What follows belongs to an exercise in optimizing a design on an open flow for small area, a short achievable clock period and few clock cycles; a production flow would make more cautious choices. RTL that was checked went through simulation tests only; none was proved equivalent to the original. The series may have gaps, and a smaller design here may also do less where the tests do not look. Only the layout flow was run in run 10; the RTL was not checked for function there.

<file path="flow/design.v">
package mp_types;
  typedef enum logic [1:0] {
    PREC_INT8  = 2'b00,
    PREC_FP16  = 2'b01,
    PREC_FP32  = 2'b10
  } prec_e;
  localparam int W_INT8 = 8;
  localparam int W_FP16 = 16;  
  localparam int W_FP32 = 32;  
  localparam int W_ACC_INT8 = 32;  
endpackage
module int8_mac (
  input  logic         clk,
  input  logic         rstn,
  input  logic         valid,
  input  logic  [7:0]  a,
  input  logic  [7:0]  b,
  input  logic  [31:0] acc_in,
  output logic  [31:0] acc_out
);
  logic signed [15:0] prod;
  assign prod = $signed(a) * $signed(b);
  assign acc_out = acc_in + {{16{prod[15]}}, prod};
endmodule
module fp16_mul(
  input  logic        clk,
  input  logic        rstn,
  input  logic        valid,
  input  logic [15:0] a,
  input  logic [15:0] b,
  output logic [15:0] y,
  output logic        ready
);
  logic        sa, sb, s;
  logic [4:0]  ea, eb;
  logic [9:0]  fa, fb;
  logic        a_nan, b_nan, a_inf, b_inf, a_zero, b_zero;
  logic [21:0] p;
  logic [10:0] mant;
  logic        g, st, inc;
  logic [11:0] mant_r;
  logic signed [7:0] e;
  assign ready = valid;
  always_comb begin
    sa = a[15]; ea = a[14:10]; fa = a[9:0];
    sb = b[15]; eb = b[14:10]; fb = b[9:0];
    s  = sa ^ sb;
    a_nan  = (ea == 5'h1f) && (fa != 10'h0);
    b_nan  = (eb == 5'h1f) && (fb != 10'h0);
    a_inf  = (ea == 5'h1f) && (fa == 10'h0);
    b_inf  = (eb == 5'h1f) && (fb == 10'h0);
    a_zero = (ea == 5'h00);
    b_zero = (eb == 5'h00);
    p = {1'b1, fa} * {1'b1, fb};
    e = $signed({3'b000, ea}) + $signed({3'b000, eb}) - 8'sd15;
    if (p[21]) begin
      mant = p[21:11]; g = p[10]; st = |p[9:0]; e = e + 8'sd1;
    end else begin
      mant = p[20:10]; g = p[9];  st = |p[8:0];
    end
    inc    = g & (st | mant[0]);
    mant_r = {1'b0, mant} + {11'b0, inc};
    if (a_nan || b_nan || (a_inf && b_zero) || (a_zero && b_inf))
      y = 16'h7e00;
    else if (a_inf || b_inf)
      y = {s, 5'h1f, 10'h0};
    else if (a_zero || b_zero)
      y = {s, 15'h0};
    else if (e < 8'sd1)
      y = {s, 15'h0};
    else begin
      if (mant_r[11]) begin
        mant_r = 12'h400;
        e = e + 8'sd1;
      end
      if (e >= 8'sd31) y = {s, 5'h1f, 10'h0};
      else             y = {s, e[4:0], mant_r[9:0]};
    end
  end
endmodule
module fp16_add(
  input  logic        clk,
  input  logic        rstn,
  input  logic        valid,
  input  logic [15:0] a,
  input  logic [15:0] b,
  output logic [15:0] y,
  output logic        ready
);
  logic        sa, sb, sx, sy;
  logic [4:0]  ea, eb, ex, ey;
  logic [9:0]  fa, fb;
  logic        a_nan, b_nan, a_inf, b_inf, a_zero, b_zero;
  logic [4:0]  d;
  logic [13:0] mx, my, my_sh;
  logic        sticky;
  logic [14:0] sum;
  logic [13:0] n;
  logic [3:0]  lz;
  logic [10:0] mant;
  logic        g, st, inc;
  logic [11:0] mant_r;
  logic signed [7:0] e;
  assign ready = valid;
  always_comb begin
    sa = a[15]; ea = a[14:10]; fa = a[9:0];
    sb = b[15]; eb = b[14:10]; fb = b[9:0];
    a_nan  = (ea == 5'h1f) && (fa != 10'h0);
    b_nan  = (eb == 5'h1f) && (fb != 10'h0);
    a_inf  = (ea == 5'h1f) && (fa == 10'h0);
    b_inf  = (eb == 5'h1f) && (fb == 10'h0);
    a_zero = (ea == 5'h00);
    b_zero = (eb == 5'h00);
    if (a[14:0] >= b[14:0]) begin
      sx = sa; ex = ea; mx = {1'b1, fa, 3'b000};
      sy = sb; ey = eb; my = {1'b1, fb, 3'b000};
    end else begin
      sx = sb; ex = eb; mx = {1'b1, fb, 3'b000};
      sy = sa; ey = ea; my = {1'b1, fa, 3'b000};
    end
    d = ex - ey;
    if (d >= 5'd14) begin
      my_sh  = 14'h0;
      sticky = 1'b1;
    end else begin
      my_sh  = my >> d;
      sticky = ((my_sh << d) != my);
    end
    my_sh[0] = my_sh[0] | sticky;
    if (sx == sy) sum = {1'b0, mx} + {1'b0, my_sh};
    else          sum = {1'b0, mx} - {1'b0, my_sh};
    e  = $signed({3'b000, ex});
    lz = 4'd0;
    if (sum[14]) begin
      n = sum[14:1];
      n[0] = sum[1] | sum[0];
      e = e + 8'sd1;
    end else begin
      n = sum[13:0];
      for (int q = 13; q >= 0; q--)
        if (n[13] == 1'b0 && lz < 4'd14) begin
          n  = n << 1;
          lz = lz + 4'd1;
        end
      e = e - $signed({4'b0000, lz});
    end
    mant = n[13:3];
    g    = n[2];
    st   = n[1] | n[0];
    inc  = g & (st | mant[0]);
    mant_r = {1'b0, mant} + {11'b0, inc};
    if (a_nan || b_nan || (a_inf && b_inf && (sa != sb)))
      y = 16'h7e00;
    else if (a_inf)
      y = a;
    else if (b_inf)
      y = b;
    else if (a_zero && b_zero)
      y = {sa & sb, 15'h0};
    else if (a_zero)
      y = b;
    else if (b_zero)
      y = a;
    else if (sum == 15'h0)
      y = 16'h0000;
    else if (e < 8'sd1)
      y = {sx, 15'h0};
    else begin
      if (mant_r[11]) begin
        mant_r = 12'h400;
        e = e + 8'sd1;
      end
      if (e >= 8'sd31) y = {sx, 5'h1f, 10'h0};
      else             y = {sx, e[4:0], mant_r[9:0]};
    end
  end
endmodule
module pe_cell #(
  parameter mp_types::prec_e PREC = mp_types::PREC_INT8
)(
  input  logic clk,
  input  logic rstn,
  input  logic valid,
  input  logic [31:0] acc_in,
  input  logic [31:0] a_in,
  input  logic [31:0] b_in,
  output logic [31:0] acc_out
);
  generate
    if (PREC == mp_types::PREC_INT8) begin : g_int8
      int8_mac u_mac (
        .clk(clk), .rstn(rstn), .valid(valid),
        .a(a_in[7:0]), .b(b_in[7:0]),
        .acc_in(acc_in), .acc_out(acc_out)
      );
    end else if (PREC == mp_types::PREC_FP16) begin : g_fp16
      logic [15:0] prod;
      logic        mready, aready;
      fp16_mul u_mul (.clk(clk), .rstn(rstn), .valid(valid), .a(a_in[15:0]), .b(b_in[15:0]), .y(prod), .ready(mready));
      logic [15:0] sum;
      fp16_add u_add (.clk(clk), .rstn(rstn), .valid(mready), .a(acc_in[15:0]), .b(prod), .y(sum), .ready(aready));
      assign acc_out = {16'b0, sum};
    end
  endgenerate
endmodule
module gemm_controller #(
  parameter int MAX_ELEMS = 16384,
  parameter mp_types::prec_e PREC = mp_types::PREC_FP16
)(
  input  logic        clk,
  input  logic        rstn,
  input  logic        start,
  input  logic [15:0] M, K, Ncols,    
  output logic        done,
  output logic [$clog2(MAX_ELEMS)-1:0] addr_A,
  input  logic [31:0]                  data_A,
  output logic [$clog2(MAX_ELEMS)-1:0] addr_B,
  input  logic [31:0]                  data_B,
  output logic [$clog2(MAX_ELEMS)-1:0] addr_C,
  output logic [31:0]                  data_C,
  output logic                         we_C
);
  typedef enum logic [2:0] {S_IDLE, S_LOAD, S_READ, S_MAC, S_STORE, S_NEXT, S_DONE} state_e;
  state_e s;
  logic [31:0] acc;
  logic [15:0] i,j,k;
  logic [31:0] acc_next;
  function automatic [$clog2(MAX_ELEMS)-1:0] idx_A(input integer r, input integer c);
    idx_A = r*K + c;
  endfunction
  function automatic [$clog2(MAX_ELEMS)-1:0] idx_B(input integer r, input integer c);
    idx_B = r*Ncols + c;
  endfunction
  function automatic [$clog2(MAX_ELEMS)-1:0] idx_C(input integer r, input integer c);
    idx_C = r*Ncols + c;
  endfunction
  pe_cell #(.PREC(PREC)) u_pe (
    .clk(clk), .rstn(rstn), .valid(s==S_MAC),
    .acc_in(acc), .a_in(data_A), .b_in(data_B), .acc_out(acc_next)
  );
  always_ff @(posedge clk) begin
    if (!rstn) begin
      s    <= S_IDLE; done <= 1'b0; we_C <= 1'b0;
      i<='0; j<='0; k<='0; acc<='0; addr_A<='0; addr_B<='0;
    end else begin
      we_C <= 1'b0; done <= 1'b0;
      unique case (s)
        S_IDLE: if (start) begin i<=0; j<=0; k<=0; acc<='0; s<=S_LOAD; end
        S_LOAD: begin
          addr_A <= idx_A(i,k);
          addr_B <= idx_B(k,j);
          s <= S_READ;
        end
        S_READ: begin
          s <= S_MAC;
        end
        S_MAC: begin
          acc <= acc_next;
          if (k+1 < K) begin
            k <= k+1;
            s <= S_LOAD;
          end else begin
            s <= S_STORE;
          end
        end
        S_STORE: begin
          addr_C <= idx_C(i,j);
          data_C <= acc;
          we_C   <= 1'b1;
          s <= S_NEXT;
        end
        S_NEXT: begin
          acc <= '0; k <= 0;
          if (j+1 < Ncols) begin j <= j+1; s <= S_LOAD; end
          else if (i+1 < M) begin j <= 0; i <= i+1; s <= S_LOAD; end
          else begin s <= S_DONE; end
        end
        S_DONE: begin done <= 1'b1; s <= S_IDLE; end
      endcase
    end
  end
endmodule
</file>
<file path="flow/run.sh">
#!/bin/bash
# synth_recipe.tcl (not shown) runs the flow's synth.tcl, then flattens the netlist and writes it again
# the make line also repeats each setting of config.mk as NAME=value (left out here)
make -C /OpenROAD-flow-scripts/flow DESIGN_CONFIG=/design/flow/config.mk WORK_HOME=/design/flow/orfs CLKGATE_MAP_FILE= SYNTH_SCRIPT=/design/flow/synth_recipe.tcl finish
</file>
<file path="flow/config.mk">
export PLATFORM = sky130hd
export DESIGN_NAME = gemm_controller
export DESIGN_NICKNAME = gemm_controller
export VERILOG_FILES = /design/flow/design.v
export SDC_FILE = /design/flow/constraint.sdc
export NUM_CORES = 4
export LEC_CHECK = 0
export CAP_MARGIN = 20
export CORE_MARGIN = 2
export CORE_UTILIZATION = 40
export PLACE_DENSITY = 0.6
export SLEW_MARGIN = 20
</file>
<file path="flow/constraint.sdc">
create_clock -name core_clock -period 30.0 [get_ports {clk}]
set_input_delay 6.0000 -clock core_clock [delete_from_list [all_inputs] [get_ports {clk}]]
set_output_delay 6.0000 -clock core_clock [all_outputs]
set_load 0.01 [all_outputs]
</file>
Fig. 1: run 1, gate families picked out
Scale: 1.5 px per um.
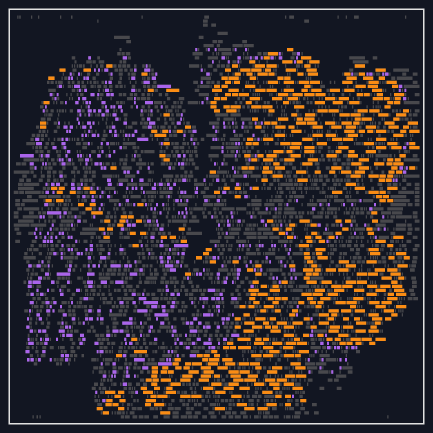
[inverting AOI/OAI gates] purple | cells: 650 | most used: a21oi_1
[adder and majority cells] orange | cells: 580 | most used: ha_1

Fig. 2: run 1, clock wires, drivers and flops
Scale: 1.5 px per um.
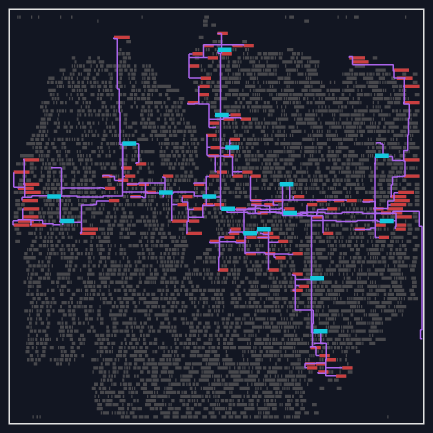
[flip-flops] red | count: 127
[clock wires] purple | length: 2480 um
[cells driving clock nets] cyan | count: 17
routed clock nets: 18
clock latency (worst-skew pair): 0.48 ns

==> metrics.md, run 1 <==
| Metric | Value |
|---|---|
| Status | `timing/DRC/antenna clean` |
| Clock buffer count | `17` |
| Worst Hold Launch | `addr_A[0]` |
| Inst Count DP | `5140` |
| # Taps | `959` |
| Max Clock Freq | `34.5 MHz` |
| Mapped Area | `0.0294 mm^2` |
| # IOs | `191` |
| Worst-case reg-to-reg path depth | `96` |
| Register area | `0.00284 mm^2` |
| DRC Markers | `0` |
| Post-synth EDFFs | `30` |
| CTS Buffer Depth | `2` |
| Die Span Y | `275 um` |
| Hold Fails Final Rpt | `0` |
| GR Overflow Total | `0` |
| IO buf count | `142` |
| CP Data Required Time | `30.41 ns` |
| Vias in the first global route | `27908` |
| Final worst slack | `1.01 ns` |
| Min-Delay Path Class | `reg -> reg` |
| Met1 GRT Util | `33.8%` |
| Initial core utilization | `40.4%` |
| Pre-CTS setup slack | `-0.289 ns` |
| Root buffer cell | `clkbuf_16` |
| DR WL/cell | `18.2 um` |
Testbench counts for the RTL of run 1, summed over its fixed seeds: cycles 219,963.
Fig. 3: run 1, cell area per tile
Scale: 1.5 px per um. The die is cut into 28 by 28 equal tiles; dark purple is low, yellow is high, 0 to 100% covered.
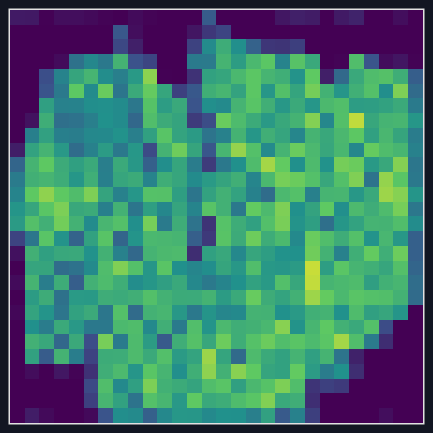
fullest tile: 92%
nearly empty tiles: 16%
mean over tiles: 45%
tiles over 75% full: 7.0%

--- run 2 (changed files replaced; the others as in run 1) ---
==> flow/design.v <==
package mp_types;
  typedef enum logic [1:0] {
    PREC_INT8  = 2'b00,
    PREC_FP16  = 2'b01,
    PREC_FP32  = 2'b10
  } prec_e;
  localparam int W_INT8 = 8;
  localparam int W_FP16 = 16;  
  localparam int W_FP32 = 32;  
  localparam int W_ACC_INT8 = 32;  
endpackage
module fp16_mul (
  input  logic [15:0] a,
  input  logic [15:0] b,
  output logic [15:0] y
);
  logic        s;
  logic [4:0]  ea, eb;
  logic        a_max, b_max, a_zero, b_zero, a_nan, b_nan;
  logic [21:0] p;
  logic [10:0] mant;
  logic        g, st, inc, hi;
  logic [11:0] mant_r;
  logic [6:0]  esum;      
  logic [6:0]  efin;
  always_comb begin
    s  = a[15] ^ b[15];
    ea = a[14:10];
    eb = b[14:10];
    a_max  = &ea;
    b_max  = &eb;
    a_zero = ~|ea;
    b_zero = ~|eb;
    a_nan  = a_max & (|a[9:0]);
    b_nan  = b_max & (|b[9:0]);
    p  = {1'b1, a[9:0]} * {1'b1, b[9:0]};
    hi = p[21];
    if (hi) begin
      mant = p[21:11]; g = p[10]; st = |p[9:0];
    end else begin
      mant = p[20:10]; g = p[9];  st = |p[8:0];
    end
    inc    = g & (st | mant[0]);
    mant_r = {1'b0, mant} + {11'b0, inc};
    esum = {2'b00, ea} + {2'b00, eb} + {6'b0, hi};
    efin = esum + {6'b0, mant_r[11]};
    if (a_nan || b_nan || (a_max && b_zero) || (a_zero && b_max))
      y = 16'h7e00;
    else if (a_max || b_max)
      y = {s, 5'h1f, 10'h0};
    else if (a_zero || b_zero || esum < 7'd16)
      y = {s, 15'h0};
    else if (efin >= 7'd46)
      y = {s, 5'h1f, 10'h0};
    else
      y = {s, 5'(efin - 7'd15), mant_r[9:0]};
  end
endmodule
module fp16_add_align (
  input  logic [15:0] a,
  input  logic [15:0] b,
  output logic [23:0] r
);
  logic        swap, sx, sy;
  logic [14:0] mx_w, my_w;
  logic [4:0]  ex, ey, d;
  logic        ax_max, ay_max, a_zero, b_zero, y_zero, x_zero;
  logic        a_nan, b_nan, a_inf, b_inf, nan, inf, zs;
  logic [13:0] mx, my, my_sh;
  logic        sticky;
  logic [14:0] sum;
  always_comb begin
    a_zero = ~|a[14:10];
    b_zero = ~|b[14:10];
    a_nan  = (&a[14:10]) & (|a[9:0]);
    b_nan  = (&b[14:10]) & (|b[9:0]);
    a_inf  = (&a[14:10]) & ~(|a[9:0]);
    b_inf  = (&b[14:10]) & ~(|b[9:0]);
    nan    = a_nan | b_nan | (a_inf & b_inf & (a[15] ^ b[15]));
    inf    = a_inf | b_inf;
    zs     = a_zero & b_zero & a[15] & b[15];
    swap = b[14:0] > a[14:0];
    if (swap) begin
      sx = b[15]; ex = b[14:10]; mx = {~b_zero, b[9:0], 3'b000};
      sy = a[15]; ey = a[14:10]; my = {~a_zero, a[9:0], 3'b000};
    end else begin
      sx = a[15]; ex = a[14:10]; mx = {~a_zero, a[9:0], 3'b000};
      sy = b[15]; ey = b[14:10]; my = {~b_zero, b[9:0], 3'b000};
    end
    y_zero = ~|ey;
    if (y_zero) my = 14'h0;
    d = ex - ey;
    if (d >= 5'd14) begin
      my_sh  = 14'h0;
      sticky = |my;
    end else begin
      my_sh  = my >> d;
      sticky = ((my_sh << d) != my);
    end
    my_sh[0] = my_sh[0] | sticky;
    if (sx == sy) sum = {1'b0, mx} + {1'b0, my_sh};
    else          sum = {1'b0, mx} - {1'b0, my_sh};
    r = {nan, inf, zs, sx, ex, sum};
  end
endmodule
module fp16_add_norm (
  input  logic [23:0] r,
  output logic [15:0] y
);
  logic        nan, inf, zs, sx;
  logic [4:0]  ex;
  logic [14:0] sum;
  logic [13:0] n;
  logic [3:0]  lz;
  logic [10:0] mant;
  logic        g, st, inc, uf;
  logic [11:0] mant_r;
  logic [5:0]  e;
  always_comb begin
    {nan, inf, zs, sx, ex, sum} = r;
    lz = 4'd0;
    for (int q = 0; q <= 13; q++)
      if (sum[q]) lz = 4'(13 - q);
    if (sum[14]) begin
      n  = {sum[14:2], sum[1] | sum[0]};
      e  = {1'b0, ex} + 6'd1;
      uf = 1'b0;
    end else begin
      n  = sum[13:0] << lz;
      e  = {1'b0, ex} - {2'b00, lz};
      uf = {1'b0, lz} >= ex;
    end
    mant   = n[13:3];
    g      = n[2];
    st     = n[1] | n[0];
    inc    = g & (st | mant[0]);
    mant_r = {1'b0, mant} + {11'b0, inc};
    e      = e + {5'b0, mant_r[11]};
    if (nan)
      y = 16'h7e00;
    else if (inf)
      y = {sx, 5'h1f, 10'h0};
    else if (sum == 15'h0)
      y = {zs, 15'h0};
    else if (uf)
      y = {sx, 15'h0};
    else if (e >= 6'd31)
      y = {sx, 5'h1f, 10'h0};
    else
      y = {sx, e[4:0], mant_r[9:0]};
  end
endmodule
module gemm_controller (
  input  logic        clk,
  input  logic        rstn,
  input  logic        start,
  input  logic [15:0] M, K, Ncols,
  output logic        done,
  output logic [13:0] addr_A,
  input  logic [31:0] data_A,
  output logic [13:0] addr_B,
  input  logic [31:0] data_B,
  output logic [13:0] addr_C,
  output logic [31:0] data_C,
  output logic        we_C
);
  logic [14:0] n_q;
  logic [13:0] k_q;
  logic        busy, pre, ph, gnew;
  logic [14:0] kl;                  
  logic [13:0] alt_A, alt_B;        
  logic [13:0] col, row_base;       
  logic [14:0] rows_left;
  logic        more;                
  logic        e0_last, e1_last, s1_valid;
  logic        f0_v, f0_k0, f0_kl, f0_fin;
  logic        f1_k0, f1_wr, f1_fin;
  logic        f2_k0, f2_wr, f2_fin;
  logic        f3_k0, f3_wr, f3_fin;
  logic        f4_wr, f4_fin;
  logic [15:0] op_a, op_b, prod, acc, prod_c, acc_c, acc_in;
  logic [23:0] mid, mid_c;
  logic        col_end, it_last, k_is1;
  assign col_end = ({1'b0, col} + 15'd1) == n_q;
  assign it_last = col_end && (rows_left == 15'd1);
  assign k_is1   = (K == 16'd1);
  always_ff @(posedge clk) begin
    n_q <= Ncols[14:0];
    k_q <= K[13:0];
    alt_A <= addr_A + 14'd1;
    alt_B <= addr_B + n_q[13:0];
  end
  always_ff @(posedge clk) begin
    if (!rstn) begin
      busy <= 1'b0; pre <= 1'b0;
      f0_v <= 1'b0; f0_k0 <= 1'b0; f0_kl <= 1'b0; f0_fin <= 1'b0;
      addr_A <= '0; addr_B <= '0;
    end else if (!busy) begin
      f0_v <= 1'b0; f0_fin <= 1'b0;
      rows_left <= M[14:0];
      if (start) begin
        busy <= 1'b1; pre <= 1'b1;
        ph <= 1'b0; gnew <= 1'b1; more <= 1'b1;
        col <= '0; row_base <= '0;
      end
    end else if (pre) begin
      pre <= 1'b0;
    end else if (!ph) begin
      ph <= 1'b1;
      if (gnew) begin
        if (!more) begin
          busy <= 1'b0;
          f0_v <= 1'b0; f0_fin <= 1'b0;
        end else begin
          gnew <= 1'b0;
          addr_A <= row_base; addr_B <= col;
          kl <= K[14:0];
          f0_v <= 1'b1; f0_k0 <= 1'b1; f0_kl <= k_is1; f0_fin <= k_is1 & it_last;
          e0_last <= it_last;
          if (col_end) begin
            col <= '0; row_base <= row_base + k_q;
            rows_left <= rows_left - 15'd1;
            if (rows_left == 15'd1) more <= 1'b0;
          end else
            col <= col + 14'd1;
        end
      end else begin
        addr_A <= alt_A; addr_B <= alt_B;
        kl <= kl - 15'd1;
        f0_v <= 1'b1; f0_k0 <= 1'b0; f0_kl <= (kl == 15'd2); f0_fin <= (kl == 15'd2) & e0_last;
      end
    end else begin
      ph <= 1'b0;
      if (f0_kl) gnew <= 1'b1;
      if (f0_k0) begin
        addr_A <= row_base; addr_B <= col;
        s1_valid <= more;
        e1_last  <= more & it_last;
        f0_v     <= more;
        f0_fin   <= f0_kl & more & it_last;
        if (more) begin
          if (col_end) begin
            col <= '0; row_base <= row_base + k_q;
            rows_left <= rows_left - 15'd1;
            if (rows_left == 15'd1) more <= 1'b0;
          end else
            col <= col + 14'd1;
        end
      end else begin
        addr_A <= alt_A; addr_B <= alt_B;
        f0_v   <= s1_valid;
        f0_fin <= f0_kl & e1_last;
      end
    end
  end
  always_ff @(posedge clk) begin
    if (!rstn) begin
      f1_wr <= 1'b0; f1_fin <= 1'b0; f2_wr <= 1'b0; f2_fin <= 1'b0;
      f3_wr <= 1'b0; f3_fin <= 1'b0; f4_wr <= 1'b0; f4_fin <= 1'b0;
      we_C <= 1'b0; done <= 1'b0;
    end else begin
      f1_wr <= f0_v & f0_kl; f1_fin <= f0_fin;
      f2_wr <= f1_wr;        f2_fin <= f1_fin;
      f3_wr <= f2_wr;        f3_fin <= f2_fin;
      f4_wr <= f3_wr;        f4_fin <= f3_fin;
      we_C  <= f4_wr;        done   <= f4_fin;
    end
  end
  always_ff @(posedge clk) begin
    f1_k0 <= f0_k0; f2_k0 <= f1_k0; f3_k0 <= f2_k0;
  end
  always_ff @(posedge clk) begin
    if (!rstn || done) addr_C <= '0;
    else if (we_C)     addr_C <= addr_C + 14'd1;
  end
  fp16_mul u_mul (.a(op_a), .b(op_b), .y(prod_c));
  assign acc_in = f3_k0 ? 16'h0000 : acc;
  fp16_add_align u_al (.a(acc_in), .b(prod), .r(mid_c));
  fp16_add_norm  u_nr (.r(mid), .y(acc_c));
  always_ff @(posedge clk) begin
    op_a <= data_A[15:0];
    op_b <= data_B[15:0];
    prod <= prod_c;
    mid  <= mid_c;
    acc  <= acc_c;
  end
  assign data_C = {16'h0000, acc};
endmodule
Fig. 4: run 2, clock wires, drivers and flops
Scale: 1.5 px per um.
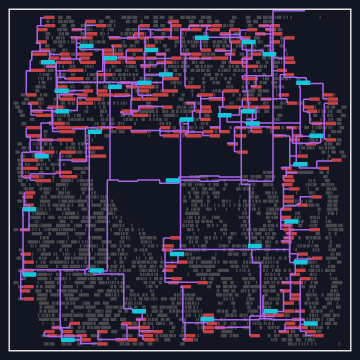
[flip-flops] red | count: 270
[clock wires] purple | length: 4170 um
[cells driving clock nets] cyan | count: 34
routed clock nets: 35
Worst Skew: 0.0226 ns

==> metrics.md, run 2 <==
| Metric | Value |
|---|---|
| Die Span Y | `227 um` |
| Register area | `0.00605 mm^2` |
| DR WL/cell | `16.3 um` |
| Worst Hold Launch | `f2_k0` |
| GR Overflow Total | `0` |
| Worst-case reg-to-reg path depth | `35` |
| Clock latency (worst-skew pair) | `0.55 ns` |
| Root buffer cell | `clkbuf_16` |
| Layout Cells excl Fill | `3050` |
| IO buf count | `140` |
| # IOs | `191` |
| Post-synth EDFFs | `64` |
| CTS Buffer Depth | `3` |
| Nets | `2697` |
| Clock buffer count | `41` |
| Mapped Area | `0.0198 mm^2` |
| Inst Count DP | `2985` |
| Initial core utilization | `40.5%` |
| CP Data Required Time | `30.48 ns` |
| Status | `timing/DRC/antenna clean` |
| # Taps | `664` |
| Vias in the first global route | `15889` |
| Max Clock Freq | `103 MHz` |
| Hold Fails Final Rpt | `0` |
| Final worst slack | `20.27 ns` |
| Met1 GRT Util | `26.3%` |
| Min-Delay Path Class | `reg -> reg` |
| Pre-CTS setup slack | `20.40 ns` |
Testbench counts for the RTL of run 2, summed over its fixed seeds: cycles 68,853.
Fig. 5: run 2, metal 3
Scale: 2 px per um.
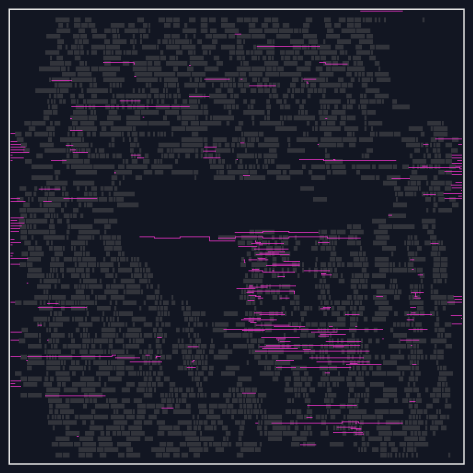
share of all routed wire: 4.0%
wire length on this layer: 1990 um
nets with wire on the layer: 161
longest straight run: 79.4 um

## Run 3: files that changed since run 2, shown whole
==> flow/design.v <==
package mp_types;
  typedef enum logic [1:0] {
    PREC_INT8  = 2'b00,
    PREC_FP16  = 2'b01,
    PREC_FP32  = 2'b10
  } prec_e;
  localparam int W_INT8 = 8;
  localparam int W_FP16 = 16;  
  localparam int W_FP32 = 32;  
  localparam int W_ACC_INT8 = 32;  
endpackage
module mul11_csa (
  input  logic [10:0] a,
  input  logic [10:0] b,
  output logic [21:0] s,
  output logic [21:0] c
);
  logic pp_0_0;
  logic pp_0_1;
  logic pp_0_2;
  logic pp_0_3;
  logic pp_0_4;
  logic pp_0_5;
  logic pp_0_6;
  logic pp_0_7;
  logic pp_0_8;
  logic pp_0_9;
  logic pp_0_10;
  logic pp_1_0;
  logic pp_1_1;
  logic pp_1_2;
  logic pp_1_3;
  logic pp_1_4;
  logic pp_1_5;
  logic pp_1_6;
  logic pp_1_7;
  logic pp_1_8;
  logic pp_1_9;
  logic pp_1_10;
  logic pp_2_0;
  logic pp_2_1;
  logic pp_2_2;
  logic pp_2_3;
  logic pp_2_4;
  logic pp_2_5;
  logic pp_2_6;
  logic pp_2_7;
  logic pp_2_8;
  logic pp_2_9;
  logic pp_2_10;
  logic pp_3_0;
  logic pp_3_1;
  logic pp_3_2;
  logic pp_3_3;
  logic pp_3_4;
  logic pp_3_5;
  logic pp_3_6;
  logic pp_3_7;
  logic pp_3_8;
  logic pp_3_9;
  logic pp_3_10;
  logic pp_4_0;
  logic pp_4_1;
  logic pp_4_2;
  logic pp_4_3;
  logic pp_4_4;
  logic pp_4_5;
  logic pp_4_6;
  logic pp_4_7;
  logic pp_4_8;
  logic pp_4_9;
  logic pp_4_10;
  logic pp_5_0;
  logic pp_5_1;
  logic pp_5_2;
  logic pp_5_3;
  logic pp_5_4;
  logic pp_5_5;
  logic pp_5_6;
  logic pp_5_7;
  logic pp_5_8;
  logic pp_5_9;
  logic pp_5_10;
  logic pp_6_0;
  logic pp_6_1;
  logic pp_6_2;
  logic pp_6_3;
  logic pp_6_4;
  logic pp_6_5;
  logic pp_6_6;
  logic pp_6_7;
  logic pp_6_8;
  logic pp_6_9;
  logic pp_6_10;
  logic pp_7_0;
  logic pp_7_1;
  logic pp_7_2;
  logic pp_7_3;
  logic pp_7_4;
  logic pp_7_5;
  logic pp_7_6;
  logic pp_7_7;
  logic pp_7_8;
  logic pp_7_9;
  logic pp_7_10;
  logic pp_8_0;
  logic pp_8_1;
  logic pp_8_2;
  logic pp_8_3;
  logic pp_8_4;
  logic pp_8_5;
  logic pp_8_6;
  logic pp_8_7;
  logic pp_8_8;
  logic pp_8_9;
  logic pp_8_10;
  logic pp_9_0;
  logic pp_9_1;
  logic pp_9_2;
  logic pp_9_3;
  logic pp_9_4;
  logic pp_9_5;
  logic pp_9_6;
  logic pp_9_7;
  logic pp_9_8;
  logic pp_9_9;
  logic pp_9_10;
  logic pp_10_0;
  logic pp_10_1;
  logic pp_10_2;
  logic pp_10_3;
  logic pp_10_4;
  logic pp_10_5;
  logic pp_10_6;
  logic pp_10_7;
  logic pp_10_8;
  logic pp_10_9;
  logic pp_10_10;
  logic hs0;
  logic hc0;
  logic fs1;
  logic fc1;
  logic hs2;
  logic hc2;
  logic fs3;
  logic fc3;
  logic hs4;
  logic hc4;
  logic fs5;
  logic fc5;
  logic hs6;
  logic hc6;
  logic fs7;
  logic fc7;
  logic hs8;
  logic hc8;
  logic fs9;
  logic fc9;
  logic fs10;
  logic fc10;
  logic hs11;
  logic hc11;
  logic fs12;
  logic fc12;
  logic fs13;
  logic fc13;
  logic fs14;
  logic fc14;
  logic fs15;
  logic fc15;
  logic fs16;
  logic fc16;
  logic fs17;
  logic fc17;
  logic fs18;
  logic fc18;
  logic fs19;
  logic fc19;
  logic fs20;
  logic fc20;
  logic fs21;
  logic fc21;
  logic fs22;
  logic fc22;
  logic fs23;
  logic fc23;
  logic fs24;
  logic fc24;
  logic fs25;
  logic fc25;
  logic fs26;
  logic fc26;
  logic fs27;
  logic fc27;
  logic fs28;
  logic fc28;
  logic fs29;
  logic fc29;
  logic hs30;
  logic hc30;
  logic fs31;
  logic fc31;
  logic hs32;
  logic hc32;
  logic fs33;
  logic fc33;
  logic fs34;
  logic fc34;
  logic fs35;
  logic fc35;
  logic fs36;
  logic fc36;
  logic fs37;
  logic fc37;
  logic fs38;
  logic fc38;
  logic fs39;
  logic fc39;
  logic fs40;
  logic fc40;
  logic fs41;
  logic fc41;
  logic fs42;
  logic fc42;
  logic fs43;
  logic fc43;
  logic fs44;
  logic fc44;
  logic fs45;
  logic fc45;
  logic fs46;
  logic fc46;
  logic fs47;
  logic fc47;
  logic fs48;
  logic fc48;
  logic fs49;
  logic fc49;
  logic fs50;
  logic fc50;
  logic fs51;
  logic fc51;
  logic fs52;
  logic fc52;
  logic fs53;
  logic fc53;
  logic fs54;
  logic fc54;
  logic fs55;
  logic fc55;
  logic hs56;
  logic hc56;
  logic fs57;
  logic fc57;
  logic fs58;
  logic fc58;
  logic fs59;
  logic fc59;
  logic fs60;
  logic fc60;
  logic fs61;
  logic fc61;
  logic fs62;
  logic fc62;
  logic fs63;
  logic fc63;
  logic fs64;
  logic fc64;
  logic fs65;
  logic fc65;
  logic fs66;
  logic fc66;
  logic fs67;
  logic fc67;
  logic fs68;
  logic fc68;
  logic fs69;
  logic fc69;
  logic fs70;
  logic fc70;
  logic fs71;
  logic fc71;
  logic hs72;
  logic hc72;
  logic fs73;
  logic fc73;
  logic fs74;
  logic fc74;
  logic fs75;
  logic fc75;
  logic fs76;
  logic fc76;
  logic fs77;
  logic fc77;
  logic fs78;
  logic fc78;
  logic fs79;
  logic fc79;
  logic fs80;
  logic fc80;
  logic fs81;
  logic fc81;
  logic fs82;
  logic fc82;
  logic fs83;
  logic fc83;
  logic fs84;
  logic fc84;
  logic fs85;
  logic fc85;
  logic fs86;
  logic fc86;
  logic fs87;
  logic fc87;
  logic fs88;
  logic fc88;
  logic fs89;
  logic fc89;
  assign pp_0_0 = a[0] & b[0];
  assign pp_0_1 = a[0] & b[1];
  assign pp_0_2 = a[0] & b[2];
  assign pp_0_3 = a[0] & b[3];
  assign pp_0_4 = a[0] & b[4];
  assign pp_0_5 = a[0] & b[5];
  assign pp_0_6 = a[0] & b[6];
  assign pp_0_7 = a[0] & b[7];
  assign pp_0_8 = a[0] & b[8];
  assign pp_0_9 = a[0] & b[9];
  assign pp_0_10 = a[0] & b[10];
  assign pp_1_0 = a[1] & b[0];
  assign pp_1_1 = a[1] & b[1];
  assign pp_1_2 = a[1] & b[2];
  assign pp_1_3 = a[1] & b[3];
  assign pp_1_4 = a[1] & b[4];
  assign pp_1_5 = a[1] & b[5];
  assign pp_1_6 = a[1] & b[6];
  assign pp_1_7 = a[1] & b[7];
  assign pp_1_8 = a[1] & b[8];
  assign pp_1_9 = a[1] & b[9];
  assign pp_1_10 = a[1] & b[10];
  assign pp_2_0 = a[2] & b[0];
  assign pp_2_1 = a[2] & b[1];
  assign pp_2_2 = a[2] & b[2];
  assign pp_2_3 = a[2] & b[3];
  assign pp_2_4 = a[2] & b[4];
  assign pp_2_5 = a[2] & b[5];
  assign pp_2_6 = a[2] & b[6];
  assign pp_2_7 = a[2] & b[7];
  assign pp_2_8 = a[2] & b[8];
  assign pp_2_9 = a[2] & b[9];
  assign pp_2_10 = a[2] & b[10];
  assign pp_3_0 = a[3] & b[0];
  assign pp_3_1 = a[3] & b[1];
  assign pp_3_2 = a[3] & b[2];
  assign pp_3_3 = a[3] & b[3];
  assign pp_3_4 = a[3] & b[4];
  assign pp_3_5 = a[3] & b[5];
  assign pp_3_6 = a[3] & b[6];
  assign pp_3_7 = a[3] & b[7];
  assign pp_3_8 = a[3] & b[8];
  assign pp_3_9 = a[3] & b[9];
  assign pp_3_10 = a[3] & b[10];
  assign pp_4_0 = a[4] & b[0];
  assign pp_4_1 = a[4] & b[1];
  assign pp_4_2 = a[4] & b[2];
  assign pp_4_3 = a[4] & b[3];
  assign pp_4_4 = a[4] & b[4];
  assign pp_4_5 = a[4] & b[5];
  assign pp_4_6 = a[4] & b[6];
  assign pp_4_7 = a[4] & b[7];
  assign pp_4_8 = a[4] & b[8];
  assign pp_4_9 = a[4] & b[9];
  assign pp_4_10 = a[4] & b[10];
  assign pp_5_0 = a[5] & b[0];
  assign pp_5_1 = a[5] & b[1];
  assign pp_5_2 = a[5] & b[2];
  assign pp_5_3 = a[5] & b[3];
  assign pp_5_4 = a[5] & b[4];
  assign pp_5_5 = a[5] & b[5];
  assign pp_5_6 = a[5] & b[6];
  assign pp_5_7 = a[5] & b[7];
  assign pp_5_8 = a[5] & b[8];
  assign pp_5_9 = a[5] & b[9];
  assign pp_5_10 = a[5] & b[10];
  assign pp_6_0 = a[6] & b[0];
  assign pp_6_1 = a[6] & b[1];
  assign pp_6_2 = a[6] & b[2];
  assign pp_6_3 = a[6] & b[3];
  assign pp_6_4 = a[6] & b[4];
  assign pp_6_5 = a[6] & b[5];
  assign pp_6_6 = a[6] & b[6];
  assign pp_6_7 = a[6] & b[7];
  assign pp_6_8 = a[6] & b[8];
  assign pp_6_9 = a[6] & b[9];
  assign pp_6_10 = a[6] & b[10];
  assign pp_7_0 = a[7] & b[0];
  assign pp_7_1 = a[7] & b[1];
  assign pp_7_2 = a[7] & b[2];
  assign pp_7_3 = a[7] & b[3];
  assign pp_7_4 = a[7] & b[4];
  assign pp_7_5 = a[7] & b[5];
  assign pp_7_6 = a[7] & b[6];
  assign pp_7_7 = a[7] & b[7];
  assign pp_7_8 = a[7] & b[8];
  assign pp_7_9 = a[7] & b[9];
  assign pp_7_10 = a[7] & b[10];
  assign pp_8_0 = a[8] & b[0];
  assign pp_8_1 = a[8] & b[1];
  assign pp_8_2 = a[8] & b[2];
  assign pp_8_3 = a[8] & b[3];
  assign pp_8_4 = a[8] & b[4];
  assign pp_8_5 = a[8] & b[5];
  assign pp_8_6 = a[8] & b[6];
  assign pp_8_7 = a[8] & b[7];
  assign pp_8_8 = a[8] & b[8];
  assign pp_8_9 = a[8] & b[9];
  assign pp_8_10 = a[8] & b[10];
  assign pp_9_0 = a[9] & b[0];
  assign pp_9_1 = a[9] & b[1];
  assign pp_9_2 = a[9] & b[2];
  assign pp_9_3 = a[9] & b[3];
  assign pp_9_4 = a[9] & b[4];
  assign pp_9_5 = a[9] & b[5];
  assign pp_9_6 = a[9] & b[6];
  assign pp_9_7 = a[9] & b[7];
  assign pp_9_8 = a[9] & b[8];
  assign pp_9_9 = a[9] & b[9];
  assign pp_9_10 = a[9] & b[10];
  assign pp_10_0 = a[10] & b[0];
  assign pp_10_1 = a[10] & b[1];
  assign pp_10_2 = a[10] & b[2];
  assign pp_10_3 = a[10] & b[3];
  assign pp_10_4 = a[10] & b[4];
  assign pp_10_5 = a[10] & b[5];
  assign pp_10_6 = a[10] & b[6];
  assign pp_10_7 = a[10] & b[7];
  assign pp_10_8 = a[10] & b[8];
  assign pp_10_9 = a[10] & b[9];
  assign pp_10_10 = a[10] & b[10];
  assign hs0 = pp_0_9 ^ pp_1_8;
  assign hc0 = pp_0_9 & pp_1_8;
  assign fs1 = pp_0_10 ^ pp_1_9 ^ pp_2_8;
  assign fc1 = (pp_0_10 & pp_1_9) | (pp_0_10 & pp_2_8) | (pp_1_9 & pp_2_8);
  assign hs2 = pp_3_7 ^ pp_4_6;
  assign hc2 = pp_3_7 & pp_4_6;
  assign fs3 = pp_1_10 ^ pp_2_9 ^ pp_3_8;
  assign fc3 = (pp_1_10 & pp_2_9) | (pp_1_10 & pp_3_8) | (pp_2_9 & pp_3_8);
  assign hs4 = pp_4_7 ^ pp_5_6;
  assign hc4 = pp_4_7 & pp_5_6;
  assign fs5 = pp_2_10 ^ pp_3_9 ^ pp_4_8;
  assign fc5 = (pp_2_10 & pp_3_9) | (pp_2_10 & pp_4_8) | (pp_3_9 & pp_4_8);
  assign hs6 = pp_0_6 ^ pp_1_5;
  assign hc6 = pp_0_6 & pp_1_5;
  assign fs7 = pp_0_7 ^ pp_1_6 ^ pp_2_5;
  assign fc7 = (pp_0_7 & pp_1_6) | (pp_0_7 & pp_2_5) | (pp_1_6 & pp_2_5);
  assign hs8 = pp_3_4 ^ pp_4_3;
  assign hc8 = pp_3_4 & pp_4_3;
  assign fs9 = pp_0_8 ^ pp_1_7 ^ pp_2_6;
  assign fc9 = (pp_0_8 & pp_1_7) | (pp_0_8 & pp_2_6) | (pp_1_7 & pp_2_6);
  assign fs10 = pp_3_5 ^ pp_4_4 ^ pp_5_3;
  assign fc10 = (pp_3_5 & pp_4_4) | (pp_3_5 & pp_5_3) | (pp_4_4 & pp_5_3);
  assign hs11 = pp_6_2 ^ pp_7_1;
  assign hc11 = pp_6_2 & pp_7_1;
  assign fs12 = pp_2_7 ^ pp_3_6 ^ pp_4_5;
  assign fc12 = (pp_2_7 & pp_3_6) | (pp_2_7 & pp_4_5) | (pp_3_6 & pp_4_5);
  assign fs13 = pp_5_4 ^ pp_6_3 ^ pp_7_2;
  assign fc13 = (pp_5_4 & pp_6_3) | (pp_5_4 & pp_7_2) | (pp_6_3 & pp_7_2);
  assign fs14 = pp_8_1 ^ pp_9_0 ^ hs0;
  assign fc14 = (pp_8_1 & pp_9_0) | (pp_8_1 & hs0) | (pp_9_0 & hs0);
  assign fs15 = pp_5_5 ^ pp_6_4 ^ pp_7_3;
  assign fc15 = (pp_5_5 & pp_6_4) | (pp_5_5 & pp_7_3) | (pp_6_4 & pp_7_3);
  assign fs16 = pp_8_2 ^ pp_9_1 ^ pp_10_0;
  assign fc16 = (pp_8_2 & pp_9_1) | (pp_8_2 & pp_10_0) | (pp_9_1 & pp_10_0);
  assign fs17 = hc0 ^ fs1 ^ hs2;
  assign fc17 = (hc0 & fs1) | (hc0 & hs2) | (fs1 & hs2);
  assign fs18 = pp_6_5 ^ pp_7_4 ^ pp_8_3;
  assign fc18 = (pp_6_5 & pp_7_4) | (pp_6_5 & pp_8_3) | (pp_7_4 & pp_8_3);
  assign fs19 = pp_9_2 ^ pp_10_1 ^ fc1;
  assign fc19 = (pp_9_2 & pp_10_1) | (pp_9_2 & fc1) | (pp_10_1 & fc1);
  assign fs20 = hc2 ^ fs3 ^ hs4;
  assign fc20 = (hc2 & fs3) | (hc2 & hs4) | (fs3 & hs4);
  assign fs21 = pp_5_7 ^ pp_6_6 ^ pp_7_5;
  assign fc21 = (pp_5_7 & pp_6_6) | (pp_5_7 & pp_7_5) | (pp_6_6 & pp_7_5);
  assign fs22 = pp_8_4 ^ pp_9_3 ^ pp_10_2;
  assign fc22 = (pp_8_4 & pp_9_3) | (pp_8_4 & pp_10_2) | (pp_9_3 & pp_10_2);
  assign fs23 = fc3 ^ hc4 ^ fs5;
  assign fc23 = (fc3 & hc4) | (fc3 & fs5) | (hc4 & fs5);
  assign fs24 = pp_3_10 ^ pp_4_9 ^ pp_5_8;
  assign fc24 = (pp_3_10 & pp_4_9) | (pp_3_10 & pp_5_8) | (pp_4_9 & pp_5_8);
  assign fs25 = pp_6_7 ^ pp_7_6 ^ pp_8_5;
  assign fc25 = (pp_6_7 & pp_7_6) | (pp_6_7 & pp_8_5) | (pp_7_6 & pp_8_5);
  assign fs26 = pp_9_4 ^ pp_10_3 ^ fc5;
  assign fc26 = (pp_9_4 & pp_10_3) | (pp_9_4 & fc5) | (pp_10_3 & fc5);
  assign fs27 = pp_4_10 ^ pp_5_9 ^ pp_6_8;
  assign fc27 = (pp_4_10 & pp_5_9) | (pp_4_10 & pp_6_8) | (pp_5_9 & pp_6_8);
  assign fs28 = pp_7_7 ^ pp_8_6 ^ pp_9_5;
  assign fc28 = (pp_7_7 & pp_8_6) | (pp_7_7 & pp_9_5) | (pp_8_6 & pp_9_5);
  assign fs29 = pp_5_10 ^ pp_6_9 ^ pp_7_8;
  assign fc29 = (pp_5_10 & pp_6_9) | (pp_5_10 & pp_7_8) | (pp_6_9 & pp_7_8);
  assign hs30 = pp_0_4 ^ pp_1_3;
  assign hc30 = pp_0_4 & pp_1_3;
  assign fs31 = pp_0_5 ^ pp_1_4 ^ pp_2_3;
  assign fc31 = (pp_0_5 & pp_1_4) | (pp_0_5 & pp_2_3) | (pp_1_4 & pp_2_3);
  assign hs32 = pp_3_2 ^ pp_4_1;
  assign hc32 = pp_3_2 & pp_4_1;
  assign fs33 = pp_2_4 ^ pp_3_3 ^ pp_4_2;
  assign fc33 = (pp_2_4 & pp_3_3) | (pp_2_4 & pp_4_2) | (pp_3_3 & pp_4_2);
  assign fs34 = pp_5_1 ^ pp_6_0 ^ hs6;
  assign fc34 = (pp_5_1 & pp_6_0) | (pp_5_1 & hs6) | (pp_6_0 & hs6);
  assign fs35 = pp_5_2 ^ pp_6_1 ^ pp_7_0;
  assign fc35 = (pp_5_2 & pp_6_1) | (pp_5_2 & pp_7_0) | (pp_6_1 & pp_7_0);
  assign fs36 = hc6 ^ fs7 ^ hs8;
  assign fc36 = (hc6 & fs7) | (hc6 & hs8) | (fs7 & hs8);
  assign fs37 = pp_8_0 ^ fc7 ^ hc8;
  assign fc37 = (pp_8_0 & fc7) | (pp_8_0 & hc8) | (fc7 & hc8);
  assign fs38 = fs9 ^ fs10 ^ hs11;
  assign fc38 = (fs9 & fs10) | (fs9 & hs11) | (fs10 & hs11);
  assign fs39 = fc9 ^ fc10 ^ hc11;
  assign fc39 = (fc9 & fc10) | (fc9 & hc11) | (fc10 & hc11);
  assign fs40 = fs12 ^ fs13 ^ fs14;
  assign fc40 = (fs12 & fs13) | (fs12 & fs14) | (fs13 & fs14);
  assign fs41 = fc12 ^ fc13 ^ fs15;
  assign fc41 = (fc12 & fc13) | (fc12 & fs15) | (fc13 & fs15);
  assign fs42 = fs16 ^ fc14 ^ fs17;
  assign fc42 = (fs16 & fc14) | (fs16 & fs17) | (fc14 & fs17);
  assign fs43 = fc15 ^ fc16 ^ fs18;
  assign fc43 = (fc15 & fc16) | (fc15 & fs18) | (fc16 & fs18);
  assign fs44 = fc17 ^ fs19 ^ fs20;
  assign fc44 = (fc17 & fs19) | (fc17 & fs20) | (fs19 & fs20);
  assign fs45 = fc18 ^ fs21 ^ fs22;
  assign fc45 = (fc18 & fs21) | (fc18 & fs22) | (fs21 & fs22);
  assign fs46 = fc19 ^ fc20 ^ fs23;
  assign fc46 = (fc19 & fc20) | (fc19 & fs23) | (fc20 & fs23);
  assign fs47 = fc21 ^ fc22 ^ fs24;
  assign fc47 = (fc21 & fc22) | (fc21 & fs24) | (fc22 & fs24);
  assign fs48 = fs25 ^ fc23 ^ fs26;
  assign fc48 = (fs25 & fc23) | (fs25 & fs26) | (fc23 & fs26);
  assign fs49 = pp_10_4 ^ fc24 ^ fc25;
  assign fc49 = (pp_10_4 & fc24) | (pp_10_4 & fc25) | (fc24 & fc25);
  assign fs50 = fs27 ^ fs28 ^ fc26;
  assign fc50 = (fs27 & fs28) | (fs27 & fc26) | (fs28 & fc26);
  assign fs51 = pp_8_7 ^ pp_9_6 ^ pp_10_5;
  assign fc51 = (pp_8_7 & pp_9_6) | (pp_8_7 & pp_10_5) | (pp_9_6 & pp_10_5);
  assign fs52 = fc27 ^ fc28 ^ fs29;
  assign fc52 = (fc27 & fc28) | (fc27 & fs29) | (fc28 & fs29);
  assign fs53 = pp_6_10 ^ pp_7_9 ^ pp_8_8;
  assign fc53 = (pp_6_10 & pp_7_9) | (pp_6_10 & pp_8_8) | (pp_7_9 & pp_8_8);
  assign fs54 = pp_9_7 ^ pp_10_6 ^ fc29;
  assign fc54 = (pp_9_7 & pp_10_6) | (pp_9_7 & fc29) | (pp_10_6 & fc29);
  assign fs55 = pp_7_10 ^ pp_8_9 ^ pp_9_8;
  assign fc55 = (pp_7_10 & pp_8_9) | (pp_7_10 & pp_9_8) | (pp_8_9 & pp_9_8);
  assign hs56 = pp_0_3 ^ pp_1_2;
  assign hc56 = pp_0_3 & pp_1_2;
  assign fs57 = pp_2_2 ^ pp_3_1 ^ pp_4_0;
  assign fc57 = (pp_2_2 & pp_3_1) | (pp_2_2 & pp_4_0) | (pp_3_1 & pp_4_0);
  assign fs58 = pp_5_0 ^ hc30 ^ fs31;
  assign fc58 = (pp_5_0 & hc30) | (pp_5_0 & fs31) | (hc30 & fs31);
  assign fs59 = fc31 ^ hc32 ^ fs33;
  assign fc59 = (fc31 & hc32) | (fc31 & fs33) | (hc32 & fs33);
  assign fs60 = fc33 ^ fs35 ^ fc34;
  assign fc60 = (fc33 & fs35) | (fc33 & fc34) | (fs35 & fc34);
  assign fs61 = fc35 ^ fc36 ^ fs37;
  assign fc61 = (fc35 & fc36) | (fc35 & fs37) | (fc36 & fs37);
  assign fs62 = fc37 ^ fc38 ^ fs39;
  assign fc62 = (fc37 & fc38) | (fc37 & fs39) | (fc38 & fs39);
  assign fs63 = fc39 ^ fs41 ^ fc40;
  assign fc63 = (fc39 & fs41) | (fc39 & fc40) | (fs41 & fc40);
  assign fs64 = fc41 ^ fs43 ^ fc42;
  assign fc64 = (fc41 & fs43) | (fc41 & fc42) | (fs43 & fc42);
  assign fs65 = fc43 ^ fs45 ^ fc44;
  assign fc65 = (fc43 & fs45) | (fc43 & fc44) | (fs45 & fc44);
  assign fs66 = fc45 ^ fs47 ^ fc46;
  assign fc66 = (fc45 & fs47) | (fc45 & fc46) | (fs47 & fc46);
  assign fs67 = fc47 ^ fs49 ^ fc48;
  assign fc67 = (fc47 & fs49) | (fc47 & fc48) | (fs49 & fc48);
  assign fs68 = fs51 ^ fc49 ^ fs52;
  assign fc68 = (fs51 & fc49) | (fs51 & fs52) | (fc49 & fs52);
  assign fs69 = fc51 ^ fs53 ^ fc52;
  assign fc69 = (fc51 & fs53) | (fc51 & fc52) | (fs53 & fc52);
  assign fs70 = pp_10_7 ^ fc53 ^ fs55;
  assign fc70 = (pp_10_7 & fc53) | (pp_10_7 & fs55) | (fc53 & fs55);
  assign fs71 = pp_8_10 ^ pp_9_9 ^ pp_10_8;
  assign fc71 = (pp_8_10 & pp_9_9) | (pp_8_10 & pp_10_8) | (pp_9_9 & pp_10_8);
  assign hs72 = pp_0_2 ^ pp_1_1;
  assign hc72 = pp_0_2 & pp_1_1;
  assign fs73 = pp_2_1 ^ pp_3_0 ^ hs56;
  assign fc73 = (pp_2_1 & pp_3_0) | (pp_2_1 & hs56) | (pp_3_0 & hs56);
  assign fs74 = hc56 ^ fs57 ^ hs30;
  assign fc74 = (hc56 & fs57) | (hc56 & hs30) | (fs57 & hs30);
  assign fs75 = fc57 ^ hs32 ^ fs58;
  assign fc75 = (fc57 & hs32) | (fc57 & fs58) | (hs32 & fs58);
  assign fs76 = fc58 ^ fs59 ^ fs34;
  assign fc76 = (fc58 & fs59) | (fc58 & fs34) | (fs59 & fs34);
  assign fs77 = fc59 ^ fs36 ^ fs60;
  assign fc77 = (fc59 & fs36) | (fc59 & fs60) | (fs36 & fs60);
  assign fs78 = fs38 ^ fc60 ^ fs61;
  assign fc78 = (fs38 & fc60) | (fs38 & fs61) | (fc60 & fs61);
  assign fs79 = fc61 ^ fs62 ^ fs40;
  assign fc79 = (fc61 & fs62) | (fc61 & fs40) | (fs62 & fs40);
  assign fs80 = fc62 ^ fs42 ^ fs63;
  assign fc80 = (fc62 & fs42) | (fc62 & fs63) | (fs42 & fs63);
  assign fs81 = fs44 ^ fc63 ^ fs64;
  assign fc81 = (fs44 & fc63) | (fs44 & fs64) | (fc63 & fs64);
  assign fs82 = fs46 ^ fc64 ^ fs65;
  assign fc82 = (fs46 & fc64) | (fs46 & fs65) | (fc64 & fs65);
  assign fs83 = fs48 ^ fc65 ^ fs66;
  assign fc83 = (fs48 & fc65) | (fs48 & fs66) | (fc65 & fs66);
  assign fs84 = fs50 ^ fc66 ^ fs67;
  assign fc84 = (fs50 & fc66) | (fs50 & fs67) | (fc66 & fs67);
  assign fs85 = fs68 ^ fc50 ^ fc67;
  assign fc85 = (fs68 & fc50) | (fs68 & fc67) | (fc50 & fc67);
  assign fs86 = fs54 ^ fc68 ^ fs69;
  assign fc86 = (fs54 & fc68) | (fs54 & fs69) | (fc68 & fs69);
  assign fs87 = fs70 ^ fc54 ^ fc69;
  assign fc87 = (fs70 & fc54) | (fs70 & fc69) | (fc54 & fc69);
  assign fs88 = fs71 ^ fc55 ^ fc70;
  assign fc88 = (fs71 & fc55) | (fs71 & fc70) | (fc55 & fc70);
  assign fs89 = pp_9_10 ^ pp_10_9 ^ fc71;
  assign fc89 = (pp_9_10 & pp_10_9) | (pp_9_10 & fc71) | (pp_10_9 & fc71);
  assign s[0] = pp_0_0;
  assign c[0] = 1'b0;
  assign s[1] = pp_0_1;
  assign c[1] = pp_1_0;
  assign s[2] = hs72;
  assign c[2] = pp_2_0;
  assign s[3] = hc72;
  assign c[3] = fs73;
  assign s[4] = fc73;
  assign c[4] = fs74;
  assign s[5] = fc74;
  assign c[5] = fs75;
  assign s[6] = fc75;
  assign c[6] = fs76;
  assign s[7] = fc76;
  assign c[7] = fs77;
  assign s[8] = fc77;
  assign c[8] = fs78;
  assign s[9] = fc78;
  assign c[9] = fs79;
  assign s[10] = fc79;
  assign c[10] = fs80;
  assign s[11] = fc80;
  assign c[11] = fs81;
  assign s[12] = fc81;
  assign c[12] = fs82;
  assign s[13] = fc82;
  assign c[13] = fs83;
  assign s[14] = fc83;
  assign c[14] = fs84;
  assign s[15] = fc84;
  assign c[15] = fs85;
  assign s[16] = fc85;
  assign c[16] = fs86;
  assign s[17] = fc86;
  assign c[17] = fs87;
  assign s[18] = fc87;
  assign c[18] = fs88;
  assign s[19] = fc88;
  assign c[19] = fs89;
  assign s[20] = fc89;
  assign c[20] = pp_10_10;
  assign s[21] = 1'b0;
  assign c[21] = 1'b0;
endmodule
module pfx_add #(parameter int W = 8) (
  input  logic [W-1:0] a,
  input  logic [W-1:0] b,
  input  logic         cin,
  output logic [W-1:0] s,
  output logic         cout
);
  localparam int L = $clog2(W);
  logic [(L+1)*W-1:0] g, p;
  logic [W-1:0] p0;
  assign p0 = a ^ b;
  assign g[W-1:0] = (a & b) | {{(W-1){1'b0}}, p0[0] & cin};
  assign p[W-1:0] = p0;
  genvar l, i;
  generate
    for (l = 0; l < L; l++) begin : lv
      for (i = 0; i < W; i++) begin : bt
        if ((i >> l) & 1) begin : cmb
          assign g[(l+1)*W+i] = g[l*W+i] | (p[l*W+i] & g[l*W+((i>>l)<<l)-1]);
          assign p[(l+1)*W+i] = p[l*W+i] & p[l*W+((i>>l)<<l)-1];
        end else begin : pass
          assign g[(l+1)*W+i] = g[l*W+i];
          assign p[(l+1)*W+i] = p[l*W+i];
        end
      end
    end
  endgenerate
  assign s    = p0 ^ {g[L*W +: W-1], cin};
  assign cout = g[L*W+W-1];
endmodule
module pfx_inc #(parameter int W = 8) (
  input  logic [W-1:0] x,
  output logic [W:0]   s
);
  logic [W:0] c;    
  assign c[0] = 1'b1;
  genvar i;
  generate
    for (i = 1; i <= W; i++) begin : cy
      assign c[i] = &x[i-1:0];
    end
  endgenerate
  assign s = {1'b0, x} ^ c;
endmodule
module fp16_mul (
  input  logic [15:0] a,
  input  logic [15:0] b,
  output logic [15:0] y
);
  logic        s;
  logic [4:0]  ea, eb;
  logic        a_max, b_max, a_zero, b_zero, a_nan, b_nan;
  logic [21:0] ts, tc, p;
  logic        hi, st_lo, st_hi, inc_lo, inc_hi, ovf;
  logic [11:0] lo_p1, hi_p1, mant_r;
  logic [5:0]  e0;
  logic [6:0]  em15, em14, em13, ef;
  mul11_csa u_tree (.a({1'b1, a[9:0]}), .b({1'b1, b[9:0]}), .s(ts), .c(tc));
  pfx_add #(.W(22)) u_cpa (.a(ts), .b(tc), .cin(1'b0), .s(p), .cout());
  pfx_inc #(.W(11)) u_ilo (.x(p[20:10]), .s(lo_p1));
  pfx_inc #(.W(11)) u_ihi (.x(p[21:11]), .s(hi_p1));
  always_comb begin
    s  = a[15] ^ b[15];
    ea = a[14:10];
    eb = b[14:10];
    a_max  = &ea;
    b_max  = &eb;
    a_zero = ~|ea;
    b_zero = ~|eb;
    a_nan  = a_max & (|a[9:0]);
    b_nan  = b_max & (|b[9:0]);
    hi     = p[21];
    st_lo  = |p[8:0];
    st_hi  = st_lo | p[9];
    inc_lo = p[9]  & (st_lo | p[10]);
    inc_hi = p[10] & (st_hi | p[11]);
    if (hi) mant_r = inc_hi ? hi_p1 : {1'b0, p[21:11]};
    else    mant_r = inc_lo ? lo_p1 : {1'b0, p[20:10]};
    ovf = mant_r[11];
    e0   = {1'b0, ea} + {1'b0, eb};
    em15 = {1'b0, e0} - 7'd15;
    em14 = {1'b0, e0} - 7'd14;
    em13 = {1'b0, e0} - 7'd13;
    case ({hi, ovf})
      2'b00:   ef = em15;
      2'b11:   ef = em13;
      default: ef = em14;
    endcase
    if (a_nan || b_nan || (a_max && b_zero) || (a_zero && b_max))
      y = 16'h7e00;
    else if (a_max || b_max)
      y = {s, 5'h1f, 10'h0};
    else if (a_zero || b_zero || (hi ? e0 < 6'd15 : e0 < 6'd16))
      y = {s, 15'h0};
    else if (!ef[6] && ef >= 7'd31)
      y = {s, 5'h1f, 10'h0};
    else
      y = {s, ef[4:0], mant_r[9:0]};
  end
endmodule
module fp16_add_align (
  input  logic [15:0] a,
  input  logic [15:0] b,
  output logic [23:0] r
);
  logic        ge, swap, sx, sy, sub;
  logic [4:0]  ex, ey, d, d_ab, d_ba;
  logic        a_zero, b_zero;
  logic        a_nan, b_nan, a_inf, b_inf, nan, inf, zs;
  logic [13:0] ma, mb, mx, my, my_sh, lost;
  logic        sticky;
  logic [14:0] sum;
  pfx_add #(.W(15)) u_cmp (.a(a[14:0]), .b(~b[14:0]), .cin(1'b1), .s(), .cout(ge));
  pfx_add #(.W(15)) u_add (.a({1'b0, mx}), .b({1'b0, my_sh} ^ {15{sub}}), .cin(sub), .s(sum), .cout());
  always_comb begin
    a_zero = ~|a[14:10];
    b_zero = ~|b[14:10];
    a_nan  = (&a[14:10]) & (|a[9:0]);
    b_nan  = (&b[14:10]) & (|b[9:0]);
    a_inf  = (&a[14:10]) & ~(|a[9:0]);
    b_inf  = (&b[14:10]) & ~(|b[9:0]);
    nan    = a_nan | b_nan | (a_inf & b_inf & (a[15] ^ b[15]));
    inf    = a_inf | b_inf;
    zs     = a_zero & b_zero & a[15] & b[15];
    ma   = a_zero ? 14'h0 : {1'b1, a[9:0], 3'b000};
    mb   = b_zero ? 14'h0 : {1'b1, b[9:0], 3'b000};
    d_ab = a[14:10] - b[14:10];
    d_ba = b[14:10] - a[14:10];
    swap = ~ge;
    sub  = a[15] ^ b[15];
    if (swap) begin
      sx = b[15]; ex = b[14:10]; mx = mb; my = ma; d = d_ba;
    end else begin
      sx = a[15]; ex = a[14:10]; mx = ma; my = mb; d = d_ab;
    end
    lost = my & ~(14'h3fff << d);
    if (d >= 5'd14) begin
      my_sh  = 14'h0;
      sticky = |my;
    end else begin
      my_sh  = my >> d;
      sticky = |lost;
    end
    my_sh[0] = my_sh[0] | sticky;
    r = {nan, inf, zs, sx, ex, sum};
  end
endmodule
module fp16_add_norm (
  input  logic [23:0] r,
  output logic [15:0] y
);
  logic        nan, inf, zs, sx;
  logic [4:0]  ex;
  logic [14:0] sum;
  logic [13:0] n;
  logic [3:0]  lz;
  logic [10:0] mant;
  logic        g, st, inc, uf;
  logic [11:0] mant_p1, mant_r;
  logic [5:0]  e;
  pfx_inc #(.W(11)) u_inc (.x(mant), .s(mant_p1));
  always_comb begin
    {nan, inf, zs, sx, ex, sum} = r;
    lz = 4'd0;
    for (int q = 0; q <= 13; q++)
      if (sum[q]) lz = 4'(13 - q);
    if (sum[14]) begin
      n  = {sum[14:2], sum[1] | sum[0]};
      e  = {1'b0, ex} + 6'd1;
      uf = 1'b0;
    end else begin
      n  = sum[13:0] << lz;
      e  = {1'b0, ex} - {2'b00, lz};
      uf = {1'b0, lz} >= ex;
    end
    mant   = n[13:3];
    g      = n[2];
    st     = n[1] | n[0];
    inc    = g & (st | mant[0]);
    mant_r = inc ? mant_p1 : {1'b0, mant};
    e      = e + {5'b0, mant_r[11]};
    if (nan)
      y = 16'h7e00;
    else if (inf)
      y = {sx, 5'h1f, 10'h0};
    else if (sum == 15'h0)
      y = {zs, 15'h0};
    else if (uf)
      y = {sx, 15'h0};
    else if (e >= 6'd31)
      y = {sx, 5'h1f, 10'h0};
    else
      y = {sx, e[4:0], mant_r[9:0]};
  end
endmodule
module gemm_controller (
  input  logic        clk,
  input  logic        rstn,
  input  logic        start,
  input  logic [15:0] M, K, Ncols,
  output logic        done,
  output logic [13:0] addr_A,
  input  logic [31:0] data_A,
  output logic [13:0] addr_B,
  input  logic [31:0] data_B,
  output logic [13:0] addr_C,
  output logic [31:0] data_C,
  output logic        we_C
);
  logic [14:0] n_q;
  logic [13:0] k_q;
  logic        busy, pre, ph, gnew;
  logic [13:0] kl;                  
  logic [13:0] alt_A, alt_B;        
  logic [13:0] col, row_base;       
  logic [14:0] rows_left;
  logic        more;                
  logic        e0_last, e1_last, s1_valid;
  logic        f0_v, f0_k0, f0_kl, f0_fin;
  logic        f1_k0, f1_wr, f1_fin;
  logic        f2_k0, f2_wr, f2_fin;
  logic        f3_k0, f3_wr, f3_fin;
  logic        f4_wr, f4_fin;
  logic [15:0] op_a, op_b, prod, acc, prod_c, acc_c, acc_in;
  logic [23:0] mid, mid_c;
  logic        col_end, it_last, k_is1, kl_is2;
  logic        go, issue, s0, s1, s0_new, stop, load0, load1, adv;
  assign col_end = ({1'b0, col} + 15'd1) == n_q;
  assign it_last = col_end && (rows_left == 15'd1);
  assign k_is1   = (k_q == 14'd1);
  assign kl_is2  = (kl == 14'd2);
  assign go     = !busy && start;
  assign issue  = busy && !pre;
  assign s0     = issue && !ph;
  assign s1     = issue && ph;
  assign s0_new = s0 && gnew;
  assign stop   = s0_new && !more;
  assign load0  = s0_new && more;
  assign load1  = s1 && f0_k0 && more;
  assign adv    = load0 || load1;
  always_ff @(posedge clk) begin
    if (!rstn) begin
      busy <= 1'b0; f0_v <= 1'b0; f0_fin <= 1'b0;
    end else begin
      if (go) busy <= 1'b1;
      else if (stop) busy <= 1'b0;
      if (s0) begin
        f0_v   <= more || !gnew;
        f0_fin <= gnew ? (more && k_is1 && it_last) : (kl_is2 && e0_last);
      end else if (s1) begin
        f0_v   <= f0_k0 ? more : s1_valid;
        f0_fin <= f0_kl && (f0_k0 ? (more && it_last) : e1_last);
      end else begin
        f0_v <= 1'b0; f0_fin <= 1'b0;
      end
    end
  end
  always_ff @(posedge clk) begin
    n_q <= Ncols[14:0];
    k_q <= K[13:0];
    pre <= go;
    if (!busy) begin
      rows_left <= M[14:0];
      ph <= 1'b0; gnew <= 1'b1; more <= 1'b1;
      col <= '0; row_base <= '0;
    end else begin
      if (issue) ph <= ~ph;
      if (s0) begin
        f0_k0 <= gnew;
        f0_kl <= gnew ? k_is1 : kl_is2;
        kl    <= gnew ? k_q : kl - 14'd1;
      end
      if (load0) begin
        gnew <= 1'b0; e0_last <= it_last;
      end else if (s1 && f0_kl)
        gnew <= 1'b1;
      if (s1 && f0_k0) begin
        s1_valid <= more; e1_last <= more && it_last;
      end
      if (adv) begin
        if (col_end) begin
          col <= '0;
          row_base <= row_base + k_q;
          rows_left <= rows_left - 15'd1;
          if (rows_left == 15'd1) more <= 1'b0;
        end else
          col <= col + 14'd1;
      end
    end
    if (adv) begin
      addr_A <= row_base; addr_B <= col;
    end else if (issue) begin
      addr_A <= alt_A; addr_B <= alt_B;
    end
    alt_A <= addr_A + 14'd1;
    alt_B <= addr_B + n_q[13:0];
  end
  always_ff @(posedge clk) begin
    if (!rstn) begin
      f1_wr <= 1'b0; f1_fin <= 1'b0; f2_wr <= 1'b0; f2_fin <= 1'b0;
      f3_wr <= 1'b0; f3_fin <= 1'b0; f4_wr <= 1'b0; f4_fin <= 1'b0;
      we_C <= 1'b0; done <= 1'b0;
    end else begin
      f1_wr <= f0_v & f0_kl; f1_fin <= f0_fin;
      f2_wr <= f1_wr;        f2_fin <= f1_fin;
      f3_wr <= f2_wr;        f3_fin <= f2_fin;
      f4_wr <= f3_wr;        f4_fin <= f3_fin;
      we_C  <= f4_wr;        done   <= f4_fin;
    end
  end
  always_ff @(posedge clk) begin
    f1_k0 <= f0_k0; f2_k0 <= f1_k0; f3_k0 <= f2_k0;
  end
  always_ff @(posedge clk) begin
    if (!rstn || done) addr_C <= '0;
    else if (we_C)     addr_C <= addr_C + 14'd1;
  end
  fp16_mul u_mul (.a(op_a), .b(op_b), .y(prod_c));
  assign acc_in = {acc[15] & ~f3_k0, acc[14:10] & {5{~f3_k0}}, acc[9:0]};
  fp16_add_align u_al (.a(acc_in), .b(prod), .r(mid_c));
  fp16_add_norm  u_nr (.r(mid), .y(acc_c));
  always_ff @(posedge clk) begin
    op_a <= data_A[15:0];
    op_b <= data_B[15:0];
    prod <= prod_c;
    mid  <= mid_c;
    acc  <= acc_c;
  end
  assign data_C = {16'h0000, acc};
endmodule
Fig. 6: run 3, signal routing as the flow saved it
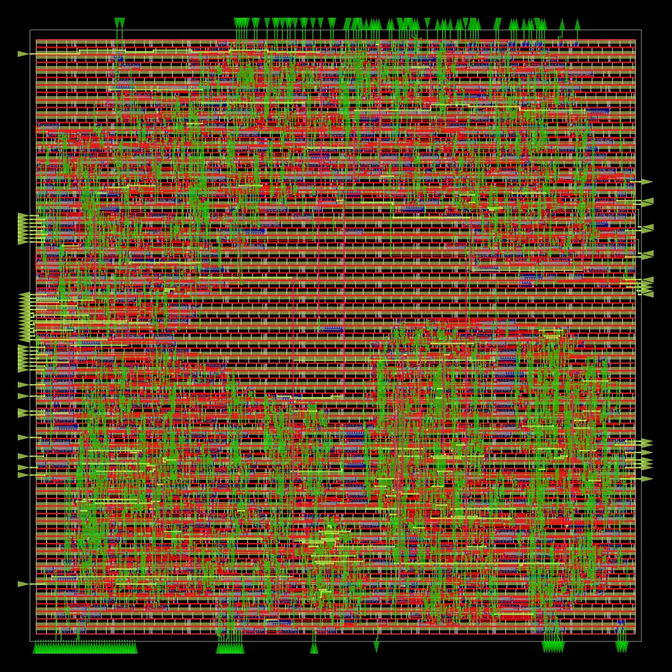
M1 WL: 20900 um
DR WL/cell: 15.9 um

==> metrics.md, run 3 <==
| Metric | Value |
|---|---|
| Status | `timing/DRC/antenna clean` |
| Hold Fails Final Rpt | `0` |
| Worst Hold Launch | `f1_k0` |
| Min-Delay Path Class | `reg -> reg` |
| Pre-CTS setup slack | `21.51 ns` |
| Max Clock Freq | `117 MHz` |
| Core Area | `0.0466 mm^2` |
| Register area | `0.00601 mm^2` |
| CTS Buffer Depth | `3` |
| Layout Cells excl Fill | `2842` |
| # IOs | `191` |
| Worst Skew | `0.0293 ns` |
| Inst Count DP | `2784` |
| Layout Utilization | `46.8%` |
| Post-synth EDFFs | `62` |
| CP Data Required Time | `30.48 ns` |
| CP max stage delay | `0.63 ns` |
| Mapped Area | `0.0189 mm^2` |
| Vias in the first global route | `14834` |
| Clock latency (worst-skew pair) | `0.60 ns` |
| Initial core utilization | `40.5%` |
| Root buffer cell | `clkbuf_16` |
| IO buf count | `138` |
| DRC Markers | `0` |
| GR Overflow Total | `0` |
| Nets | `2542` |
| Clock buffer count | `47` |
| Fin crit period | `8.51 ns` |
Testbench counts for the RTL of run 3, summed over its fixed seeds: cycles 68,853.
Fig. 7: run 3, gate families picked out
Scale: 1.5 px per um.
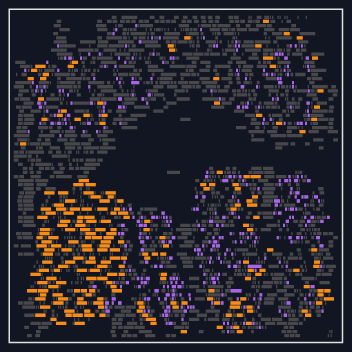
[inverting AOI/OAI gates] purple | cells: 352 | most used: o21ai_0 | where: all over the die
[adder and majority cells] orange | cells: 217 | most used: ha_1 | where: all over the die

==> run 4, diff against run 3 <==
--- a/flow/design.v
+++ b/flow/design.v
@@ -706,42 +706,51 @@
   endgenerate
   assign s = {1'b0, x} ^ c;
 endmodule
-module fp16_mul (
+module fp16_mul_a (
   input  logic [15:0] a,
   input  logic [15:0] b,
-  output logic [15:0] y
+  output logic [23:0] r
 );
-  logic        s;
-  logic [4:0]  ea, eb;
-  logic        a_max, b_max, a_zero, b_zero, a_nan, b_nan;
+  logic        a_max, b_max, a_zero, b_zero, a_nan, b_nan, nan, inf, zero;
   logic [21:0] ts, tc, p;
-  logic        hi, st_lo, st_hi, inc_lo, inc_hi, ovf;
-  logic [11:0] lo_p1, hi_p1, mant_r;
   logic [5:0]  e0;
-  logic [6:0]  em15, em14, em13, ef;
   mul11_csa u_tree (.a({1'b1, a[9:0]}), .b({1'b1, b[9:0]}), .s(ts), .c(tc));
   pfx_add #(.W(22)) u_cpa (.a(ts), .b(tc), .cin(1'b0), .s(p), .cout());
-  pfx_inc #(.W(11)) u_ilo (.x(p[20:10]), .s(lo_p1));
-  pfx_inc #(.W(11)) u_ihi (.x(p[21:11]), .s(hi_p1));
   always_comb begin
-    s  = a[15] ^ b[15];
-    ea = a[14:10];
-    eb = b[14:10];
-    a_max  = &ea;
-    b_max  = &eb;
-    a_zero = ~|ea;
-    b_zero = ~|eb;
+    a_max  = &a[14:10];
+    b_max  = &b[14:10];
+    a_zero = ~|a[14:10];
+    b_zero = ~|b[14:10];
     a_nan  = a_max & (|a[9:0]);
     b_nan  = b_max & (|b[9:0]);
+    nan    = a_nan | b_nan | (a_max & b_zero) | (a_zero & b_max);
+    inf    = ~nan & (a_max | b_max);
+    zero   = ~nan & ~inf & (a_zero | b_zero);
+    e0     = {1'b0, a[14:10]} + {1'b0, b[14:10]};
+    r      = {nan, inf, zero, a[15] ^ b[15], e0, |p[8:0], p[21:9]};
+  end
+endmodule
+module fp16_mul_b (
+  input  logic [23:0] r,
+  output logic [15:0] y
+);
+  logic        nan, inf, zero, s, st_lo;
+  logic [5:0]  e0;
+  logic [21:9] p;
+  logic        hi, st_hi, inc_lo, inc_hi, ovf;
+  logic [11:0] lo_p1, hi_p1, mant_r;
+  logic [6:0]  em15, em14, em13, ef;
+  assign {nan, inf, zero, s, e0, st_lo, p} = r;
+  pfx_inc #(.W(11)) u_ilo (.x(p[20:10]), .s(lo_p1));
+  pfx_inc #(.W(11)) u_ihi (.x(p[21:11]), .s(hi_p1));
+  always_comb begin
     hi     = p[21];
-    st_lo  = |p[8:0];
     st_hi  = st_lo | p[9];
     inc_lo = p[9]  & (st_lo | p[10]);
     inc_hi = p[10] & (st_hi | p[11]);
     if (hi) mant_r = inc_hi ? hi_p1 : {1'b0, p[21:11]};
     else    mant_r = inc_lo ? lo_p1 : {1'b0, p[20:10]};
     ovf = mant_r[11];
-    e0   = {1'b0, ea} + {1'b0, eb};
     em15 = {1'b0, e0} - 7'd15;
     em14 = {1'b0, e0} - 7'd14;
     em13 = {1'b0, e0} - 7'd13;
@@ -750,11 +759,11 @@
       2'b11:   ef = em13;
       default: ef = em14;
     endcase
-    if (a_nan || b_nan || (a_max && b_zero) || (a_zero && b_max))
+    if (nan)
       y = 16'h7e00;
-    else if (a_max || b_max)
+    else if (inf)
       y = {s, 5'h1f, 10'h0};
-    else if (a_zero || b_zero || (hi ? e0 < 6'd15 : e0 < 6'd16))
+    else if (zero || (hi ? e0 < 6'd15 : e0 < 6'd16))
       y = {s, 15'h0};
     else if (!ef[6] && ef >= 7'd31)
       y = {s, 5'h1f, 10'h0};
@@ -762,6 +771,15 @@
       y = {s, ef[4:0], mant_r[9:0]};
   end
 endmodule
+module fp16_mul (
+  input  logic [15:0] a,
+  input  logic [15:0] b,
+  output logic [15:0] y
+);
+  logic [23:0] r;
+  fp16_mul_a u_a (.a(a), .b(b), .r(r));
+  fp16_mul_b u_b (.r(r), .y(y));
+endmodule
 module fp16_add_align (
   input  logic [15:0] a,
   input  logic [15:0] b,
@@ -884,9 +902,10 @@
   logic        f1_k0, f1_wr, f1_fin;
   logic        f2_k0, f2_wr, f2_fin;
   logic        f3_k0, f3_wr, f3_fin;
-  logic        f4_wr, f4_fin;
+  logic        f4_k0, f4_wr, f4_fin;
+  logic        f5_wr, f5_fin;
   logic [15:0] op_a, op_b, prod, acc, prod_c, acc_c, acc_in;
-  logic [23:0] mid, mid_c;
+  logic [23:0] mid, mid_c, pm, pm_c;
   logic        col_end, it_last, k_is1, kl_is2;
   logic        go, issue, s0, s1, s0_new, stop, load0, load1, adv;
   assign col_end = ({1'b0, col} + 15'd1) == n_q;
@@ -963,29 +982,33 @@
     if (!rstn) begin
       f1_wr <= 1'b0; f1_fin <= 1'b0; f2_wr <= 1'b0; f2_fin <= 1'b0;
       f3_wr <= 1'b0; f3_fin <= 1'b0; f4_wr <= 1'b0; f4_fin <= 1'b0;
+      f5_wr <= 1'b0; f5_fin <= 1'b0;
       we_C <= 1'b0; done <= 1'b0;
     end else begin
       f1_wr <= f0_v & f0_kl; f1_fin <= f0_fin;
       f2_wr <= f1_wr;        f2_fin <= f1_fin;
       f3_wr <= f2_wr;        f3_fin <= f2_fin;
       f4_wr <= f3_wr;        f4_fin <= f3_fin;
-      we_C  <= f4_wr;        done   <= f4_fin;
+      f5_wr <= f4_wr;        f5_fin <= f4_fin;
+      we_C  <= f5_wr;        done   <= f5_fin;
     end
   end
   always_ff @(posedge clk) begin
-    f1_k0 <= f0_k0; f2_k0 <= f1_k0; f3_k0 <= f2_k0;
+    f1_k0 <= f0_k0; f2_k0 <= f1_k0; f3_k0 <= f2_k0; f4_k0 <= f3_k0;
   end
   always_ff @(posedge clk) begin
     if (!rstn || done) addr_C <= '0;
     else if (we_C)     addr_C <= addr_C + 14'd1;
   end
-  fp16_mul u_mul (.a(op_a), .b(op_b), .y(prod_c));
-  assign acc_in = {acc[15] & ~f3_k0, acc[14:10] & {5{~f3_k0}}, acc[9:0]};
+  fp16_mul_a u_mula (.a(op_a), .b(op_b), .r(pm_c));
+  fp16_mul_b u_mulb (.r(pm), .y(prod_c));
+  assign acc_in = {acc[15] & ~f4_k0, acc[14:10] & {5{~f4_k0}}, acc[9:0]};
   fp16_add_align u_al (.a(acc_in), .b(prod), .r(mid_c));
   fp16_add_norm  u_nr (.r(mid), .y(acc_c));
   always_ff @(posedge clk) begin
     op_a <= data_A[15:0];
     op_b <= data_B[15:0];
+    pm   <= pm_c;
     prod <= prod_c;
     mid  <= mid_c;
     acc  <= acc_c;
Fig. 8: run 4, metal 3
Scale: 2 px per um.
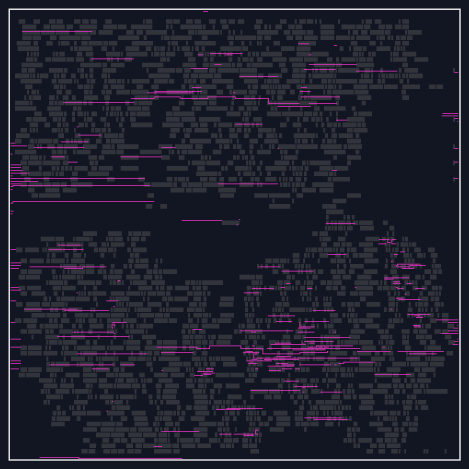
longest straight run: 70.6 um
main direction: horizontal
share of all routed wire: 5.0%
nets with wire on the layer: 154
wire length on this layer: 2310 um

==> metrics.md, run 4 <==
| Metric | Value |
|---|---|
| GRT Total Usage | `18.5%` |
| CTS tree | `built` |
| CP Data Required Time | `24.00 ns` |
| Register area | `0.00655 mm^2` |
| Layout Utilization | `47.0%` |
| Initial core utilization | `40.6%` |
| Inst Count DP | `2819` |
| Status | `timing/DRC/antenna clean` |
| Worst setup path startpoint | `acc[3]` |
| Post-synth EDFFs | `62` |
| Root buffer cell | `clkbuf_16` |
| Max Clock Freq | `130 MHz` |
| Compound-Gate Fraction of Synth Area | `13.3%` |
| DRC Markers | `0` |
| Area delta synth->final | `15.8%` |
| Worst-case reg-to-reg path depth | `24` |
| Full die area | `0.0505 mm^2` |
| Max_slew headroom | `29.7%` |
| Hold Fails Final Rpt | `0` |
| CTS Buffer Depth | `3` |
| Worst Skew | `0.0224 ns` |
| # IOs | `191` |
| Row cnt | `80` |
| Core Area | `0.0479 mm^2` |
| Vias in the first global route | `15341` |
| Fin crit period | `7.69 ns` |
| Clock latency (worst-skew pair) | `0.55 ns` |
| Layout Cells excl Fill | `2885` |
| Die Span Y | `225 um` |
| Worst Hold Launch | `f1_k0` |
| Mapped Area | `0.0195 mm^2` |
| Crit Path Max Fanout | `6` |
| Met1 GRT Util | `24.7%` |
| Final worst slack | `22.31 ns` |
| IO buf count | `138` |
| Pre-CTS setup slack | `22.48 ns` |
| CP max stage delay | `0.61 ns` |
| Clock buffer count | `49` |
Testbench counts for the RTL of run 4, summed over its fixed seeds: cycles 68,949.
Fig. 9: run 4, signal routing as the flow saved it
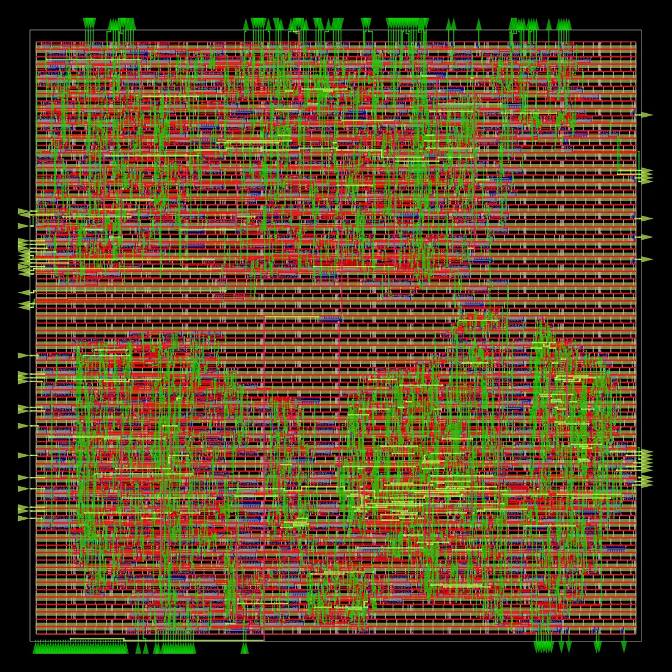
WL met3: 2310 um
via count: 15299
met2 wire len: 21700 um
M1 WL: 21400 um
DR WL/cell: 16.0 um

==> run 5, diff against run 4 <==
==> flow/flow/run.sh (new file) <==
#!/bin/bash
# The standard layout, with the port buffers made of sky130_fd_sc_hd__buf_2
# (ORFS's buffer_ports otherwise picks clkdlybuf4s50_1, a slow delay cell).
set -euo pipefail
export BUFFER_PORTS_ARGS="-buffer_cell sky130_fd_sc_hd__buf_2"
bash standard.sh > standard.log 2>&1
==> flow/standard.sh (new file) <==
#!/bin/bash
# synth_recipe.tcl (not shown) runs the flow's synth.tcl, then flattens the netlist and writes it again
# the make line also repeats each setting of config.mk as NAME=value (left out here)
make -C /OpenROAD-flow-scripts/flow DESIGN_CONFIG=/design/flow/config.mk WORK_HOME=/design/flow/orfs CLKGATE_MAP_FILE= SYNTH_SCRIPT=/design/flow/synth_recipe.tcl "${@:-finish}"
removed: flow/run.sh
Fig. 10: run 5, gate families picked out
Scale: 1.5 px per um.
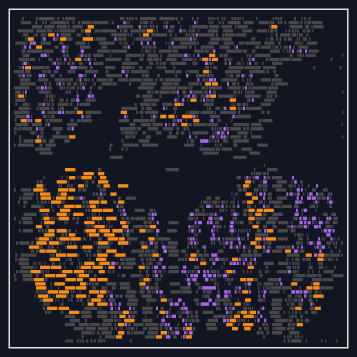
[adder and majority cells] orange | cells: 217 | most used: ha_1 | where: all over the die
[inverting AOI/OAI gates] purple | cells: 336 | most used: o21ai_0 | where: all over the die
commonest non-fill, non-tap cell in the layout: dfxtp_1
Layout Cells excl Fill: 2887
fraction of area in multi-input gates: 54.4%

==> metrics.md, run 5 <==
| Metric | Value |
|---|---|
| Final worst slack | `22.72 ns` |
| Clock buffer count | `48` |
| CP max stage delay | `0.53 ns` |
| Worst-case reg-to-reg path depth | `24` |
| Worst setup path startpoint | `acc[1]` |
| # Taps | `615` |
| # IOs | `191` |
| Max Clock Freq | `137 MHz` |
| Vias in the first global route | `15098` |
| Row cnt | `80` |
| Mapped Area | `0.0195 mm^2` |
| Crit Path Max Fanout | `5` |
| DRC Markers | `0` |
| Met1 GRT Util | `23.7%` |
| Via count | `15220` |
| Status | `timing/DRC/antenna clean` |
| Full die area | `0.0505 mm^2` |
| Initial core utilization | `40.6%` |
| GR Overflow Total | `0` |
| WL met3 | `1910 um` |
| Post-synth EDFFs | `62` |
| M1 WL | `21300 um` |
| Inst Count DP | `2818` |
| Nets | `2575` |
| Hold Fails Final Rpt | `0` |
Fig. 11: run 5, clock wires, drivers and flops
Scale: 1.5 px per um.
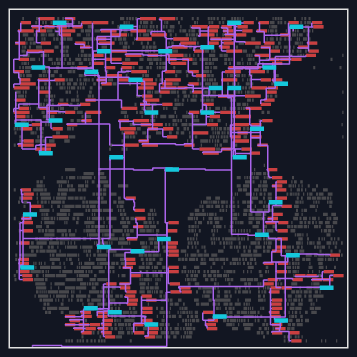
Worst Skew: 0.0204 ns
clock latency (worst-skew pair): 0.56 ns

==> run 6, diff against run 5 <==
--- a/flow/design.v
+++ b/flow/design.v
@@ -892,51 +892,51 @@
   logic [14:0] n_q;
   logic [13:0] k_q;
   logic        busy, pre, ph, gnew;
+  logic [1:0]  bub;                 
   logic [13:0] kl;                  
   logic [13:0] alt_A, alt_B;        
-  logic [13:0] col, row_base;       
-  logic [14:0] rows_left;
+  logic [13:0] col, rb0;            
+  logic [14:0] rows_left;           
   logic        more;                
-  logic        e0_last, e1_last, s1_valid;
-  logic        f0_v, f0_k0, f0_kl, f0_fin;
-  logic        f1_k0, f1_wr, f1_fin;
-  logic        f2_k0, f2_wr, f2_fin;
-  logic        f3_k0, f3_wr, f3_fin;
-  logic        f4_k0, f4_wr, f4_fin;
-  logic        f5_wr, f5_fin;
-  logic [15:0] op_a, op_b, prod, acc, prod_c, acc_c, acc_in;
-  logic [23:0] mid, mid_c, pm, pm_c;
-  logic        col_end, it_last, k_is1, kl_is2;
-  logic        go, issue, s0, s1, s0_new, stop, load0, load1, adv;
-  assign col_end = ({1'b0, col} + 15'd1) == n_q;
-  assign it_last = col_end && (rows_left == 15'd1);
-  assign k_is1   = (k_q == 14'd1);
-  assign kl_is2  = (kl == 14'd2);
+  logic        b_c1v, b_r1v, b_re, b_fin;    
+  logic        col_end1, col_end2, c1v, lastcol, r1v, lastrow;
+  logic        k_is1, kl_is2, go, issue, s0, s1, s0_new, stop, load0, load1, klast;
+  logic [13:0] col_p1, rb1;
+  logic        f0_k0, f0_kl;
+  logic [6:1]  k0_p;                
+  logic        adr_ph, d_ph;        
+  logic [4:0]  info [0:5];          
+  logic        q1, q2, q3;          
+  logic        w_c1v, w_r1v, w_re, w_fin;
+  logic [13:0] wbase, wrow;         
+  logic [13:0] wadd_b;
+  logic        wadd_c;
+  logic [15:0] a0_r, a1_r, b_r, b1_r;
+  logic [23:0] pm0, pm0_c, pm1, pm1_c, mid0, mid0_c, mid1, mid1_c;
+  logic [15:0] prod0, prod0_c, prod1, prod1_c, prod1d, acc0, acc1, y0, y1, acc0_in, acc1_in, dc;
+  assign col_p1   = col + 14'd1;
+  assign col_end1 = {1'b0, col_p1} == n_q;             
+  assign col_end2 = ({1'b0, col_p1} + 15'd1) == n_q;   
+  assign c1v      = !col_end1;
+  assign lastcol  = col_end1 || col_end2;
+  assign r1v      = rows_left != 15'd1;
+  assign lastrow  = (rows_left == 15'd1) || (rows_left == 15'd2);
+  assign rb1      = rb0 + k_q;
+  assign k_is1    = (k_q == 14'd1);
+  assign kl_is2   = (kl == 14'd2);
   assign go     = !busy && start;
-  assign issue  = busy && !pre;
+  assign issue  = busy && !pre && (bub == 2'd0);
   assign s0     = issue && !ph;
   assign s1     = issue && ph;
   assign s0_new = s0 && gnew;
   assign stop   = s0_new && !more;
   assign load0  = s0_new && more;
-  assign load1  = s1 && f0_k0 && more;
-  assign adv    = load0 || load1;
+  assign load1  = s1 && f0_k0;
+  assign klast  = gnew ? k_is1 : kl_is2;      
   always_ff @(posedge clk) begin
-    if (!rstn) begin
-      busy <= 1'b0; f0_v <= 1'b0; f0_fin <= 1'b0;
-    end else begin
-      if (go) busy <= 1'b1;
-      else if (stop) busy <= 1'b0;
-      if (s0) begin
-        f0_v   <= more || !gnew;
-        f0_fin <= gnew ? (more && k_is1 && it_last) : (kl_is2 && e0_last);
-      end else if (s1) begin
-        f0_v   <= f0_k0 ? more : s1_valid;
-        f0_fin <= f0_kl && (f0_k0 ? (more && it_last) : e1_last);
-      end else begin
-        f0_v <= 1'b0; f0_fin <= 1'b0;
-      end
-    end
+    if (!rstn) busy <= 1'b0;
+    else if (go) busy <= 1'b1;
+    else if (stop) busy <= 1'b0;
   end
   always_ff @(posedge clk) begin
     n_q <= Ncols[14:0];
@@ -944,34 +944,37 @@
     pre <= go;
     if (!busy) begin
       rows_left <= M[14:0];
-      ph <= 1'b0; gnew <= 1'b1; more <= 1'b1;
-      col <= '0; row_base <= '0;
+      ph <= 1'b0; gnew <= 1'b1; more <= 1'b1; bub <= 2'd0;
+      col <= '0; rb0 <= '0;
     end else begin
+      if (bub != 2'd0) bub <= bub - 2'd1;
       if (issue) ph <= ~ph;
       if (s0) begin
         f0_k0 <= gnew;
-        f0_kl <= gnew ? k_is1 : kl_is2;
+        f0_kl <= klast;
         kl    <= gnew ? k_q : kl - 14'd1;
       end
       if (load0) begin
-        gnew <= 1'b0; e0_last <= it_last;
-      end else if (s1 && f0_kl)
+        gnew <= 1'b0;
+        b_c1v <= c1v; b_r1v <= r1v; b_re <= lastcol; b_fin <= lastcol && lastrow;
+      end else if (s1 && f0_kl) begin
         gnew <= 1'b1;
-      if (s1 && f0_k0) begin
-        s1_valid <= more; e1_last <= more && it_last;
+        if (k_is1) bub <= 2'd2;
       end
-      if (adv) begin
-        if (col_end) begin
+      if (load1) begin
+        if (lastcol) begin
           col <= '0;
-          row_base <= row_base + k_q;
-          rows_left <= rows_left - 15'd1;
-          if (rows_left == 15'd1) more <= 1'b0;
+          rb0 <= rb0 + {k_q[12:0], 1'b0};
+          rows_left <= rows_left - 15'd2;
+          if (lastrow) more <= 1'b0;
         end else
-          col <= col + 14'd1;
+          col <= col + 14'd2;
       end
     end
-    if (adv) begin
-      addr_A <= row_base; addr_B <= col;
+    if (load0) begin
+      addr_A <= rb0; addr_B <= col;
+    end else if (load1) begin
+      addr_A <= rb1; addr_B <= col_p1;
     end else if (issue) begin
       addr_A <= alt_A; addr_B <= alt_B;
     end
@@ -979,39 +982,76 @@
     alt_B <= addr_B + n_q[13:0];
   end
   always_ff @(posedge clk) begin
+    adr_ph <= issue && ph;
+    d_ph   <= adr_ph;
+    k0_p <= {k0_p[5:1], f0_k0};
+  end
+  always_ff @(posedge clk) begin
     if (!rstn) begin
-      f1_wr <= 1'b0; f1_fin <= 1'b0; f2_wr <= 1'b0; f2_fin <= 1'b0;
-      f3_wr <= 1'b0; f3_fin <= 1'b0; f4_wr <= 1'b0; f4_fin <= 1'b0;
-      f5_wr <= 1'b0; f5_fin <= 1'b0;
+      for (int i = 0; i <= 5; i++) info[i] <= '0;
+      q1 <= 1'b0; q2 <= 1'b0; q3 <= 1'b0;
       we_C <= 1'b0; done <= 1'b0;
     end else begin
-      f1_wr <= f0_v & f0_kl; f1_fin <= f0_fin;
-      f2_wr <= f1_wr;        f2_fin <= f1_fin;
-      f3_wr <= f2_wr;        f3_fin <= f2_fin;
-      f4_wr <= f3_wr;        f4_fin <= f3_fin;
-      f5_wr <= f4_wr;        f5_fin <= f4_fin;
-      we_C  <= f5_wr;        done   <= f5_fin;
+      if (s0 && !stop && klast)
+        info[0] <= gnew ? {1'b1, c1v, r1v, lastcol, lastcol && lastrow}
+                        : {1'b1, b_c1v, b_r1v, b_re, b_fin};
+      else
+        info[0] <= '0;
+      for (int i = 1; i <= 5; i++) info[i] <= info[i-1];
+      q1 <= info[5][4]; q2 <= q1; q3 <= q2;
+      we_C <= info[5][4] | (q1 & w_c1v) | (q2 & w_r1v) | (q3 & w_r1v & w_c1v);
+      done <= q3 & w_fin;
     end
   end
   always_ff @(posedge clk) begin
-    f1_k0 <= f0_k0; f2_k0 <= f1_k0; f3_k0 <= f2_k0; f4_k0 <= f3_k0;
+    if (info[5][4]) begin
+      {w_c1v, w_r1v, w_re, w_fin} <= info[5][3:0];
+    end
+    if (!rstn || (q3 && w_fin)) begin
+      wbase <= '0; wrow <= '0;
+    end else if (q3) begin
+      if (w_re) begin
+        wbase <= wrow + {n_q[12:0], 1'b0};
+        wrow  <= wrow + {n_q[12:0], 1'b0};
+      end else
+        wbase <= wbase + 14'd2;
+    end
   end
+  assign wadd_b = (q1 || q2) ? n_q[13:0] : 14'd0;
+  assign wadd_c = info[5][4] ? 1'b0 : (q1 || q3);
   always_ff @(posedge clk) begin
-    if (!rstn || done) addr_C <= '0;
-    else if (we_C)     addr_C <= addr_C + 14'd1;
-  end
-  fp16_mul_a u_mula (.a(op_a), .b(op_b), .r(pm_c));
-  fp16_mul_b u_mulb (.r(pm), .y(prod_c));
-  assign acc_in = {acc[15] & ~f4_k0, acc[14:10] & {5{~f4_k0}}, acc[9:0]};
-  fp16_add_align u_al (.a(acc_in), .b(prod), .r(mid_c));
-  fp16_add_norm  u_nr (.r(mid), .y(acc_c));
-  always_ff @(posedge clk) begin
-    op_a <= data_A[15:0];
-    op_b <= data_B[15:0];
-    pm   <= pm_c;
-    prod <= prod_c;
-    mid  <= mid_c;
-    acc  <= acc_c;
+    if (info[5][4])   addr_C <= wbase;
+    else if (q1)      addr_C <= wbase + 14'd1;
+    else if (q2)      addr_C <= wbase + n_q[13:0];
+    else if (q3)      addr_C <= wbase + n_q[13:0] + 14'd1;
+  end
+  always_ff @(posedge clk) begin
+    if (!d_ph) a0_r <= data_A[15:0];
+    else       a1_r <= data_A[15:0];
+    b_r  <= data_B[15:0];
+    b1_r <= b_r;
+  end
+  fp16_mul_a u_m0a (.a(a0_r), .b(b_r),  .r(pm0_c));
+  fp16_mul_b u_m0b (.r(pm0), .y(prod0_c));
+  fp16_mul_a u_m1a (.a(a1_r), .b(b1_r), .r(pm1_c));
+  fp16_mul_b u_m1b (.r(pm1), .y(prod1_c));
+  assign acc0_in = {acc0[15] & ~k0_p[4], acc0[14:10] & {5{~k0_p[4]}}, acc0[9:0]};
+  assign acc1_in = {acc1[15] & ~k0_p[6], acc1[14:10] & {5{~k0_p[6]}}, acc1[9:0]};
+  fp16_add_align u_al0 (.a(acc0_in), .b(prod0),  .r(mid0_c));
+  fp16_add_norm  u_nr0 (.r(mid0), .y(y0));
+  fp16_add_align u_al1 (.a(acc1_in), .b(prod1d), .r(mid1_c));
+  fp16_add_norm  u_nr1 (.r(mid1), .y(y1));
+  always_ff @(posedge clk) begin
+    pm0    <= pm0_c;
+    pm1    <= pm1_c;
+    prod0  <= prod0_c;
+    prod1  <= prod1_c;
+    prod1d <= prod1;
+    mid0   <= mid0_c;
+    mid1   <= mid1_c;
+    acc0   <= y0;
+    acc1   <= y1;
+    dc     <= (q2 || q3) ? y1 : y0;
   end
-  assign data_C = {16'h0000, acc};
+  assign data_C = {16'h0000, dc};
 endmodule
--- a/flow/config.mk
+++ b/flow/config.mk
@@ -8,5 +8,6 @@
 export CAP_MARGIN = 20
 export CORE_MARGIN = 2
 export CORE_UTILIZATION = 40
+export CTS_BUF_LIST = sky130_fd_sc_hd__clkbuf_4 sky130_fd_sc_hd__clkbuf_8
 export PLACE_DENSITY = 0.6
 export SLEW_MARGIN = 20
Fig. 12: run 6, metal 3
Scale: 1.5 px per um.
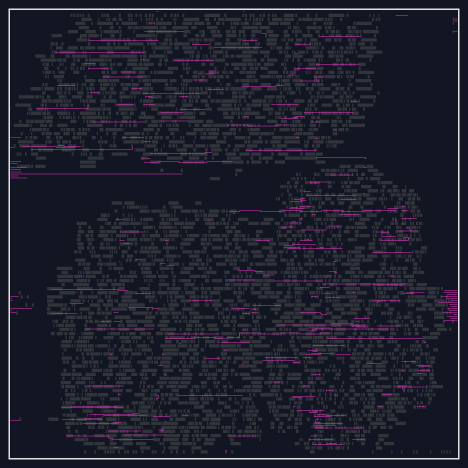
met3 GRT Util: 2.97%
Routed WL: 83100 um
via count: 26744

==> metrics.md, run 6 <==
| Metric | Value |
|---|---|
| Status | `timing/DRC/antenna clean` |
| Post-synth EDFFs | `113` |
| Final worst slack | `22.63 ns` |
| Met2 wire len | `37700 um` |
| Full die area | `0.0892 mm^2` |
| Clock latency (worst-skew pair) | `0.69 ns` |
| Layout Cells excl Fill | `5178` |
| GR Overflow Total | `0` |
| Area delta synth->final | `10.6%` |
| Fraction of area in multi-input gates | `56.6%` |
| # Taps | `1155` |
| Hold Fails Final Rpt | `0` |
| IO buf count | `138` |
| Min-Delay Path Class | `reg -> reg` |
| Pre-CTS setup slack | `22.51 ns` |
| Root buffer cell | `clkbuf_8` |
| Vias in the first global route | `26018` |
| Die Span Y | `299 um` |
| Worst setup path startpoint | `addr_A[0]` |
| Max_slew headroom | `34.2%` |
| CP max stage delay | `0.50 ns` |
| WL met3 | `3820 um` |
| Worst Skew | `0.0313 ns` |
| CTS tree | `built` |
| CP Data Required Time | `24.00 ns` |
Testbench counts for the RTL of run 6, summed over its fixed seeds: cycles 38,586.
Fig. 13: run 6, cell area per tile
Scale: 1 px per um. The die is cut into 30 by 30 equal tiles; dark purple is low, yellow is high, 0 to 100% covered.
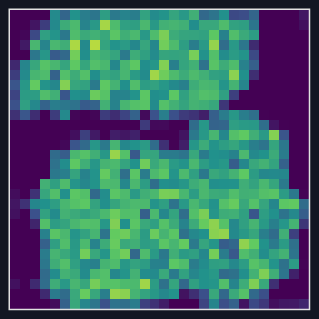
Core Area: 0.0863 mm^2
Layout Utilization: 44.5%
initial core utilization: 40.2%

==> run 7, diff against run 6 <==
--- a/flow/config.mk
+++ b/flow/config.mk
@@ -8,6 +8,5 @@
 export CAP_MARGIN = 20
 export CORE_MARGIN = 2
 export CORE_UTILIZATION = 40
-export CTS_BUF_LIST = sky130_fd_sc_hd__clkbuf_4 sky130_fd_sc_hd__clkbuf_8
 export PLACE_DENSITY = 0.6
 export SLEW_MARGIN = 20
Fig. 14: run 7, signal routing as the flow saved it
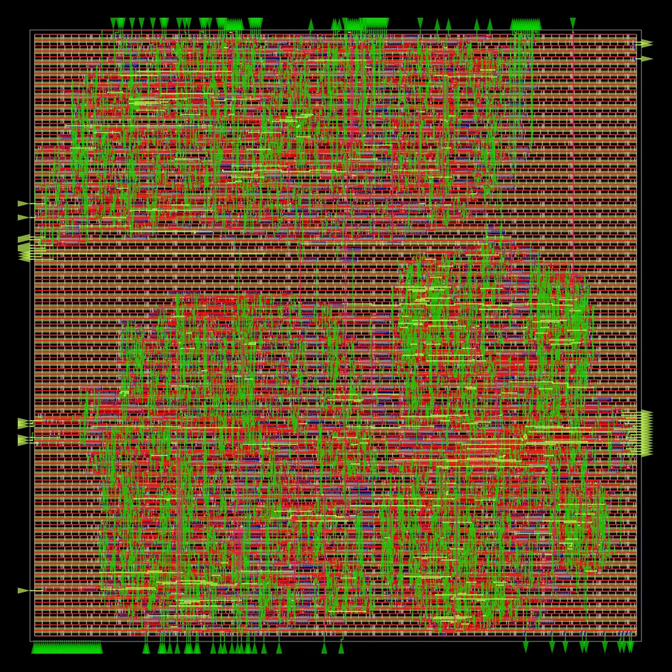
GRT Total Usage: 18.5%
via count: 26546
Top Layer Used: met4

==> metrics.md, run 7 <==
| Metric | Value |
|---|---|
| Vias in the first global route | `25646` |
| Fin crit period | `7.31 ns` |
| Worst setup path startpoint | `addr_A[0]` |
| Core Area | `0.0863 mm^2` |
| Full die area | `0.0892 mm^2` |
| Layout Cells excl Fill | `5114` |
| Min-Delay Path Class | `reg -> reg` |
| # IOs | `191` |
| Met2 wire len | `37800 um` |
| Row cnt | `108` |
| Worst Skew | `0.0209 ns` |
| Clock buffer count | `72` |
| Mapped Area | `0.0347 mm^2` |
| Status | `timing/DRC/antenna clean` |
| Pre-CTS setup slack | `22.51 ns` |
| CP Data Required Time | `24.00 ns` |
| WL met3 | `3390 um` |
| Fraction of area in multi-input gates | `56.8%` |
| IO buf count | `138` |
| Register area | `0.0111 mm^2` |
| Max_slew headroom | `33.6%` |
| CP max stage delay | `0.50 ns` |
| Worst-case reg-to-reg path depth | `26` |
| Inst Count DP | `5012` |
| CTS tree | `built` |
| CTS Buffer Depth | `3` |
| Met1 GRT Util | `25.9%` |
| DRC Markers | `0` |
| M1 WL | `39800 um` |
Fig. 15: run 7, metal 3
Scale: 1.5 px per um.
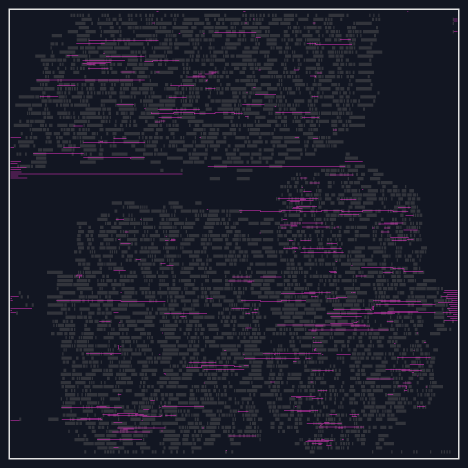
Routed WL: 82900 um
met3 GRT Util: 2.38%

==> run 8, diff against run 7 <==
--- a/flow/config.mk
+++ b/flow/config.mk
@@ -8,5 +8,7 @@
 export CAP_MARGIN = 20
 export CORE_MARGIN = 2
 export CORE_UTILIZATION = 40
+export CTS_BUF_LIST = sky130_fd_sc_hd__clkbuf_8
+export CTS_CLUSTER_SIZE = 24
 export PLACE_DENSITY = 0.6
 export SLEW_MARGIN = 20
Fig. 16: run 8, metal 3
Scale: 1.5 px per um.
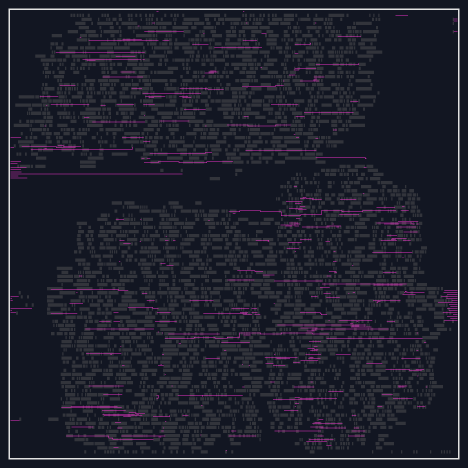
via count: 26705
Routed WL: 83200 um
met3 GRT Util: 2.97%

==> metrics.md, run 8 <==
| Metric | Value |
|---|---|
| Nets | `4499` |
| Min-Delay Path Class | `reg -> reg` |
| Met1 GRT Util | `25.8%` |
| WL met3 | `3750 um` |
| Max Clock Freq | `136 MHz` |
| Largest area contributor in the netlist | `dfxtp_1` |
| Crit Path Max Fanout | `5` |
| Clock buffer count | `109` |
| Fraction of area in multi-input gates | `56.7%` |
| DR WL/cell | `16.1 um` |
| Register area share after synthesis | `31.8%` |
| # Taps | `1155` |
| Final worst slack | `22.63 ns` |
| CTS H-tree depth | `3` |
| Root buffer cell | `clkbuf_8` |
| Die Span Y | `299 um` |
| CTS Buffer Depth | `3` |
| Worst setup path startpoint | `addr_A[0]` |
| GRT Total Usage | `18.6%` |
| Post-synth EDFFs | `113` |
| GR Overflow Total | `0` |
| Top Layer Used | `met4` |
| Max_slew headroom | `33.6%` |
| Fin area | `0.0383 mm^2` |
| Vias in the first global route | `25999` |
| Register area | `0.0111 mm^2` |
| # IOs | `191` |
| Full die area | `0.0892 mm^2` |
| Hold Fails Final Rpt | `0` |
| Worst Hold Launch | `prod1[0]` |
| DRC Markers | `0` |
| Commonest non-fill, non-tap cell in the layout | `nand2_1` |
| Clock latency (worst-skew pair) | `0.69 ns` |
| Worst Hold End | `prod1d[0]` |
| Startpoint Class | `register` |
| Pre-CTS setup slack | `22.51 ns` |
| Core Area | `0.0863 mm^2` |
| Die W | `299 um` |
| Worst-case reg-to-reg path depth | `26` |
| Synth Area per Inst | `9.02 um^2` |
| M2 GR Usage | `29.8%` |
| Area delta synth->final | `10.4%` |
| Status | `timing/DRC/antenna clean` |
| Fin crit period | `7.37 ns` |
| Inst Count DP | `5012` |
| Initial core utilization | `40.2%` |
| M1 WL | `39700 um` |
| Commonest non-fill, non-tap cells in the layout | `384 x nand2_1, 383 x dfxtp_1, 355 x inv_1, 264 x nor2_1, 253 x ha_1` |
| Worst Skew | `0.0304 ns` |
| Compound-Gate Fraction of Synth Area | `13.9%` |
| CP Data Required Time | `24.00 ns` |
Fig. 17: run 8, clock wires, drivers and flops
Scale: 1 px per um.
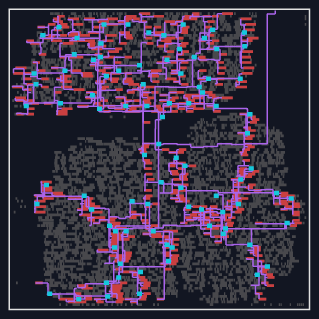
[clock wires] purple | length: 7050 um
[cells driving clock nets] cyan | count: 88
[flip-flops] red | count: 496
routed clock nets: 89
flops lie: all over the die

==> run 9, diff against run 8 <==
--- a/flow/design.v
+++ b/flow/design.v
@@ -738,18 +738,18 @@
   logic [5:0]  e0;
   logic [21:9] p;
   logic        hi, st_hi, inc_lo, inc_hi, ovf;
-  logic [11:0] lo_p1, hi_p1, mant_r;
+  logic [10:0] mant;
+  logic [11:0] mant_p1, mant_r;
   logic [6:0]  em15, em14, em13, ef;
   assign {nan, inf, zero, s, e0, st_lo, p} = r;
-  pfx_inc #(.W(11)) u_ilo (.x(p[20:10]), .s(lo_p1));
-  pfx_inc #(.W(11)) u_ihi (.x(p[21:11]), .s(hi_p1));
+  assign mant = p[21] ? p[21:11] : p[20:10];
+  pfx_inc #(.W(11)) u_inc (.x(mant), .s(mant_p1));
   always_comb begin
     hi     = p[21];
     st_hi  = st_lo | p[9];
     inc_lo = p[9]  & (st_lo | p[10]);
     inc_hi = p[10] & (st_hi | p[11]);
-    if (hi) mant_r = inc_hi ? hi_p1 : {1'b0, p[21:11]};
-    else    mant_r = inc_lo ? lo_p1 : {1'b0, p[20:10]};
+    mant_r = (hi ? inc_hi : inc_lo) ? mant_p1 : {1'b0, mant};
     ovf = mant_r[11];
     em15 = {1'b0, e0} - 7'd15;
     em14 = {1'b0, e0} - 7'd14;
@@ -903,17 +903,15 @@
   logic        k_is1, kl_is2, go, issue, s0, s1, s0_new, stop, load0, load1, klast;
   logic [13:0] col_p1, rb1;
   logic        f0_k0, f0_kl;
-  logic [6:1]  k0_p;                
+  logic [5:1]  k0_p;                
   logic        adr_ph, d_ph;        
   logic [4:0]  info [0:5];          
   logic        q1, q2, q3;          
   logic        w_c1v, w_r1v, w_re, w_fin;
   logic [13:0] wbase, wrow;         
-  logic [13:0] wadd_b;
-  logic        wadd_c;
   logic [15:0] a0_r, a1_r, b_r, b1_r;
   logic [23:0] pm0, pm0_c, pm1, pm1_c, mid0, mid0_c, mid1, mid1_c;
-  logic [15:0] prod0, prod0_c, prod1, prod1_c, prod1d, acc0, acc1, y0, y1, acc0_in, acc1_in, dc;
+  logic [15:0] prod0, prod0_c, prod1, prod1_c, acc0, acc1, y0, y1, acc0_in, acc1_in, dc;
   assign col_p1   = col + 14'd1;
   assign col_end1 = {1'b0, col_p1} == n_q;             
   assign col_end2 = ({1'b0, col_p1} + 15'd1) == n_q;   
@@ -984,7 +982,7 @@
   always_ff @(posedge clk) begin
     adr_ph <= issue && ph;
     d_ph   <= adr_ph;
-    k0_p <= {k0_p[5:1], f0_k0};
+    k0_p <= {k0_p[4:1], f0_k0};
   end
   always_ff @(posedge clk) begin
     if (!rstn) begin
@@ -999,7 +997,7 @@
         info[0] <= '0;
       for (int i = 1; i <= 5; i++) info[i] <= info[i-1];
       q1 <= info[5][4]; q2 <= q1; q3 <= q2;
-      we_C <= info[5][4] | (q1 & w_c1v) | (q2 & w_r1v) | (q3 & w_r1v & w_c1v);
+      we_C <= info[5][4] | (q1 & w_r1v) | (q2 & w_c1v) | (q3 & w_r1v & w_c1v);
       done <= q3 & w_fin;
     end
   end
@@ -1017,12 +1015,10 @@
         wbase <= wbase + 14'd2;
     end
   end
-  assign wadd_b = (q1 || q2) ? n_q[13:0] : 14'd0;
-  assign wadd_c = info[5][4] ? 1'b0 : (q1 || q3);
   always_ff @(posedge clk) begin
     if (info[5][4])   addr_C <= wbase;
-    else if (q1)      addr_C <= wbase + 14'd1;
-    else if (q2)      addr_C <= wbase + n_q[13:0];
+    else if (q1)      addr_C <= wbase + n_q[13:0];
+    else if (q2)      addr_C <= wbase + 14'd1;
     else if (q3)      addr_C <= wbase + n_q[13:0] + 14'd1;
   end
   always_ff @(posedge clk) begin
@@ -1036,22 +1032,24 @@
   fp16_mul_a u_m1a (.a(a1_r), .b(b1_r), .r(pm1_c));
   fp16_mul_b u_m1b (.r(pm1), .y(prod1_c));
   assign acc0_in = {acc0[15] & ~k0_p[4], acc0[14:10] & {5{~k0_p[4]}}, acc0[9:0]};
-  assign acc1_in = {acc1[15] & ~k0_p[6], acc1[14:10] & {5{~k0_p[6]}}, acc1[9:0]};
+  assign acc1_in = {acc1[15] & ~k0_p[5], acc1[14:10] & {5{~k0_p[5]}}, acc1[9:0]};
   fp16_add_align u_al0 (.a(acc0_in), .b(prod0),  .r(mid0_c));
   fp16_add_norm  u_nr0 (.r(mid0), .y(y0));
-  fp16_add_align u_al1 (.a(acc1_in), .b(prod1d), .r(mid1_c));
+  fp16_add_align u_al1 (.a(acc1_in), .b(prod1), .r(mid1_c));
   fp16_add_norm  u_nr1 (.r(mid1), .y(y1));
   always_ff @(posedge clk) begin
     pm0    <= pm0_c;
     pm1    <= pm1_c;
     prod0  <= prod0_c;
     prod1  <= prod1_c;
-    prod1d <= prod1;
     mid0   <= mid0_c;
     mid1   <= mid1_c;
     acc0   <= y0;
     acc1   <= y1;
-    dc     <= (q2 || q3) ? y1 : y0;
+    if (q1)      dc <= y1;
+    else if (q2) dc <= acc0;
+    else if (q3) dc <= acc1;
+    else         dc <= y0;
   end
   assign data_C = {16'h0000, dc};
 endmodule
--- a/flow/config.mk
+++ b/flow/config.mk
@@ -8,7 +8,5 @@
 export CAP_MARGIN = 20
 export CORE_MARGIN = 2
 export CORE_UTILIZATION = 40
-export CTS_BUF_LIST = sky130_fd_sc_hd__clkbuf_8
-export CTS_CLUSTER_SIZE = 24
 export PLACE_DENSITY = 0.6
 export SLEW_MARGIN = 20
Fig. 18: run 9, metal 3
Scale: 1.5 px per um.
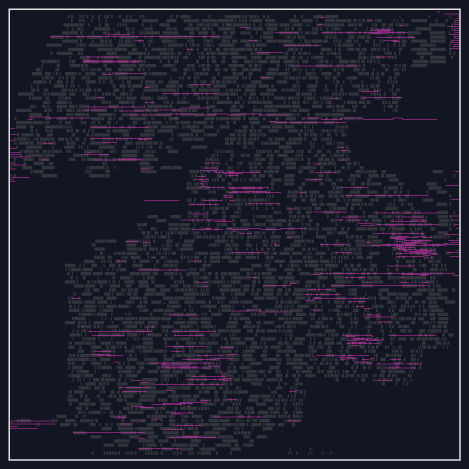
wire length on this layer: 4510 um
main direction: horizontal
Routed WL: 87700 um
met3 GRT Util: 2.33%
via count: 27760

==> metrics.md, run 9 <==
| Metric | Value |
|---|---|
| Status | `timing/DRC/antenna clean` |
| Root buffer cell | `clkbuf_16` |
| M2 GR Usage | `31.5%` |
| Startpoint Class | `register` |
| Clock buffer count | `65` |
| Full die area | `0.0897 mm^2` |
| # IOs | `191` |
| Layout Utilization | `44.4%` |
| Max_slew headroom | `28.7%` |
| Met2 wire len | `39900 um` |
| CTS tree | `built` |
| WL met3 | `4510 um` |
| Inst Count DP | `5123` |
| Top Layer Used | `met4` |
| Synth Area per Inst | `8.77 um^2` |
| Crit Path Max Fanout | `33` |
| Core Area | `0.0866 mm^2` |
| Clock latency (worst-skew pair) | `0.64 ns` |
| CP max stage delay | `0.83 ns` |
| Pre-CTS setup slack | `22.33 ns` |
| Area delta synth->final | `10.1%` |
| Fin crit period | `7.48 ns` |
| IO buf count | `138` |
| Worst Hold End | `k0_p[2]` |
| Max Clock Freq | `134 MHz` |
| Worst setup path startpoint | `k0_p[4]` |
| CP Data Required Time | `30.51 ns` |
| Worst-case reg-to-reg path depth | `25` |
| # Taps | `1155` |
| Largest area contributor in the netlist | `dfxtp_1` |
| Nets | `4568` |
| Initial core utilization | `40.3%` |
| Die W | `300 um` |
| Worst Hold Launch | `k0_p[1]` |
| Fin area | `0.0385 mm^2` |
| Min-Delay Path Class | `reg -> reg` |
| CTS Buffer Depth | `3` |
Testbench counts for the RTL of run 9, summed over its fixed seeds: cycles 38,586.
Fig. 19: run 9, signal routing as the flow saved it
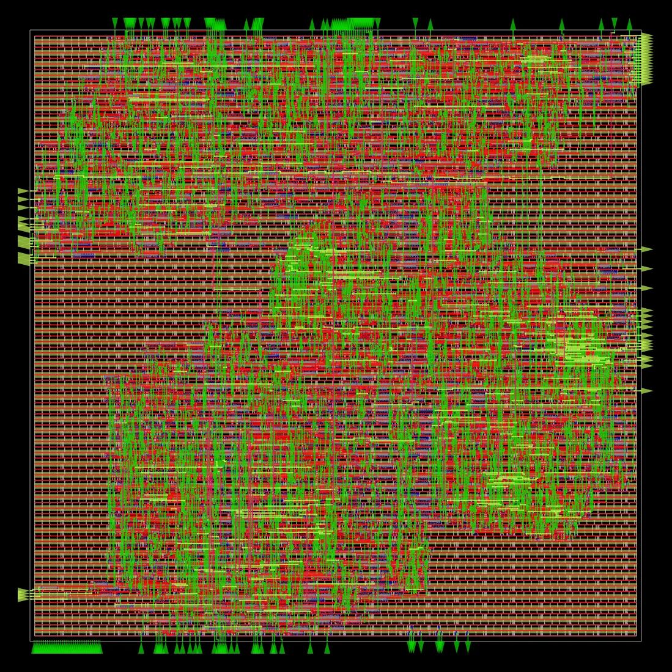
GRT Total Usage: 19.5%
M1 WL: 41800 um
DR WL/cell: 16.8 um

==> run 10, diff against run 9 <==
--- a/flow/design.v
+++ b/flow/design.v
@@ -905,7 +905,9 @@
   logic        f0_k0, f0_kl;
   logic [5:1]  k0_p;                
   logic        adr_ph, d_ph;        
-  logic [4:0]  info [0:5];          
+  logic [5:0]  la;                  
+  logic [3:0]  slot0, slot1;        
+  logic        wp, rp;              
   logic        q1, q2, q3;          
   logic        w_c1v, w_r1v, w_re, w_fin;
   logic [13:0] wbase, wrow;         
@@ -986,24 +988,27 @@
   end
   always_ff @(posedge clk) begin
     if (!rstn) begin
-      for (int i = 0; i <= 5; i++) info[i] <= '0;
+      la <= '0; wp <= 1'b0; rp <= 1'b0;
       q1 <= 1'b0; q2 <= 1'b0; q3 <= 1'b0;
       we_C <= 1'b0; done <= 1'b0;
     end else begin
-      if (s0 && !stop && klast)
-        info[0] <= gnew ? {1'b1, c1v, r1v, lastcol, lastcol && lastrow}
-                        : {1'b1, b_c1v, b_r1v, b_re, b_fin};
-      else
-        info[0] <= '0;
-      for (int i = 1; i <= 5; i++) info[i] <= info[i-1];
-      q1 <= info[5][4]; q2 <= q1; q3 <= q2;
-      we_C <= info[5][4] | (q1 & w_r1v) | (q2 & w_c1v) | (q3 & w_r1v & w_c1v);
+      la <= {la[4:0], s0 && !stop && klast};
+      if (s0 && !stop && klast) wp <= ~wp;
+      if (la[5]) rp <= ~rp;
+      q1 <= la[5]; q2 <= q1; q3 <= q2;
+      we_C <= la[5] | (q1 & w_r1v) | (q2 & w_c1v) | (q3 & w_r1v & w_c1v);
       done <= q3 & w_fin;
     end
   end
   always_ff @(posedge clk) begin
-    if (info[5][4]) begin
-      {w_c1v, w_r1v, w_re, w_fin} <= info[5][3:0];
+    if (s0 && !stop && klast) begin
+      if (wp) slot1 <= gnew ? {c1v, r1v, lastcol, lastcol && lastrow} : {b_c1v, b_r1v, b_re, b_fin};
+      else    slot0 <= gnew ? {c1v, r1v, lastcol, lastcol && lastrow} : {b_c1v, b_r1v, b_re, b_fin};
+    end
+  end
+  always_ff @(posedge clk) begin
+    if (la[5]) begin
+      {w_c1v, w_r1v, w_re, w_fin} <= rp ? slot1 : slot0;
     end
     if (!rstn || (q3 && w_fin)) begin
       wbase <= '0; wrow <= '0;
@@ -1016,7 +1021,7 @@
     end
   end
   always_ff @(posedge clk) begin
-    if (info[5][4])   addr_C <= wbase;
+    if (la[5])        addr_C <= wbase;
     else if (q1)      addr_C <= wbase + n_q[13:0];
     else if (q2)      addr_C <= wbase + 14'd1;
     else if (q3)      addr_C <= wbase + n_q[13:0] + 14'd1;
--- a/flow/config.mk
+++ b/flow/config.mk
@@ -7,6 +7,6 @@
 export LEC_CHECK = 0
 export CAP_MARGIN = 20
 export CORE_MARGIN = 2
-export CORE_UTILIZATION = 40
-export PLACE_DENSITY = 0.6
+export CORE_UTILIZATION = 60
+export PLACE_DENSITY = 0.8
 export SLEW_MARGIN = 20
Fig. 20: run 10, clock wires, drivers and flops
Scale: 1.5 px per um.
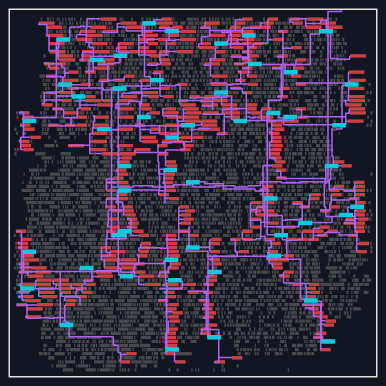
[cells driving clock nets] cyan | count: 51
[clock wires] purple | length: 5700 um
[flip-flops] red | count: 465
routed clock nets: 52
flops lie: all over the die
Worst Skew: 0.0178 ns

==> metrics.md, run 10 <==
| Metric | Value |
|---|---|
| Row cnt | `87` |
| CTS Buffer Depth | `3` |
| Nets | `4509` |
| Fin crit period | `7.37 ns` |
| Top Layer Used | `met4` |
| Fin area | `0.0374 mm^2` |
| Final worst slack | `22.63 ns` |
| Vias in the first global route | `27152` |
| Met2 wire len | `38100 um` |
| Root buffer cell | `clkbuf_16` |
| Commonest non-fill, non-tap cells in the layout | `374 x nand2_1, 342 x inv_1, 342 x dfxtp_1, 293 x nor2_1, 245 x ha_1` |
| DRC Markers | `0` |
| DR WL/cell | `17.6 um` |
| Post-synth EDFFs | `121` |
| Startpoint Class | `register` |
| Max Clock Freq | `136 MHz` |
| WL met3 | `6690 um` |
| Crit Path Max Fanout | `6` |
| Layout Utilization | `65.9%` |
| CP max stage delay | `0.54 ns` |
| Register area share after synthesis | `30.4%` |
| Hold Fails Final Rpt | `0` |
| Pre-CTS setup slack | `22.56 ns` |
| Min-Delay Path Class | `reg -> reg` |
| CTS tree | `built` |
| Full die area | `0.0596 mm^2` |
| CTS H-tree depth | `2` |
| Routed WL | `83700 um` |
| Area delta synth->final | `8.04%` |
| Synth Area per Inst | `8.80 um^2` |
| FF-to-FF End | `mid1[9]` |
| Met1 GRT Util | `38.3%` |
| Compound-Gate Fraction of Synth Area | `14.7%` |
| M2 GR Usage | `45.1%` |
| Status | `timing/DRC/antenna clean` |
| Worst Hold Launch | `k0_p[1]` |
| Inst Count DP | `4668` |
| Initial core utilization | `61.0%` |
| Die W | `244 um` |
| Largest area contributor in the netlist | `dfxtp_1` |
| IO buf count | `138` |
| Max_slew headroom | `29.9%` |
| Worst Hold End | `k0_p[2]` |
Fig. 21: run 10, gate families picked out
Scale: 1.5 px per um.
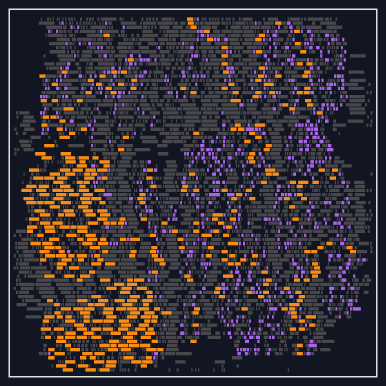
fraction of area in multi-input gates: 59.0%
commonest non-fill, non-tap cell in the layout: nand2_1
Layout Cells excl Fill: 4764


==> gallery <==
Signal routing as the flow saved it.
panel A
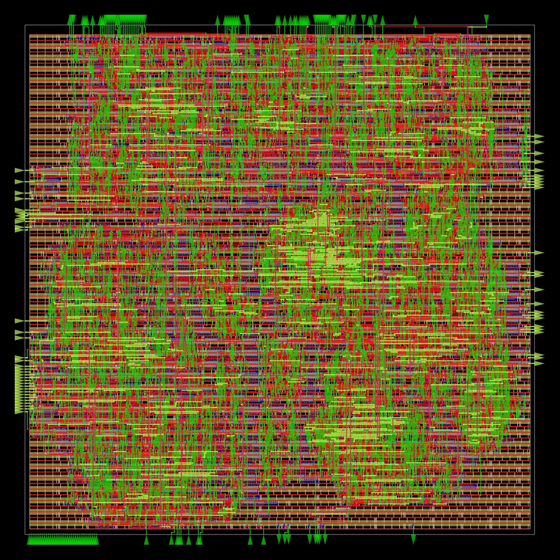
panel B
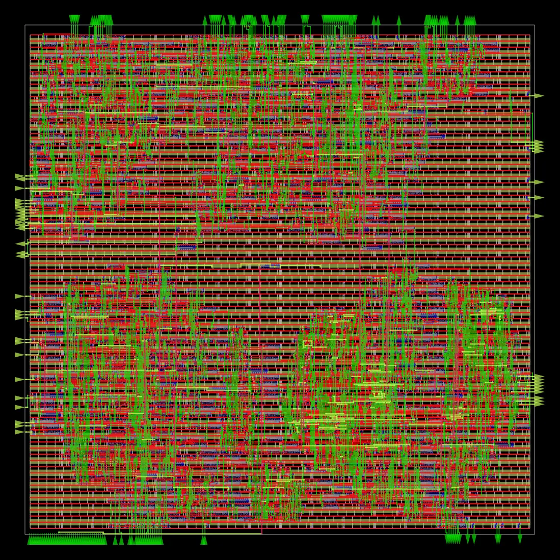
panel C
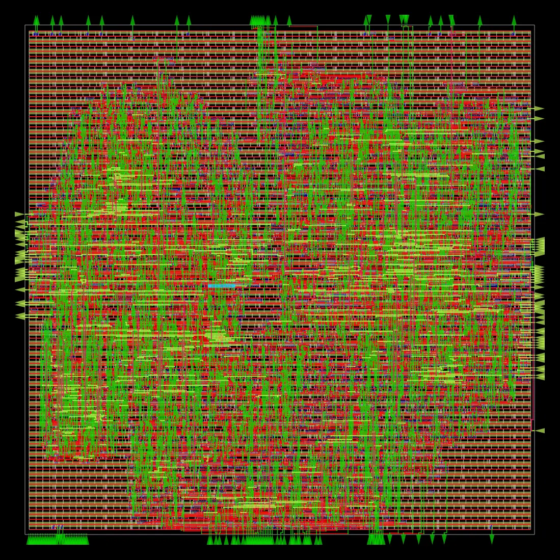
panel D
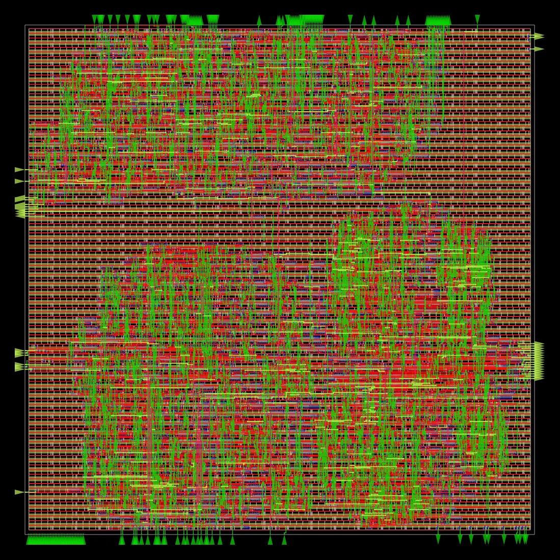
panel D: run 8
panel B: run 5
panel A: run 10
panel C: run 1
Of these, least wire: panel B


==> gallery <==
Cell area per tile.
Plate I
Scale: 1.5 px per um. The die is cut into 22 by 22 equal tiles; dark purple is low, yellow is high, 0 to 100% covered.
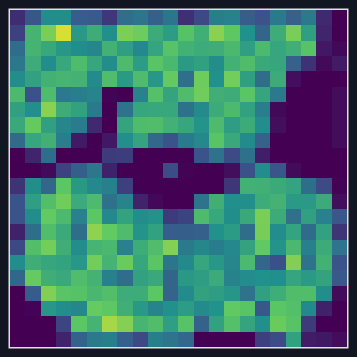
Plate II
Scale: 1.5 px per um. The die is cut into 23 by 23 equal tiles; dark purple is low, yellow is high, 0 to 100% covered.
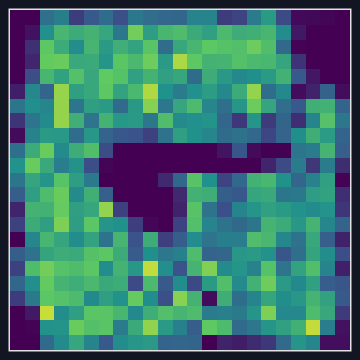
Plate III
Scale: 1 px per um. The die is cut into 30 by 30 equal tiles; dark purple is low, yellow is high, 0 to 100% covered.
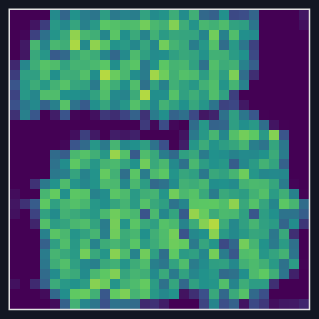
Plate IV
Scale: 1.5 px per um. The die is cut into 24 by 24 equal tiles; dark purple is low, yellow is high, 0 to 100% covered.
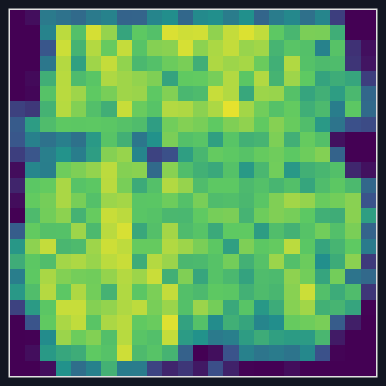
Plate V
Scale: 1.5 px per um. The die is cut into 22 by 22 equal tiles; dark purple is low, yellow is high, 0 to 100% covered.
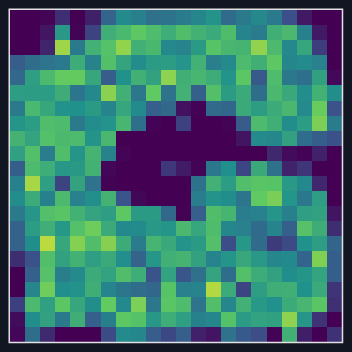
run 7 -> Plate III
run 5 -> Plate I
run 2 -> Plate II
run 3 -> Plate V
run 10 -> Plate IV

Key to Plate I:
mean over tiles: 42%
densest ninth of the die: top center
tiles over 75% full: 6.4%
fullest tile: 94%
nearly empty tiles: 15%

[re-timing with driven ports]
The flow's constraints put no driver on any port. The routed layouts listed below were extracted and timed again, unchanged, in two steps. Step 1: set_driving_cell puts a clkbuf_16 on clk and a buf_2 on each other input, an assumption about the parent block. Step 2 moves the port delays by t, midway between the first and last clock arrival at a register: inputs arrive t later, outputs are due t later. That takes back most of the time a late clock gives input paths. a / b / c = ideal / step 1 / step 2; a / b = the first two.
| run | t, ns | slack for setup (ns) | hold slack, ns | latest minus earliest clock arrival (ns) | worst slew at a driven data input, ns |
|---|---|---|---|---|---|
| run 1 | 0.529 | 1.015 / 1.049 / 0.520 | 0.454 / 0.454 / 0.454 | 0.017 / 0.016 | 0.12 |
| run 2 | 0.601 | 20.272 / 20.272 / 20.272 | 0.328 / 0.328 / 0.328 | 0.023 / 0.023 | 0.12 |
| run 3 | 0.639 | 21.487 / 21.487 / 21.487 | 0.365 / 0.365 / 0.365 | 0.031 / 0.031 | 0.06 |
| run 4 | 0.588 | 22.305 / 22.254 / 22.510 | 0.307 / 0.307 / 0.307 | 0.026 / 0.026 | 0.06 |
| run 5 | 0.600 | 22.724 / 22.673 / 23.148 | 0.319 / 0.319 / 0.319 | 0.021 / 0.020 | 0.04 |
| run 6 | 0.734 | 22.626 / 22.568 / 22.524 | 0.321 / 0.321 / 0.321 | 0.040 / 0.040 | 0.07 |
| run 7 | 0.667 | 22.693 / 22.631 / 22.582 | 0.324 / 0.324 / 0.324 | 0.025 / 0.025 | 0.07 |
| run 8 | 0.730 | 22.628 / 22.571 / 22.535 | 0.320 / 0.320 / 0.320 | 0.037 / 0.037 | 0.07 |
| run 9 | 0.688 | 22.517 / 22.517 / 22.361 | 0.328 / 0.328 / 0.328 | 0.058 / 0.058 | 0.06 |
| run 10 | 0.669 | 22.630 / 22.564 / 22.498 | 0.326 / 0.326 / 0.326 | 0.022 / 0.022 | 0.05 |
After both steps setup and hold are still met in every run listed. The setup slack of run 1, which loses most, moves by +0.034 ns with the drivers and by -0.495 ns with both steps.
